What follows belongs to an exercise in optimizing a design on an open flow for small area; a production flow would make more cautious choices.
Where RTL was checked, it was by simulation tests only, not by an equivalence proof against the original.
Some runs may be left out. An edit can pass the tests and still lose a function that they never use.
Only the layout flow was run in run 3; the RTL was not checked for function there.

===== flow/design.v =====
`default_nettype none
module Delay_Line 
#(
    parameter       DEPTH           = 0, 
    parameter       WIDTH           = 0
) 
(
    /*verilator lint_off UNUSED*/
    input   wire                    clock,
    /*verilator lint_on UNUSED*/
    input   wire    [WIDTH-1:0]     in,
    output  reg     [WIDTH-1:0]     out
);
    localparam ZERO = {WIDTH{1'b0}};
    generate
        if (DEPTH == 0) begin
            always @(*) begin
                out = in;
            end
        end
        else begin
            integer i;
            reg [WIDTH-1:0] stage [DEPTH-1:0];
            always @(posedge clock) begin
                stage[0] <= in;
                for(i = 1; i < DEPTH; i = i + 1) begin
                    stage[i] <= stage[i-1];
                end
            end
            always @(*) begin
                out = stage[DEPTH-1];
            end
        end
    endgenerate
endmodule
`default_nettype none
module UpDown_Counter
#(
    parameter WORD_WIDTH      = 0,
    parameter INITIAL_COUNT   = 0   
)
(
    input   wire                        clock,
    input   wire                        up_down,         
    input   wire                        run,             
    input   wire                        wren,            
    input   wire    [WORD_WIDTH-1:0]    write_data,
    output  reg     [WORD_WIDTH-1:0]    count,
    output  reg     [WORD_WIDTH-1:0]    next_count       
);
    localparam ZERO         = {WORD_WIDTH{1'b0}};
    localparam ONE          = {{WORD_WIDTH-1{1'b0}},1'b1};
    localparam MINUS_ONE    = ~ZERO;
    reg [WORD_WIDTH-1:0] increment;
    always @(*) begin
        increment   = (up_down == 1'b1) ? ONE : MINUS_ONE;
        next_count  = (wren    == 1'b1) ? write_data : (count + increment);
    end
    always @(posedge clock) begin
        count <= ((run == 1'b1) || (wren == 1'b1)) ? next_count : count;
    end
endmodule
`default_nettype none
module Thread_Number
#(
    parameter   INITIAL_THREAD                  = 0,
    parameter   THREAD_COUNT                    = 0,
    parameter   THREAD_COUNT_WIDTH              = 0  
)
(
    input   wire                                clock,
    output  wire    [THREAD_COUNT_WIDTH-1:0]    current_thread,
    output  wire    [THREAD_COUNT_WIDTH-1:0]    next_thread
);
    localparam ZERO        = {THREAD_COUNT_WIDTH{1'b0}};
    localparam LAST_THREAD = THREAD_COUNT - 1;
    reg last_thread;
    always @(*) begin
        last_thread = (current_thread == LAST_THREAD [THREAD_COUNT_WIDTH-1:0]);
    end
    UpDown_Counter
    #(
        .WORD_WIDTH     (THREAD_COUNT_WIDTH),
        .INITIAL_COUNT  (INITIAL_THREAD)
    )
    Thread
    (
        .clock          (clock),
        .up_down        (1'b1),          
        .run            (1'b1),          
        .wren           (last_thread),   
        .write_data     (ZERO),
        .count          (current_thread),
        .next_count     (next_thread)
    );
endmodule
`default_nettype none
module RAM_SDP 
#(
    parameter       WORD_WIDTH          = 0,
    parameter       ADDR_WIDTH          = 0,
    parameter       DEPTH               = 0,
    parameter       RAMSTYLE            = "",
    parameter       READ_NEW_DATA       = 0,
    parameter       USE_INIT_FILE       = 0,
    parameter       INIT_FILE           = ""
)
(
    input  wire                         clock,
    input  wire                         wren,
    input  wire     [ADDR_WIDTH-1:0]    write_addr,
    input  wire     [WORD_WIDTH-1:0]    write_data,
    input  wire                         rden,
    input  wire     [ADDR_WIDTH-1:0]    read_addr, 
    output reg      [WORD_WIDTH-1:0]    read_data
);
    localparam ZERO = {WORD_WIDTH{1'b0}};
    reg [WORD_WIDTH-1:0] ram [DEPTH-1:0];
    generate
        if (READ_NEW_DATA == 0) begin
            always @(posedge clock) begin
                if(wren == 1'b1) begin
                    ram[write_addr] <= write_data;
                end
                if(rden == 1'b1) begin
                    read_data <= ram[read_addr];
                end
            end
        end
        /*verilator lint_off BLKSEQ*/
        else begin
            always @(posedge clock) begin
                if(wren == 1'b1) begin
                    ram[write_addr] = write_data;
                end
                if(rden == 1'b1) begin
                    read_data = ram[read_addr];
                end
            end
        end
        /*verilator lint_on BLKSEQ*/
    endgenerate
endmodule
`default_nettype none
module RAM_SDP_Multithreaded
#(
    parameter       WORD_WIDTH              = 0,
    parameter       ADDR_WIDTH              = 0,
    parameter       THREAD_DEPTH            = 0,  
    parameter       RAMSTYLE                = "",
    parameter       READ_NEW_DATA           = 0,
    parameter       USE_INIT_FILE           = 0,
    parameter       INIT_FILE               = "",
    parameter       THREAD_COUNT            = 0,
    parameter       THREAD_COUNT_WIDTH      = 0,
    parameter       INITIAL_THREAD_READ     = 0,
    parameter       INITIAL_THREAD_WRITE    = 0
)
(
    input  wire                             clock,
    input  wire                             wren,
    input  wire     [ADDR_WIDTH-1:0]        write_addr,
    input  wire     [WORD_WIDTH-1:0]        write_data,
    input  wire                             rden,
    input  wire     [ADDR_WIDTH-1:0]        read_addr, 
    output wire     [WORD_WIDTH-1:0]        read_data
);
    localparam RAM_ADDR_WIDTH = ADDR_WIDTH   + THREAD_COUNT_WIDTH;
    localparam RAM_DEPTH      = THREAD_DEPTH * THREAD_COUNT;
    localparam [THREAD_COUNT_WIDTH-1:0] READ_OFFSET = (INITIAL_THREAD_READ - INITIAL_THREAD_WRITE + THREAD_COUNT) % THREAD_COUNT;
    wire [THREAD_COUNT_WIDTH-1:0] write_thread;
    Thread_Number
    #(
        .INITIAL_THREAD     (INITIAL_THREAD_WRITE),
        .THREAD_COUNT       (THREAD_COUNT),
        .THREAD_COUNT_WIDTH (THREAD_COUNT_WIDTH)
    )
    TN_WRITE
    (
        .clock              (clock),
        .current_thread     (write_thread),
        /*verilator lint_off PINCONNECTEMPTY*/
        .next_thread        ()
        /*verilator lint_on PINCONNECTEMPTY*/
    );
    reg [THREAD_COUNT_WIDTH-1:0] read_thread;
    always @(*) begin
        read_thread = write_thread + READ_OFFSET;
    end
    reg [RAM_ADDR_WIDTH-1:0] ram_read_addr;
    reg [RAM_ADDR_WIDTH-1:0] ram_write_addr;
    always @(*) begin
        ram_read_addr   = {read_thread,  read_addr};
        ram_write_addr  = {write_thread, write_addr};
    end
    RAM_SDP
    #(
        .WORD_WIDTH     (WORD_WIDTH),
        .ADDR_WIDTH     (RAM_ADDR_WIDTH),
        .DEPTH          (RAM_DEPTH),
        .RAMSTYLE       (RAMSTYLE),
        .READ_NEW_DATA  (READ_NEW_DATA),
        .USE_INIT_FILE  (USE_INIT_FILE),
        .INIT_FILE      (INIT_FILE)
    )
    RAM
    (
        .clock          (clock),
        .wren           (wren),
        .write_addr     (ram_write_addr),
        .write_data     (write_data),
        .rden           (rden),
        .read_addr      (ram_read_addr), 
        .read_data      (read_data)
    );
endmodule
`default_nettype none
module Address_Range_Decoder_Static
#(
    parameter       ADDR_WIDTH          = 0,
    parameter       ADDR_BASE           = 0,
    parameter       ADDR_BOUND          = 0
)
(
    input   wire                        enable,
    input   wire    [ADDR_WIDTH-1:0]    addr,
    output  reg                         hit 
);
    localparam ADDR_COUNT = ADDR_BOUND - ADDR_BASE + 1;
    localparam COUNT_ZERO = {ADDR_COUNT{1'b0}};
    integer                     i;
    reg     [ADDR_COUNT-1:0]    per_addr_match;
    always @(*) begin
        for(i = ADDR_BASE; i <= ADDR_BOUND; i = i + 1) begin : addr_decode
            per_addr_match[i-ADDR_BASE] = (addr == i[ADDR_WIDTH-1:0]);
        end
    end
    reg hit_raw;
    always @(*) begin : is_hit
        hit_raw = | per_addr_match;
        hit     = hit_raw & enable;
    end 
endmodule
`default_nettype none
module Address_Range_Translator
#(
    parameter       ADDR_COUNT          = 0,
    parameter       ADDR_BASE           = 0,
    parameter       ADDR_WIDTH          = 0,
    parameter       REGISTERED          = 0
)
(
    /*verilator lint_off UNUSED*/
    input   wire                        clock,
    /*verilator lint_on UNUSED*/
    input   wire    [ADDR_WIDTH-1:0]    raw_address,
    output  reg     [ADDR_WIDTH-1:0]    translated_address
);
    reg     [ADDR_WIDTH-1:0]    cooked_address;
    generate
        if (REGISTERED == 1) begin
            always @(posedge clock) begin
                cooked_address <= raw_address;
            end
        end
        else begin
            always @(*) begin
                cooked_address = raw_address;
            end
        end
    endgenerate
    localparam ADDR_DEPTH = 2**ADDR_WIDTH;
    localparam [ADDR_WIDTH-1:0] BASE = ADDR_BASE[ADDR_WIDTH-1:0];
    reg [ADDR_WIDTH-1:0] offset;
    always @(*) begin
        offset             = cooked_address - BASE;
        translated_address = ({{32-ADDR_WIDTH{1'b0}}, offset} < ADDR_COUNT) ? offset : {ADDR_WIDTH{1'b0}};
    end
endmodule
`default_nettype none
module Memory_Mapper
#(
    parameter       ADDR_WIDTH              = 0,
    parameter       ADDR_BASE               = 0,
    parameter       ADDR_BOUND              = 0,
    parameter       ADDR_WIDTH_LSB          = 0,
    parameter       REGISTERED              = 0  
)
(
    input   wire                            clock,
    input   wire                            enable,
    input   wire    [ADDR_WIDTH-1:0]        addr,
    output  wire    [ADDR_WIDTH_LSB-1:0]    addr_translated_lsb,
    output  reg                             addr_valid
);
    localparam ADDR_COUNT    = ADDR_BOUND - ADDR_BASE + 1;
    localparam ADDR_BASE_LSB = ADDR_BASE [ADDR_WIDTH_LSB-1:0];
    Address_Range_Translator
    #(
        .ADDR_COUNT         (ADDR_COUNT),
        .ADDR_BASE          (ADDR_BASE_LSB),
        .ADDR_WIDTH         (ADDR_WIDTH_LSB),
        .REGISTERED         (REGISTERED)
    )
    ART
    (
        .clock              (clock),
        .raw_address        (addr [ADDR_WIDTH_LSB-1:0]),
        .translated_address (addr_translated_lsb)
    );
    wire addr_valid_raw;
    Address_Range_Decoder_Static
    #(
        .ADDR_WIDTH (ADDR_WIDTH),
        .ADDR_BASE  (ADDR_BASE),
        .ADDR_BOUND (ADDR_BOUND)
    )
    ARDS
    (
        .enable     (enable),
        .addr       (addr),
        .hit        (addr_valid_raw)
    );
    generate
        if (REGISTERED == 1'b1) begin
            always @(posedge clock) begin
                addr_valid <= addr_valid_raw;
            end
        end
        else begin
            always @(*) begin
                addr_valid = addr_valid_raw;
            end
        end
    endgenerate
endmodule
`default_nettype none
module Multiplier_Generic
#(
    parameter WORD_WIDTH                = 0,
    parameter PIPELINE_DEPTH            = 0
)
(
    input   wire                        clock,
    input   wire                        is_signed,
    input   wire    [WORD_WIDTH-1:0]    A,
    input   wire    [WORD_WIDTH-1:0]    B,
    output  wire    [WORD_WIDTH-1:0]    R_low,
    output  wire    [WORD_WIDTH-1:0]    R_high
);
    localparam OUTPUT_WIDTH = WORD_WIDTH * 2;
    localparam RESULT_ZERO  = {OUTPUT_WIDTH{1'b0}};
    reg [OUTPUT_WIDTH-1:0] result;
    always @(*) begin
        if (is_signed == 1'b1) begin
            result = $signed(A) * $signed(B);
        end
        else begin
            result = A * B;
        end
    end
    Delay_Line
    #(
        .DEPTH  (PIPELINE_DEPTH),
        .WIDTH  (OUTPUT_WIDTH)
    )
    pipeline_stages
    (
        .clock  (clock),
        .in     (result),
        .out    ({R_high, R_low})
    );
endmodule
`default_nettype none
module Multiplier_Pipeline
#(
    parameter WORD_WIDTH                    = 36,
    parameter CONFIG_ADDR                   = 4000,
    parameter CONFIG_ADDR_WIDTH             = 12,
    parameter THREAD_COUNT                  = 8,
    parameter RAMSTYLE                      = "MLAB"
)
(
    input   wire                            clock,
    input   wire    [CONFIG_ADDR_WIDTH-1:0] config_addr,
    input   wire                            config_signed,  
    input   wire                            config_enable,
    input   wire    [WORD_WIDTH-1:0]        A,
    input   wire                            A_wren,
    input   wire    [WORD_WIDTH-1:0]        B,
    input   wire                            B_wren,
    output  wire    [WORD_WIDTH-1:0]        R_low,
    output  wire    [WORD_WIDTH-1:0]        R_high
);
function integer clog2;
    input integer value;
    begin
        value = value - 1;
        for (clog2 = 0; value > 0; clog2 = clog2 + 1) begin
            value = value >> 1;
        end
    end
endfunction
    localparam THREAD_COUNT_WIDTH   = clog2(THREAD_COUNT);
    localparam WORD_ZERO            = {WORD_WIDTH{1'b0}};
    localparam DELAY_DEPTH          = THREAD_COUNT / 2;      
    wire config_index;
    wire config_valid;
    Memory_Mapper
    #(
        .ADDR_WIDTH             (CONFIG_ADDR_WIDTH),
        .ADDR_BASE              (CONFIG_ADDR),
        .ADDR_BOUND             (CONFIG_ADDR),
        .ADDR_WIDTH_LSB         (1),
        .REGISTERED             (0)              
    )
    config_address
    (
        .clock                  (clock),         
        .enable                 (config_enable),
        .addr                   (config_addr),
        .addr_translated_lsb    (config_index),
        .addr_valid             (config_valid)
    );
    wire is_signed;
    RAM_SDP_Multithreaded
    #(
        .WORD_WIDTH             (1),
        .ADDR_WIDTH             (1),
        .THREAD_DEPTH           (2),
        .RAMSTYLE               ("logic"),
        .READ_NEW_DATA          (0),
        .USE_INIT_FILE          (0),
        .INIT_FILE              (),
        .THREAD_COUNT           (THREAD_COUNT),
        .THREAD_COUNT_WIDTH     (THREAD_COUNT_WIDTH),
        .INITIAL_THREAD_READ    (THREAD_COUNT-1),
        .INITIAL_THREAD_WRITE   (0)
    )
    config_data
    (
        .clock                  (clock),
        .wren                   (config_valid),
        .write_addr             (config_index),
        .write_data             (config_signed),
        .rden                   (1'b1),
        .read_addr              (1'b0),
        .read_data              (is_signed)
    );
    wire [WORD_WIDTH-1:0] A_latched;
    RAM_SDP_Multithreaded
    #(
        .WORD_WIDTH             (WORD_WIDTH),
        .ADDR_WIDTH             (1),
        .THREAD_DEPTH           (2),
        .RAMSTYLE               (RAMSTYLE),
        .READ_NEW_DATA          (0),
        .USE_INIT_FILE          (0),
        .INIT_FILE              (),
        .THREAD_COUNT           (THREAD_COUNT),
        .THREAD_COUNT_WIDTH     (THREAD_COUNT_WIDTH),
        .INITIAL_THREAD_READ    (THREAD_COUNT-1),
        .INITIAL_THREAD_WRITE   (0)
    )
    A_Latch
    (
        .clock                  (clock),
        .wren                   (A_wren),
        .write_addr             (1'b0),
        .write_data             (A),
        .rden                   (1'b1),
        .read_addr              (1'b0),
        .read_data              (A_latched)
    );
    wire [WORD_WIDTH-1:0] B_latched;
    RAM_SDP_Multithreaded
    #(
        .WORD_WIDTH             (WORD_WIDTH),
        .ADDR_WIDTH             (1),
        .THREAD_DEPTH           (2),
        .RAMSTYLE               (RAMSTYLE),
        .READ_NEW_DATA          (0),
        .USE_INIT_FILE          (0),
        .INIT_FILE              (),
        .THREAD_COUNT           (THREAD_COUNT),
        .THREAD_COUNT_WIDTH     (THREAD_COUNT_WIDTH),
        .INITIAL_THREAD_READ    (THREAD_COUNT-1),
        .INITIAL_THREAD_WRITE   (0)
    )
    B_Latch
    (
        .clock                  (clock),
        .wren                   (B_wren),
        .write_addr             (1'b0),
        .write_data             (B),
        .rden                   (1'b1),
        .read_addr              (1'b0),
        .read_data              (B_latched)
    );
    localparam INPUT_LATCH_DELAY = 2;
    localparam INPUT_DELAY_DEPTH = DELAY_DEPTH - INPUT_LATCH_DELAY;
    localparam INPUT_DELAY_WIDTH = WORD_WIDTH + WORD_WIDTH + 1;
    wire [WORD_WIDTH-1:0] A_input;
    wire [WORD_WIDTH-1:0] B_input;
    wire                  is_signed_input;
    Delay_Line
    #(
        .DEPTH  (INPUT_DELAY_DEPTH), 
        .WIDTH  (INPUT_DELAY_WIDTH)
    ) 
    input_operands_control
    (
        .clock  (clock),
        .in     ({A_latched, B_latched, is_signed}),
        .out    ({A_input,   B_input,   is_signed_input})
    );
    wire [WORD_WIDTH-1:0] R_low_internal;
    wire [WORD_WIDTH-1:0] R_high_internal;
        Multiplier_Generic
        #(
            .WORD_WIDTH             (WORD_WIDTH),
            .PIPELINE_DEPTH         (0)
        )
        Multiplier
        (
            .clock                  (clock),
            .is_signed              (is_signed_input),
            .A                      (A_input),
            .B                      (B_input),
            .R_low                  (R_low_internal),
            .R_high                 (R_high_internal)
        );
    localparam OUTPUT_DELAY_DEPTH = DELAY_DEPTH;
    localparam OUTPUT_DELAY_WIDTH = WORD_WIDTH + WORD_WIDTH;
    Delay_Line 
    #(
        .DEPTH  (OUTPUT_DELAY_DEPTH), 
        .WIDTH  (OUTPUT_DELAY_WIDTH)
    ) 
    output_results
    (
        .clock  (clock),
        .in     ({R_high_internal, R_low_internal}),
        .out    ({R_high,          R_low})
    );
endmodule
function integer clog2;
    input integer value;
    begin
        value = value - 1;
        for (clog2 = 0; value > 0; clog2 = clog2 + 1) begin
            value = value >> 1;
        end
    end
endfunction

===== flow/constraint.sdc =====
create_clock -name core_clock -period 8.5 [get_ports {clock}]
set_input_delay 1.7000 -clock core_clock [delete_from_list [all_inputs] [get_ports {clock}]]
set_output_delay 1.7000 -clock core_clock [all_outputs]
set_load 0.01 [all_outputs]

===== flow/run.sh =====
#!/bin/bash
# synth_recipe.tcl (not shown) runs the flow's synth.tcl, then flattens the netlist and writes it again
# the make line also repeats each setting of config.mk as NAME=value (left out here)
make -C /OpenROAD-flow-scripts/flow DESIGN_CONFIG=/design/flow/config.mk WORK_HOME=/design/flow/orfs CLKGATE_MAP_FILE= SYNTH_SCRIPT=/design/flow/synth_recipe.tcl finish

===== flow/config.mk =====
export PLATFORM = sky130hd
export DESIGN_NAME = Multiplier_Pipeline
export DESIGN_NICKNAME = Multiplier_Pipeline
export VERILOG_FILES = /design/flow/design.v
export SDC_FILE = /design/flow/constraint.sdc
export NUM_CORES = 4
export LEC_CHECK = 0
export CAP_MARGIN = 20
export CORE_MARGIN = 2
export CORE_UTILIZATION = 40
export SLEW_MARGIN = 20

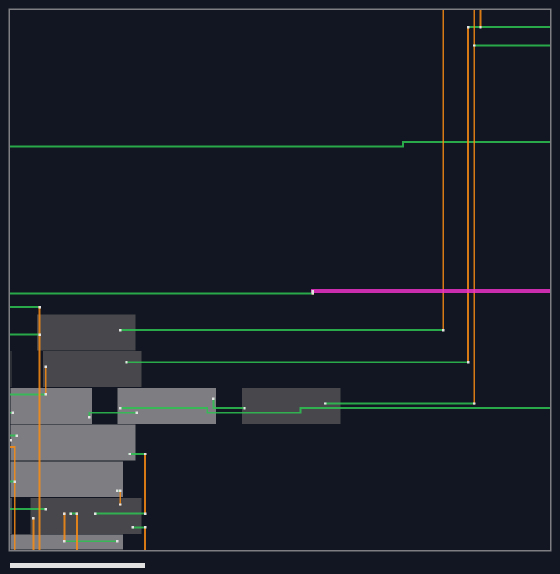
Figure 1: run 1, zoomed window.
Scale bar: 10 µm. Window x 102 to 142, y 347 to 387 µm. Cells in grey, sequential cells in the stronger grey; small squares are vias.
- metal 1: green
- metal 3: magenta
- metal 2: orange
- netlist names of flops here include: B_Latch.RAM.ram (2), input_operands_control.genblk1.stage (2)
- most frequent: buf_12 (3), edfxtp_1 (2), dfxtp_1 (2)
- cells with their middle in the window: 8
- sequential cells in the window: 4

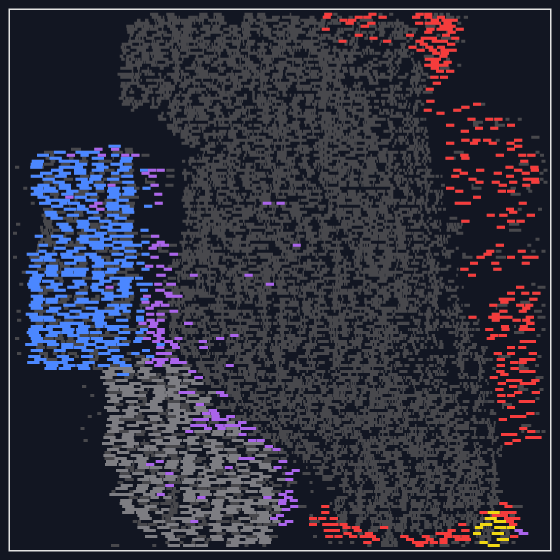
Figure 2: run 1, hierarchy map of the flops.
Other sequential cells in the stronger grey, the rest of the logic in the fainter grey.
- B_Latch: blue (sequential cells 327; where west)
- output_results: red (sequential cells 288)
- config_data: yellow (sequential cells 12; where south-east)
- input_operands_control: purple (sequential cells 146)

==> flow_summary.ini, run 1 <==
[sta]
final_period_utilization_pct = 96.4
hold-worst-slack_ns = 0.263
maxSlewViolCount = 0
maximum_clock_rate_mhz = 122

[floorplan]
chipWidth_um = 489
design.core.area_mm2 = 0.235
placement_rows = 178

[critical_path]
worst_setup_path_endpoint = output_results.genblk1.stage[0][70]
cp_cell_sequence = buf_4, and2_1, fa_1, fa_1, fa_2, clkinvlp_4, buf_4, fa_1, inv_1, fa_1, fa_1, fa_1, fa_1, ha_1, nor2b_1, o21ai_0, nand2b_1, or3_1, o21a_2, a31o_1, a41oi_2, xor2_1, mux2i_1
worst_r2r_endpoint = output_results.genblk1.stage[0][70]

[final_layout]
layout.cells.most_common_list = 1912 x inv_1, 1731 x fa_1, 859 x nand2_1
area_share_clock_buf_inv_pct = 3.76
layout-drive-gt1-share_pct = 9.67
area_added_between_synthesis_and_finish_pct = 11.6
seq_area_mm2 = 0.0279

[clock_network]
cts_num_sinks = 1100
clockRootBuffer = clkbuf_16

[routing]
avgViaCountPerCell = 4.92

[logic_synthesis]
synth_compound_area_share_pct = 3.62
synthMuxAreaShare_pct = 4.51

[run_status]
run_status = finished clean
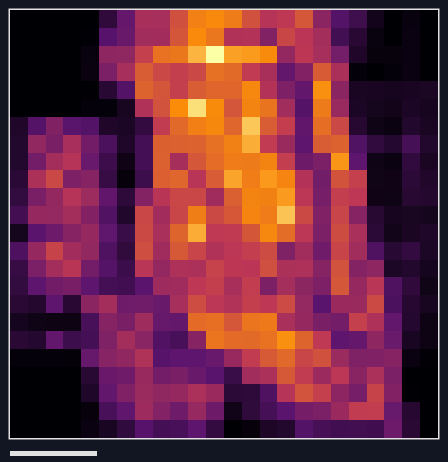
Figure 3: run 1, signal metal coverage by tile.
Scale bar: 100 µm. 24 x 24 tiles, from black (low) to pale yellow (high), scaled to the fullest tile. Values are wire area over tile area, all layers added.
- fullest tile: 0.51
- tiles over half the peak: 26%
- mean over tiles: 0.17
- nearly empty tiles: 12%

Figure 4. Routing view (run 1).
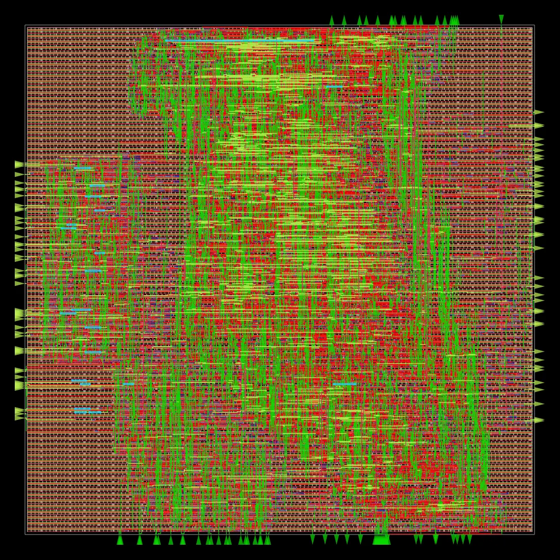

==> run 2: changes to the inputs <==
--- a/flow/design.v
+++ b/flow/design.v
@@ -351,13 +351,11 @@
     localparam OUTPUT_WIDTH = WORD_WIDTH * 2;
     localparam RESULT_ZERO  = {OUTPUT_WIDTH{1'b0}};
     reg [OUTPUT_WIDTH-1:0] result;
+    wire signed [WORD_WIDTH:0] A_ext = {is_signed & A[WORD_WIDTH-1], A};
+    wire signed [WORD_WIDTH:0] B_ext = {is_signed & B[WORD_WIDTH-1], B};
+    wire signed [2*WORD_WIDTH+1:0] product = A_ext * B_ext;
     always @(*) begin
-        if (is_signed == 1'b1) begin
-            result = $signed(A) * $signed(B);
-        end
-        else begin
-            result = A * B;
-        end
+        result = product[OUTPUT_WIDTH-1:0];
     end
     Delay_Line
     #(
@@ -392,156 +390,37 @@
     output  wire    [WORD_WIDTH-1:0]        R_low,
     output  wire    [WORD_WIDTH-1:0]        R_high
 );
-function integer clog2;
-    input integer value;
-    begin
-        value = value - 1;
-        for (clog2 = 0; value > 0; clog2 = clog2 + 1) begin
-            value = value >> 1;
+    wire config_write = config_enable & (config_addr == CONFIG_ADDR[CONFIG_ADDR_WIDTH-1:0]);
+    reg [WORD_WIDTH-1:0] ring_A [THREAD_COUNT-1:0];
+    reg [WORD_WIDTH-1:0] ring_B [THREAD_COUNT-1:0];
+    reg                  ring_S [THREAD_COUNT-1:0];
+    integer i;
+    always @(posedge clock) begin
+        ring_A[0] <= ring_A[THREAD_COUNT-1];
+        ring_B[0] <= ring_B[THREAD_COUNT-1];
+        ring_S[0] <= ring_S[THREAD_COUNT-1];
+        ring_A[1] <= A_wren       ? A             : ring_A[0];
+        ring_B[1] <= B_wren       ? B             : ring_B[0];
+        ring_S[1] <= config_write ? config_signed : ring_S[0];
+        for (i = 2; i < THREAD_COUNT; i = i + 1) begin
+            ring_A[i] <= ring_A[i-1];
+            ring_B[i] <= ring_B[i-1];
+            ring_S[i] <= ring_S[i-1];
         end
     end
-endfunction
-    localparam THREAD_COUNT_WIDTH   = clog2(THREAD_COUNT);
-    localparam WORD_ZERO            = {WORD_WIDTH{1'b0}};
-    localparam DELAY_DEPTH          = THREAD_COUNT / 2;      
-    wire config_index;
-    wire config_valid;
-    Memory_Mapper
-    #(
-        .ADDR_WIDTH             (CONFIG_ADDR_WIDTH),
-        .ADDR_BASE              (CONFIG_ADDR),
-        .ADDR_BOUND             (CONFIG_ADDR),
-        .ADDR_WIDTH_LSB         (1),
-        .REGISTERED             (0)              
-    )
-    config_address
-    (
-        .clock                  (clock),         
-        .enable                 (config_enable),
-        .addr                   (config_addr),
-        .addr_translated_lsb    (config_index),
-        .addr_valid             (config_valid)
-    );
-    wire is_signed;
-    RAM_SDP_Multithreaded
-    #(
-        .WORD_WIDTH             (1),
-        .ADDR_WIDTH             (1),
-        .THREAD_DEPTH           (2),
-        .RAMSTYLE               ("logic"),
-        .READ_NEW_DATA          (0),
-        .USE_INIT_FILE          (0),
-        .INIT_FILE              (),
-        .THREAD_COUNT           (THREAD_COUNT),
-        .THREAD_COUNT_WIDTH     (THREAD_COUNT_WIDTH),
-        .INITIAL_THREAD_READ    (THREAD_COUNT-1),
-        .INITIAL_THREAD_WRITE   (0)
-    )
-    config_data
-    (
-        .clock                  (clock),
-        .wren                   (config_valid),
-        .write_addr             (config_index),
-        .write_data             (config_signed),
-        .rden                   (1'b1),
-        .read_addr              (1'b0),
-        .read_data              (is_signed)
-    );
-    wire [WORD_WIDTH-1:0] A_latched;
-    RAM_SDP_Multithreaded
+    Multiplier_Generic
     #(
         .WORD_WIDTH             (WORD_WIDTH),
-        .ADDR_WIDTH             (1),
-        .THREAD_DEPTH           (2),
-        .RAMSTYLE               (RAMSTYLE),
-        .READ_NEW_DATA          (0),
-        .USE_INIT_FILE          (0),
-        .INIT_FILE              (),
-        .THREAD_COUNT           (THREAD_COUNT),
-        .THREAD_COUNT_WIDTH     (THREAD_COUNT_WIDTH),
-        .INITIAL_THREAD_READ    (THREAD_COUNT-1),
-        .INITIAL_THREAD_WRITE   (0)
+        .PIPELINE_DEPTH         (0)
     )
-    A_Latch
+    Multiplier
     (
         .clock                  (clock),
-        .wren                   (A_wren),
-        .write_addr             (1'b0),
-        .write_data             (A),
-        .rden                   (1'b1),
-        .read_addr              (1'b0),
-        .read_data              (A_latched)
-    );
-    wire [WORD_WIDTH-1:0] B_latched;
-    RAM_SDP_Multithreaded
-    #(
-        .WORD_WIDTH             (WORD_WIDTH),
-        .ADDR_WIDTH             (1),
-        .THREAD_DEPTH           (2),
-        .RAMSTYLE               (RAMSTYLE),
-        .READ_NEW_DATA          (0),
-        .USE_INIT_FILE          (0),
-        .INIT_FILE              (),
-        .THREAD_COUNT           (THREAD_COUNT),
-        .THREAD_COUNT_WIDTH     (THREAD_COUNT_WIDTH),
-        .INITIAL_THREAD_READ    (THREAD_COUNT-1),
-        .INITIAL_THREAD_WRITE   (0)
-    )
-    B_Latch
-    (
-        .clock                  (clock),
-        .wren                   (B_wren),
-        .write_addr             (1'b0),
-        .write_data             (B),
-        .rden                   (1'b1),
-        .read_addr              (1'b0),
-        .read_data              (B_latched)
-    );
-    localparam INPUT_LATCH_DELAY = 2;
-    localparam INPUT_DELAY_DEPTH = DELAY_DEPTH - INPUT_LATCH_DELAY;
-    localparam INPUT_DELAY_WIDTH = WORD_WIDTH + WORD_WIDTH + 1;
-    wire [WORD_WIDTH-1:0] A_input;
-    wire [WORD_WIDTH-1:0] B_input;
-    wire                  is_signed_input;
-    Delay_Line
-    #(
-        .DEPTH  (INPUT_DELAY_DEPTH), 
-        .WIDTH  (INPUT_DELAY_WIDTH)
-    ) 
-    input_operands_control
-    (
-        .clock  (clock),
-        .in     ({A_latched, B_latched, is_signed}),
-        .out    ({A_input,   B_input,   is_signed_input})
-    );
-    wire [WORD_WIDTH-1:0] R_low_internal;
-    wire [WORD_WIDTH-1:0] R_high_internal;
-        Multiplier_Generic
-        #(
-            .WORD_WIDTH             (WORD_WIDTH),
-            .PIPELINE_DEPTH         (0)
-        )
-        Multiplier
-        (
-            .clock                  (clock),
-            .is_signed              (is_signed_input),
-            .A                      (A_input),
-            .B                      (B_input),
-            .R_low                  (R_low_internal),
-            .R_high                 (R_high_internal)
-        );
-    localparam OUTPUT_DELAY_DEPTH = DELAY_DEPTH;
-    localparam OUTPUT_DELAY_WIDTH = WORD_WIDTH + WORD_WIDTH;
-    Delay_Line 
-    #(
-        .DEPTH  (OUTPUT_DELAY_DEPTH), 
-        .WIDTH  (OUTPUT_DELAY_WIDTH)
-    ) 
-    output_results
-    (
-        .clock  (clock),
-        .in     ({R_high_internal, R_low_internal}),
-        .out    ({R_high,          R_low})
+        .is_signed              (ring_S[0]),
+        .A                      (ring_A[0]),
+        .B                      (ring_B[0]),
+        .R_low                  (R_low),
+        .R_high                 (R_high)
     );
 endmodule
 function integer clog2;
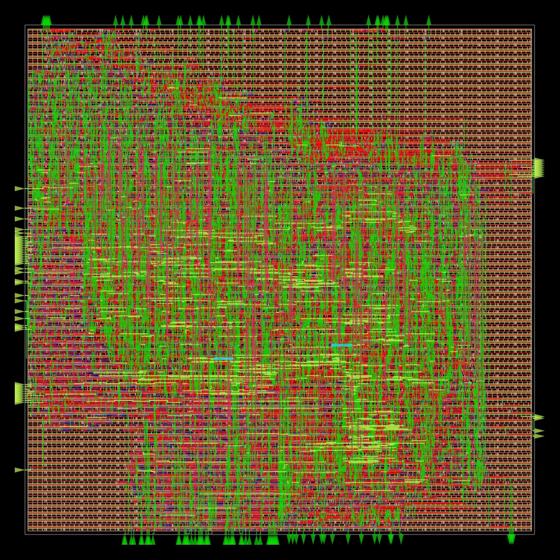
Figure 5: run 2, routing view.
met2 wire length: 83600 µm
WL per Instance: 19.3 µm
Tot GR Track Use: 22.4%
overall routed net length: 164000 µm
length of routed wiring on met1: 61800 µm

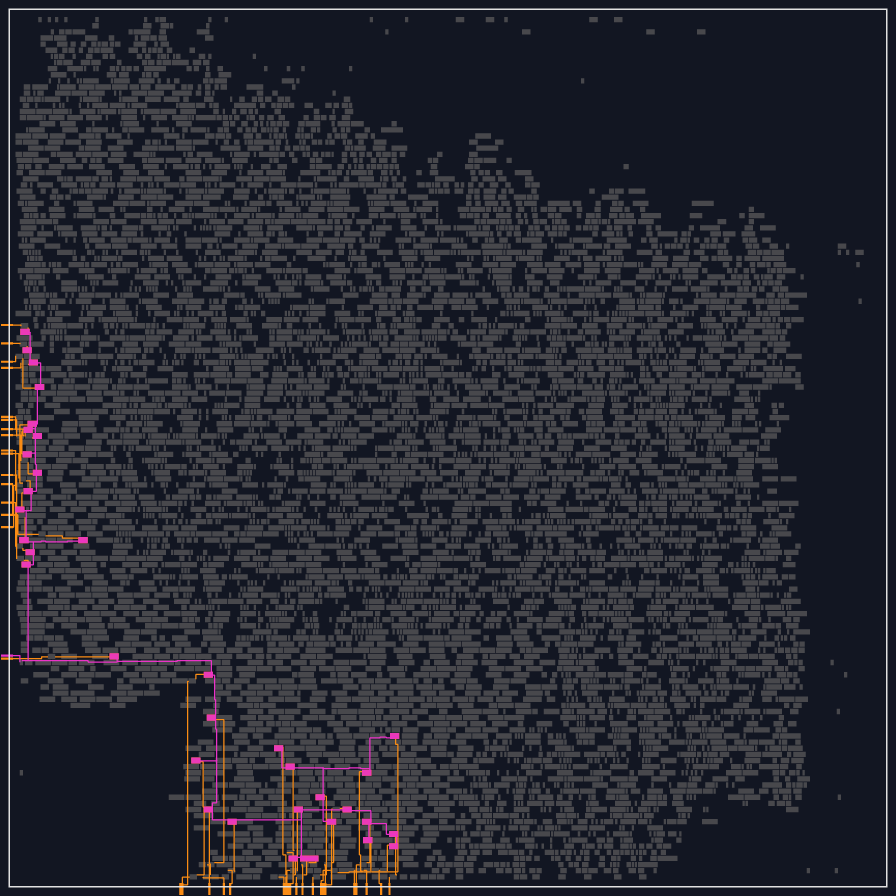
Figure 6: run 2, port wiring.
- A_wren: magenta (bits 1; direction input; edge west; end cells 36; buffers 1; wire 624 µm)
- A: orange (bits 36; direction input; edge 20 south, 16 west; end cells 36; buffers 36; wire 1300 µm)

==> flow_summary.ini, run 2 <==
[critical_path]
regToRegSetupSlack_ns = 7.18
worstPathArrival_ns = 8.34
worst_path_largest_cell_delay_ns = 0.58
startpoint_to_endpoint_class_of_the_critical_path = reg2out
crit_required_ns = 6.80
reg2reg_from = ring_A[0][22]
worst_r2r_endpoint = ring_A[1][22]
worst_setup_path_endpoint = R_high[35]

[floorplan]
design.core.area_mm2 = 0.147
chipWidth_um = 389
placement_rows = 141

[logic_synthesis]
synth_top_cell_by_area = fa_1
synthAdderAreaFrac_pct = 53.1
synthMuxAreaShare_pct = 1.39
postSynthRegisterBits = 584
synth_compound_area_share_pct = 2.47
synth_top_family_by_area = adder cells

[final_layout]
area_share_clock_buf_inv_pct = 2.63
clkbuf_count = 75
n_sequential_cell = 584
non_clock_buffer_share_pct = 13.1
layout-drive-gt1-share_pct = 23.6
area_added_between_synthesis_and_finish_pct = 25.6
layout.cells.most_common_list = 1353 x fa_1, 1261 x inv_1, 983 x nand2_1
seq_area_mm2 = 0.0118
reg_top3 = ring_A (288), ring_B (288), ring_S (8)

[hold_path]
holdPathStages = 0
holdCritStartpoint = ring_B[5][34]
hold_path.class = reg2reg

[clock_network]
clockRootBuffer = clkbuf_16
cts_num_sinks = 584

[run_status]
violatedChecks = negative setup slack
run_status = complete, but fails checks

[placed_design]
numPortBuffers = 160

[routing]
avgViaCountPerCell = 4.80
dr_total_vias = 40888
post-route-drc-count = 0

[sta]
final_period_utilization_pct = 118
report.final.setup_viol = 55
worst_slew_margin_rel_pct = 28.2
rsz_0062_raised_after_global_routing = yes
post-route-worst-setup-slack_ns = -1.54
maxSlewViolCount = 0
hold-worst-slack_ns = 0.286
maximum_clock_rate_mhz = 99.6

[global_routing]
grt_overflow = 0
grt_first_pass_wirelength_um = 260000

[flow_run]
timing.max_cap.violations = 0
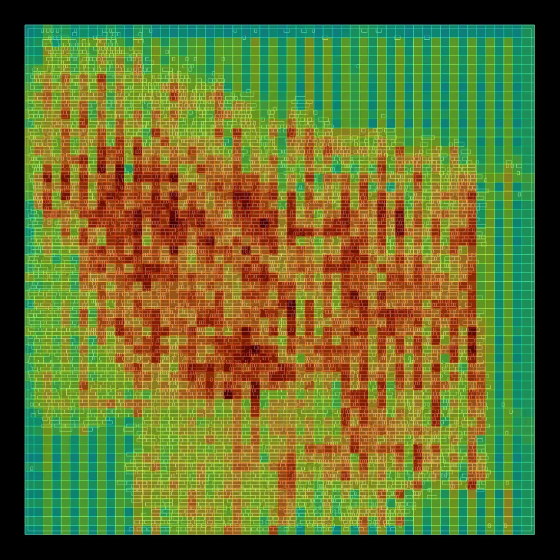
Figure 7: run 2, routing congestion map.
grt met1 use: 26.5%
GRT busiest layer: met2
final core occ: 50.5%
met2 demand-to-capacity share in global routing: 40.2%

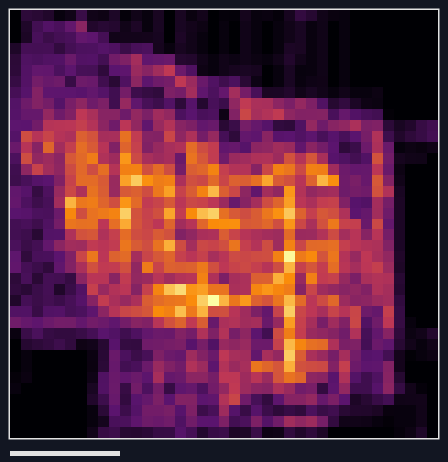
Figure 8: run 2, signal metal coverage by tile.
Scale bar: 100 µm. 39 x 39 tiles, from black (low) to pale yellow (high), scaled to the fullest tile. Values are wire area over tile area, all layers added.
- mean over tiles: 0.18
- fullest tile: 0.60
- densest ninth of the die: centre

Figure 9. M3 wires (run 2).
Scale bar: 100 µm. Cells faint in the background.
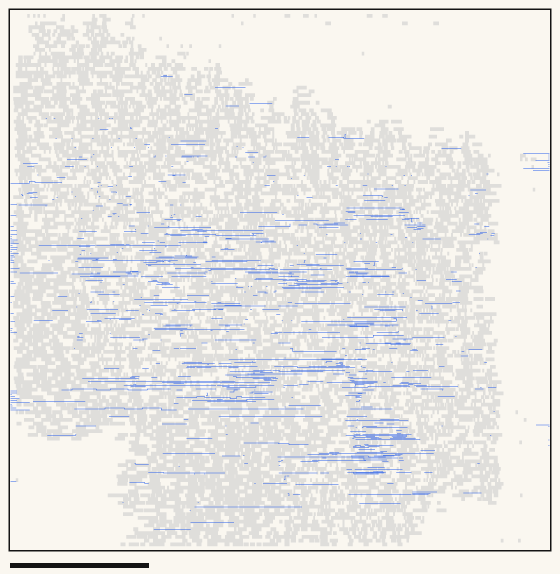

--- run 3: outline of the changes from run 2 ---
flow/design.v: 434 -> 3200 lines; modules unchanged: 8
  Multiplier_Generic: edited, 34 -> 2771 lines
  Add_Full: new, 11 lines
  Add_Half: new, 10 lines
  Add_Full_One: new, 10 lines
  Multiplier_Pipeline: edited, 53 -> 51 lines
==> module Multiplier_Pipeline as of run 3 <==
module Multiplier_Pipeline
#(
    parameter WORD_WIDTH                    = 36,
    parameter CONFIG_ADDR                   = 4000,
    parameter CONFIG_ADDR_WIDTH             = 12,
    parameter THREAD_COUNT                  = 8,
    parameter RAMSTYLE                      = "MLAB"
)
(
    input   wire                            clock,
    input   wire    [CONFIG_ADDR_WIDTH-1:0] config_addr,
    input   wire                            config_signed,  
    input   wire                            config_enable,
    input   wire    [WORD_WIDTH-1:0]        A,
    input   wire                            A_wren,
    input   wire    [WORD_WIDTH-1:0]        B,
    input   wire                            B_wren,
    output  wire    [WORD_WIDTH-1:0]        R_low,
    output  wire    [WORD_WIDTH-1:0]        R_high
);
    wire config_write = config_enable & (config_addr == CONFIG_ADDR[CONFIG_ADDR_WIDTH-1:0]);
    reg [WORD_WIDTH-1:0] ring_A [THREAD_COUNT-1:0];
    reg [WORD_WIDTH-1:0] ring_B [THREAD_COUNT-1:0];
    reg                  ring_S [THREAD_COUNT-1:0];
    integer i;
    always @(posedge clock) begin
        ring_A[0] <= ring_A[THREAD_COUNT-1];
        ring_B[0] <= ring_B[THREAD_COUNT-1];
        ring_S[0] <= ring_S[THREAD_COUNT-1];
        ring_A[1] <= A_wren       ? A             : ring_A[0];
        ring_B[1] <= B_wren       ? B             : ring_B[0];
        ring_S[1] <= config_write ? config_signed : ring_S[0];
        for (i = 2; i < THREAD_COUNT; i = i + 1) begin
            ring_A[i] <= ring_A[i-1];
            ring_B[i] <= ring_B[i-1];
            ring_S[i] <= ring_S[i-1];
        end
    end
    Multiplier_Generic
    #(
        .WORD_WIDTH             (WORD_WIDTH)
    )
    Multiplier
    (
        .is_signed              (ring_S[0]),
        .A                      (ring_A[0]),
        .B                      (ring_B[0]),
        .R_low                  (R_low),
        .R_high                 (R_high)
    );
endmodule
==> module Add_Half as of run 3 <==
module Add_Half
(
    input   wire    a,
    input   wire    b,
    output  wire    s,
    output  wire    co
);
    assign s  = a ^ b;
    assign co = a & b;
endmodule
==> module Add_Full_One as of run 3 <==
module Add_Full_One
(
    input   wire    a,
    input   wire    b,
    output  wire    s,
    output  wire    co
);
    assign s  = ~(a ^ b);
    assign co = a | b;
endmodule
==> module Add_Full as of run 3 <==
module Add_Full
(
    input   wire    a,
    input   wire    b,
    input   wire    c,
    output  wire    s,
    output  wire    co
);
    assign s  = a ^ b ^ c;
    assign co = (a & b) | (a & c) | (b & c);
endmodule
--- a/flow/config.mk
+++ b/flow/config.mk
@@ -6,6 +6,8 @@
 export NUM_CORES = 4
 export LEC_CHECK = 0
+export ABC_AREA = 1
 export CAP_MARGIN = 20
 export CORE_MARGIN = 2
 export CORE_UTILIZATION = 40
 export SLEW_MARGIN = 20
+export SYNTH_HIERARCHICAL = 1
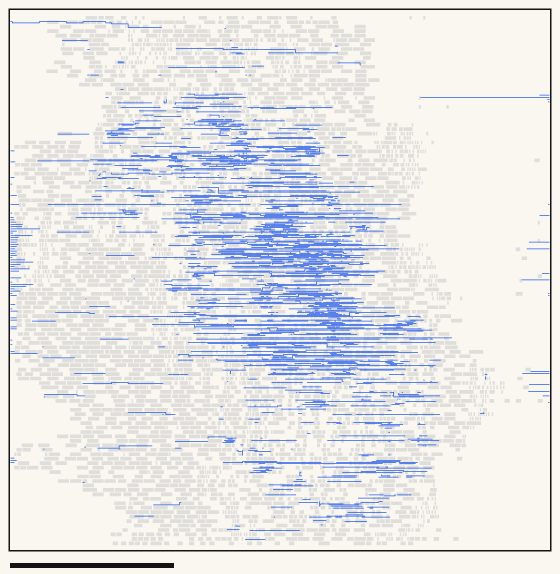
Figure 10: run 3, M3 wires.
Scale bar: 100 µm. Cells faint in the background.
- main direction: horizontal
- share of all routed wire: 11%
- wire length on this layer: 14400 µm

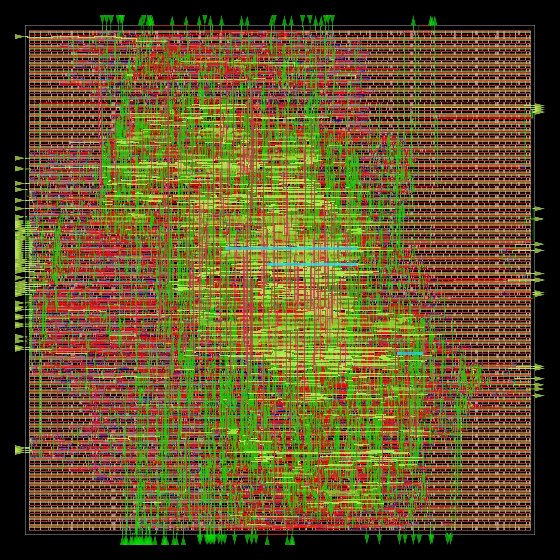
Figure 11: run 3, routing view.
Via Count: 31276
length of routed wiring on met1: 53600 µm
WL per Instance: 23.6 µm
top sig layer: met5
routed length on met3: 14400 µm

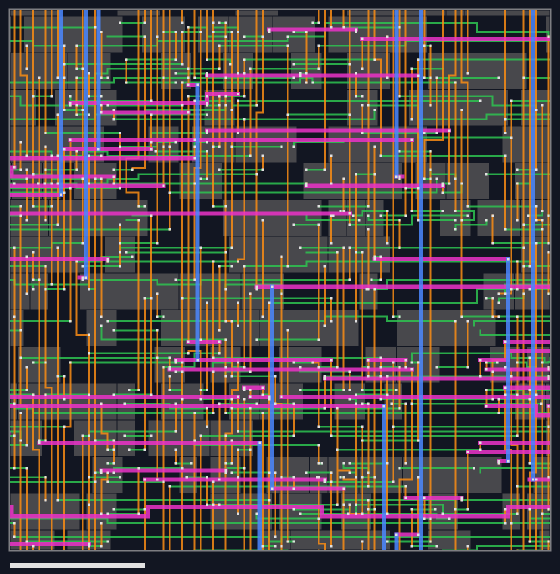
Figure 12: run 3, zoomed window.
Scale bar: 10 µm. Window x 62 to 102, y 227 to 267 µm. Cells in grey, sequential cells in the stronger grey; small squares are vias.
- metal 4: blue
- metal 1: green
- metal 3: magenta
- metal 2: orange
- most frequent: o22ai_1 (30), xor2_1 (28), fa_1 (19)
- sequential cells in the window: 0
- cells with their middle in the window: 96

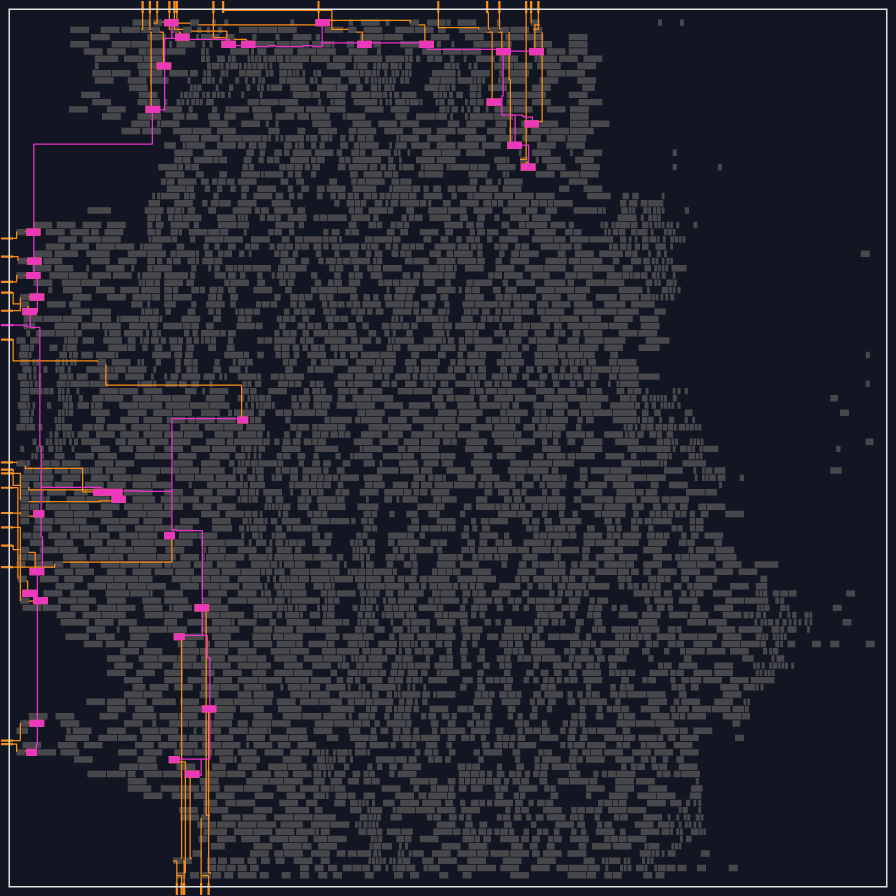
Figure 13: run 3, port wiring.
- A: orange (bits 36; direction input; edge 16 west, 15 north, 5 south; end cells 36; buffers 36; wire 1370 µm)
- A_wren: magenta (bits 1; direction input; edge west; end cells 36; buffers 2; wire 832 µm)

==> flow_summary.ini, run 3 <==
[critical_path]
worst_path_largest_cell_delay_ns = 0.61
startpoint_to_endpoint_class_of_the_critical_path = reg2out
crit_required_ns = 6.80
regToRegSetupSlack_ns = 7.07
reg2reg_from = ring_B[0][35]
worst_r2r_endpoint = ring_B[1][35]

[clock_network]
cts_num_sinks = 584
clk-insertion-delay-late_ns = 0.64
clockRootBuffer = clkbuf_16

[sta]
final_period_utilization_pct = 99.2
maxSlewViolCount = 0
hold-worst-slack_ns = 0.287
maximum_clock_rate_mhz = 119
worst_slew_margin_rel_pct = 44.3
post-route-worst-setup-slack_ns = 0.0692

[global_routing]
grt_overflow = 0
grtUsageMet2_pct = 36.5
grt_met1_use_pct = 32.0
grt_first_pass_wirelength_um = 197000
track_usage_pct = 23.9
grt_busiest_layer = met2

[final_layout]
non_clock_buffer_share_pct = 9.70
clkbuf_count = 66
n_sequential_cell = 584
area_share_clock_buf_inv_pct = 3.49
area_added_between_synthesis_and_finish_pct = 19.8
seq_area_mm2 = 0.0118
layout-drive-gt1-share_pct = 23.5
layout.cells.most_common_list = 658 x xor2_1, 569 x o22ai_1, 550 x dfxtp_1
final_core_occ_pct = 48.3
reg_top3 = ring_A (288), ring_B (288), ring_S (8)

[logic_synthesis]
synth_top_cell_by_area = fa_1
synth_simple_gate_area_share_pct = 4.73
synthMuxAreaShare_pct = 2.44
postSynthRegisterBits = 584
synth_compound_area_share_pct = 11.2
synthAdderAreaFrac_pct = 32.4
synth_top_family_by_area = adder cells

[hold_path]
hold_path.class = reg2reg
holdPathStages = 0
holdCritStartpoint = ring_B[7][18]

[run_status]
run_status = finished clean

[floorplan]
design.core.area_mm2 = 0.105
placement_rows = 119

[flow_run]
timing.max_cap.violations = 0

[routing]
routed-wl-met2_um = 58400
routed_wirelength_um = 133000

[placed_design]
numPortBuffers = 160
Figure 14. Routing congestion map (run 3).
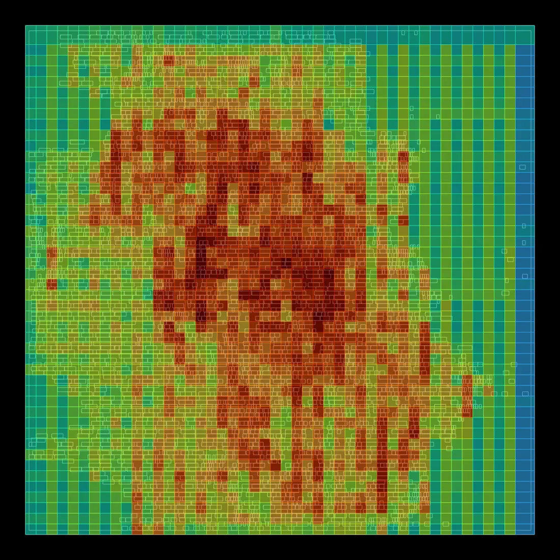

==> run 4: too many edits to list; what changed since run 3 <==
flow/design.v: 3200 -> 3056 lines; modules unchanged: 11
  Multiplier_Generic: edited, 2771 -> 2617 lines
  Multiplier_Pipeline: edited, 51 -> 61 lines
==> module Multiplier_Pipeline as of run 4 <==
module Multiplier_Pipeline
#(
    parameter WORD_WIDTH                    = 36,
    parameter CONFIG_ADDR                   = 4000,
    parameter CONFIG_ADDR_WIDTH             = 12,
    parameter THREAD_COUNT                  = 8,
    parameter RAMSTYLE                      = "MLAB"
)
(
    input   wire                            clock,
    input   wire    [CONFIG_ADDR_WIDTH-1:0] config_addr,
    input   wire                            config_signed,  
    input   wire                            config_enable,
    input   wire    [WORD_WIDTH-1:0]        A,
    input   wire                            A_wren,
    input   wire    [WORD_WIDTH-1:0]        B,
    input   wire                            B_wren,
    output  wire    [WORD_WIDTH-1:0]        R_low,
    output  wire    [WORD_WIDTH-1:0]        R_high
);
    wire config_write = config_enable & (config_addr == CONFIG_ADDR[CONFIG_ADDR_WIDTH-1:0]);
    reg [WORD_WIDTH-1:0] ring_A [THREAD_COUNT-1:0];
    reg [WORD_WIDTH-1:0] ring_B [THREAD_COUNT-1:0];
    reg                  ring_S [THREAD_COUNT-1:0];
    integer i;
    always @(posedge clock) begin
        ring_A[0] <= ring_A[THREAD_COUNT-1];
        ring_B[0] <= ring_B[THREAD_COUNT-1];
        ring_S[0] <= ring_S[THREAD_COUNT-1];
        ring_A[1] <= A_wren       ? A             : ring_A[0];
        ring_B[1] <= B_wren       ? B             : ring_B[0];
        ring_S[1] <= config_write ? config_signed : ring_S[0];
        for (i = 2; i < THREAD_COUNT; i = i + 1) begin
            ring_A[i] <= ring_A[i-1];
            ring_B[i] <= ring_B[i-1];
            ring_S[i] <= ring_S[i-1];
        end
    end
    wire [WORD_WIDTH-1:0] R_low_next;
    wire [WORD_WIDTH-1:0] R_high_next;
    Multiplier_Generic
    #(
        .WORD_WIDTH             (WORD_WIDTH)
    )
    Multiplier
    (
        .is_signed              (ring_S[THREAD_COUNT-1]),
        .A                      (ring_A[THREAD_COUNT-1]),
        .B                      (ring_B[THREAD_COUNT-1]),
        .R_low                  (R_low_next),
        .R_high                 (R_high_next)
    );
    reg [WORD_WIDTH-1:0] R_low_reg;
    reg [WORD_WIDTH-1:0] R_high_reg;
    always @(posedge clock) begin
        R_low_reg  <= R_low_next;
        R_high_reg <= R_high_next;
    end
    assign R_low  = R_low_reg;
    assign R_high = R_high_reg;
endmodule
--- a/flow/config.mk
+++ b/flow/config.mk
@@ -10,4 +10,5 @@
 export CORE_MARGIN = 2
 export CORE_UTILIZATION = 40
+export CTS_BUF_LIST = sky130_fd_sc_hd__clkbuf_4
 export SLEW_MARGIN = 20
 export SYNTH_HIERARCHICAL = 1
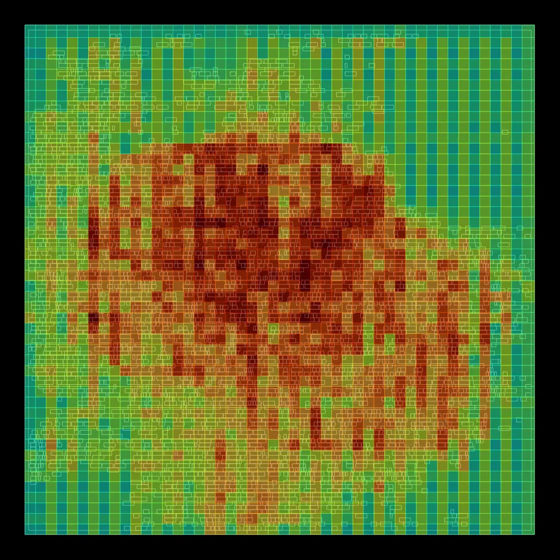
Figure 15: run 4, routing congestion map.
grt met1 use: 30.6%
final core occ: 44.5%
WL per Instance: 25.1 µm

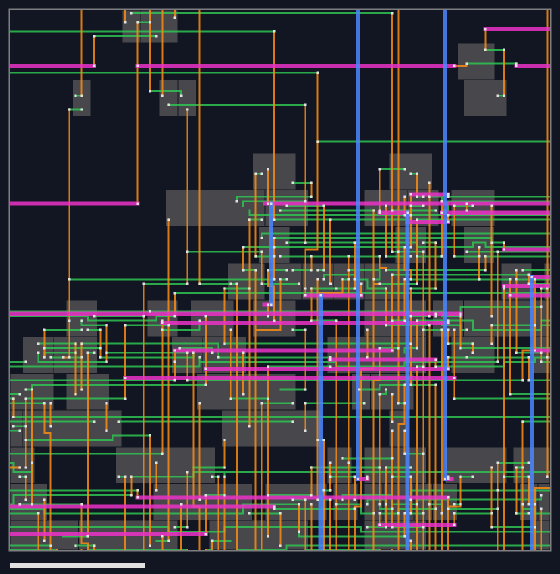
Figure 16: run 4, zoomed window.
Scale bar: 10 µm. Window x 63 to 103, y 229 to 269 µm. Cells in grey, sequential cells in the stronger grey; small squares are vias.
- metal 1: green
- metal 2: orange
- metal 4: blue
- metal 3: magenta
- cells with their middle in the window: 63
- most frequent: o22ai_1 (14), xor2_1 (14), fa_1 (11)
- sequential cells in the window: 0

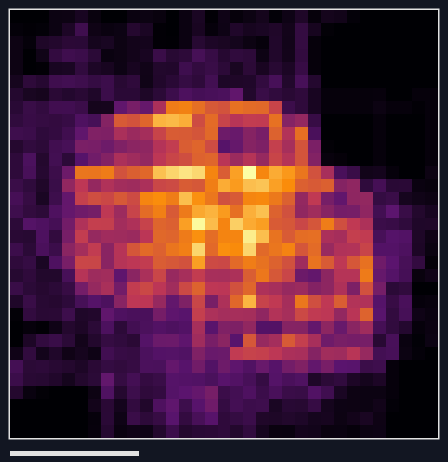
Figure 17: run 4, signal metal coverage by tile.
Scale bar: 100 µm. 33 x 33 tiles, from black (low) to pale yellow (high), scaled to the fullest tile. Values are wire area over tile area, all layers added.
- emptiest ninth of the die: north-east
- mean over tiles: 0.21
- fullest tile: 0.85
- tiles over half the peak: 19%
- densest ninth of the die: centre

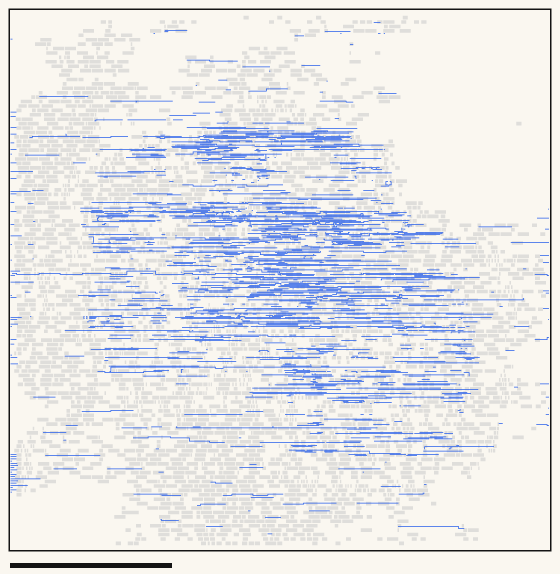
Figure 18: run 4, M3 wires.
Scale bar: 100 µm. Cells faint in the background.
- wire length on this layer: 15400 µm
- main direction: horizontal
- share of all routed wire: 11%
- nets with wire on the layer: 450

==> flow_summary.ini, run 4 <==
[run_status]
run_status = finished clean

[sta]
maxSlewViolCount = 0
post-route-worst-setup-slack_ns = 0.905
worst_slew_margin_rel_pct = 29.9
final_period_utilization_pct = 89.4
maximum_clock_rate_mhz = 132
hold-worst-slack_ns = 0.287

[logic_synthesis]
postSynthRegisterBits = 656
synthMuxAreaShare_pct = 2.40
synth_top_family_by_area = adder cells
synth_top_cell_by_area = dfxtp_1

[placed_design]
numPortBuffers = 160

[floorplan]
design.core.area_mm2 = 0.107
placement_rows = 120

[routing]
routed_wirelength_um = 136000
maxUsedRoutingLayer = met4
routed-wl-met2_um = 60400
route.met3.wl_um = 15400
dr_total_vias = 30693
met1_length_um = 51600

[clock_network]
clockRootBuffer = clkbuf_4
clk-insertion-delay-late_ns = 1.06

[final_layout]
non_clock_buffer_share_pct = 5.16
area_added_between_synthesis_and_finish_pct = 10.3
n_sequential_cell = 656
layout.cells.most_common_list = 665 x xor2_1, 647 x o22ai_1, 638 x dfxtp_1
layout-drive-gt1-share_pct = 14.2
clkbuf_count = 229
area_share_clock_buf_inv_pct = 4.39
reg_top3 = ring_A (288), ring_B (288)

[global_routing]
grt_busiest_layer = met2
grt_overflow = 0
grtUsageMet2_pct = 37.2
grt_first_pass_wirelength_um = 204000
track_usage_pct = 24.6

[critical_path]
startpoint_to_endpoint_class_of_the_critical_path = reg2reg
crit_required_ns = 9.44
worst_r2r_endpoint = R_high_reg[35]
regToRegSetupSlack_ns = 0.91

[hold_path]
hold_path.class = reg2reg
holdCritStartpoint = ring_B[2][5]
holdPathStages = 0

[flow_run]
timing.max_cap.violations = 0
Figure 19. Port wiring (run 4).
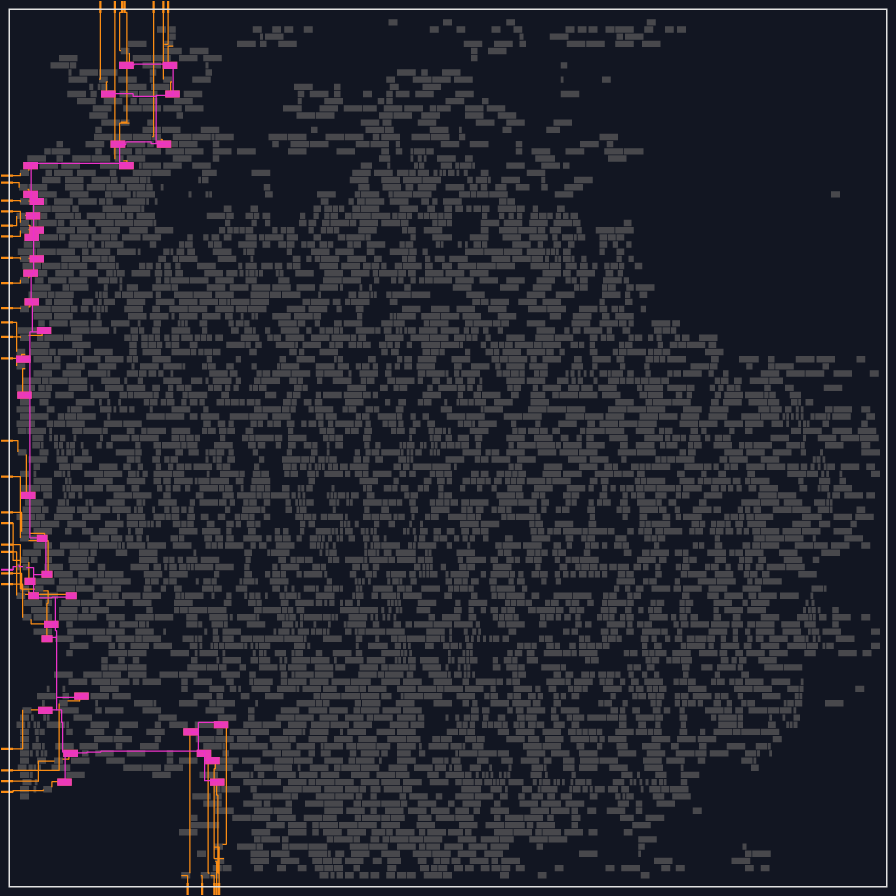

==> run 5: changes to the inputs <==
--- a/flow/config.mk
+++ b/flow/config.mk
@@ -9,6 +9,5 @@
 export CAP_MARGIN = 20
 export CORE_MARGIN = 2
 export CORE_UTILIZATION = 40
-export CTS_BUF_LIST = sky130_fd_sc_hd__clkbuf_4
 export SLEW_MARGIN = 20
 export SYNTH_HIERARCHICAL = 1
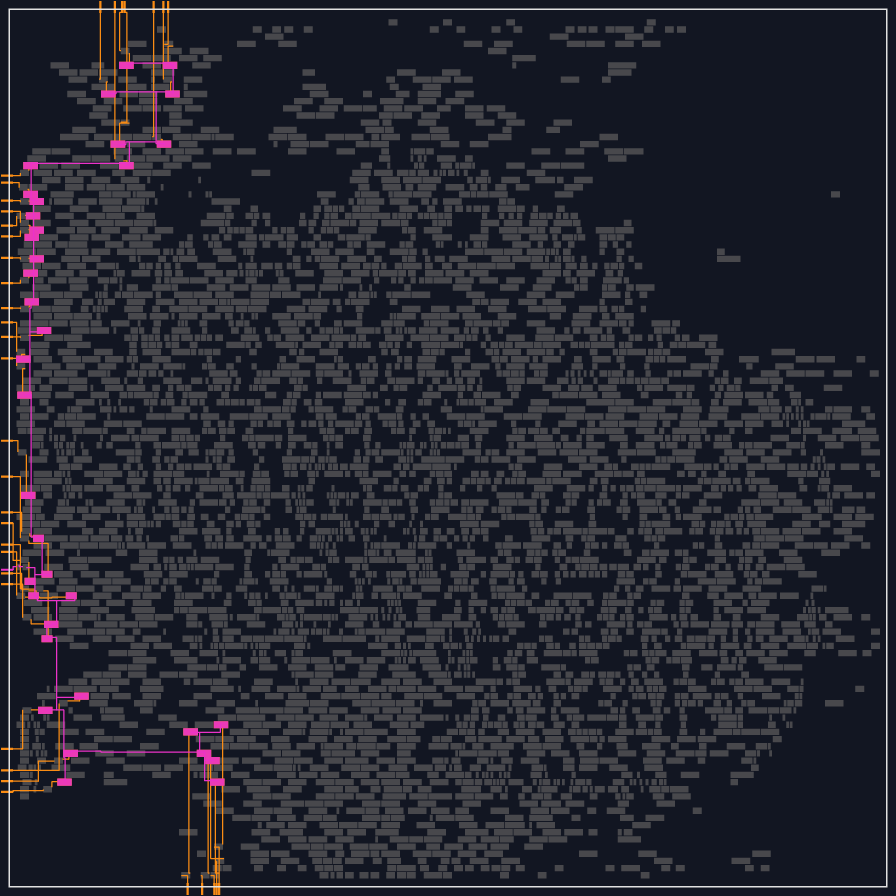
Figure 20: run 5, port wiring.
- A: orange (bits 36; direction input; edge 24 west, 7 north, 5 south; end cells 36; buffers 36; wire 1010 µm)
- A_wren: magenta (bits 1; direction input; edge west; end cells 36; buffers 2; wire 557 µm)

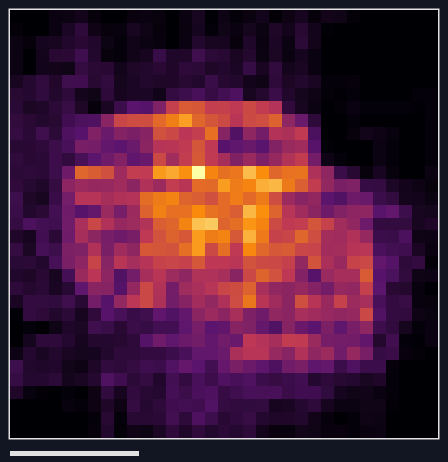
Figure 21: run 5, signal metal coverage by tile.
Scale bar: 100 µm. 33 x 33 tiles, from black (low) to pale yellow (high), scaled to the fullest tile. Values are wire area over tile area, all layers added.
- emptiest ninth of the die: north-east
- densest ninth of the die: centre
- nearly empty tiles: 18%
- tiles over half the peak: 15%

==> flow_summary.ini, run 5 <==
[final_layout]
layout-drive-gt1-share_pct = 11.2
n_sequential_cell = 656
area_share_clock_buf_inv_pct = 4.92
clkbuf_count = 93
non_clock_buffer_share_pct = 5.13
area_added_between_synthesis_and_finish_pct = 10.9
final_core_occ_pct = 44.7
reg_top3 = ring_A (288), ring_B (288)

[flow_run]
timing.max_cap.violations = 0

[hold_path]
holdCritStartpoint = ring_B[6][0]
hold_path.class = reg2reg

[routing]
wl_per_cell_um = 25.7
routed-wl-met2_um = 60400
maxUsedRoutingLayer = met5
routed_wirelength_um = 135000
met1_length_um = 51300

[clock_network]
clk-insertion-delay-late_ns = 0.65

[floorplan]
placement_rows = 120

[sta]
post-route-worst-setup-slack_ns = 0.919

[critical_path]
regToRegSetupSlack_ns = 0.92
crit_required_ns = 9.06

[logic_synthesis]
postSynthRegisterBits = 656
synthMuxAreaShare_pct = 2.40

[placed_design]
numPortBuffers = 160

[run_status]
run_status = finished clean

[global_routing]
grt_first_pass_wirelength_um = 202000
grt_overflow = 0
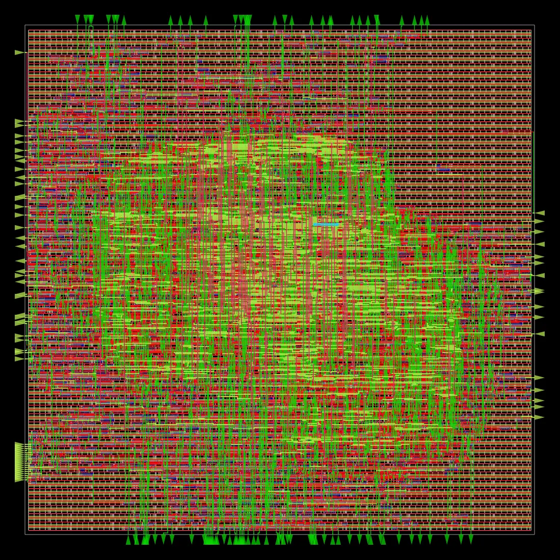
Figure 22: run 5, routing view.
routed length on met3: 14700 µm
Via Count: 29990
Tot GR Track Use: 24.3%

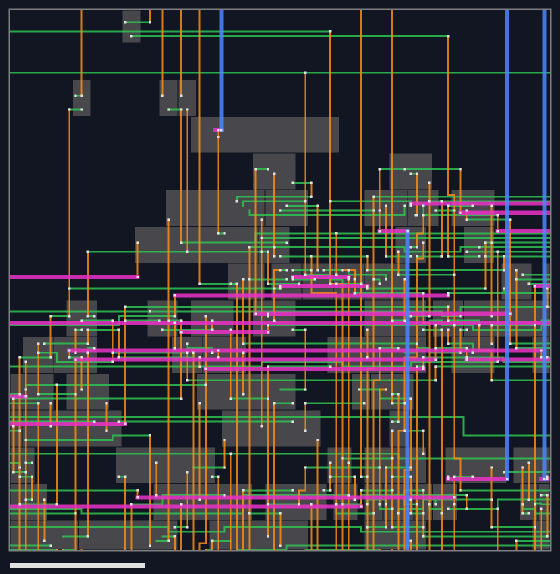
Figure 23: run 5, zoomed window.
Scale bar: 10 µm. Window x 63 to 103, y 229 to 269 µm. Cells in grey, sequential cells in the stronger grey; small squares are vias.
- metal 3: magenta
- metal 1: green
- metal 4: blue
- metal 2: orange
- cells with their middle in the window: 62
- sequential cells in the window: 0
- most frequent: o22ai_1 (14), xor2_1 (14), fa_1 (11)

port drivers added, routing unchanged:
The results above use ideal ports. As a check the final layouts listed here were re-extracted and re-timed, cells and wires unchanged. Step 1, drivers: a clkbuf_16 drives clock and a buf_2 each remaining input, both assumed. Step 2 adds t to the input delays and takes it off the output delays; t is the mean of the earliest and latest rising clock arrival at the registers after step 1. Input paths then give back, and output paths get back, about the clock's delay inside the block. a / b / c = no drivers / after step 1 / after step 2; a / b = the first two.
run | t (ns) | setup slack, ns | worst data-port slew with drivers (ns)
run 1 | 0.835 | 0.305 / 0.305 / 0.305 | 0.15
run 2 | 0.654 | -1.540 / -1.605 / -0.951 | 0.07
run 3 | 0.673 | 0.069 / 0.001 / 0.674 | 0.06
run 4 | 1.090 | 0.905 / 0.905 / 0.905 | 0.08
run 5 | 0.703 | 0.919 / 0.919 / 0.919 | 0.09
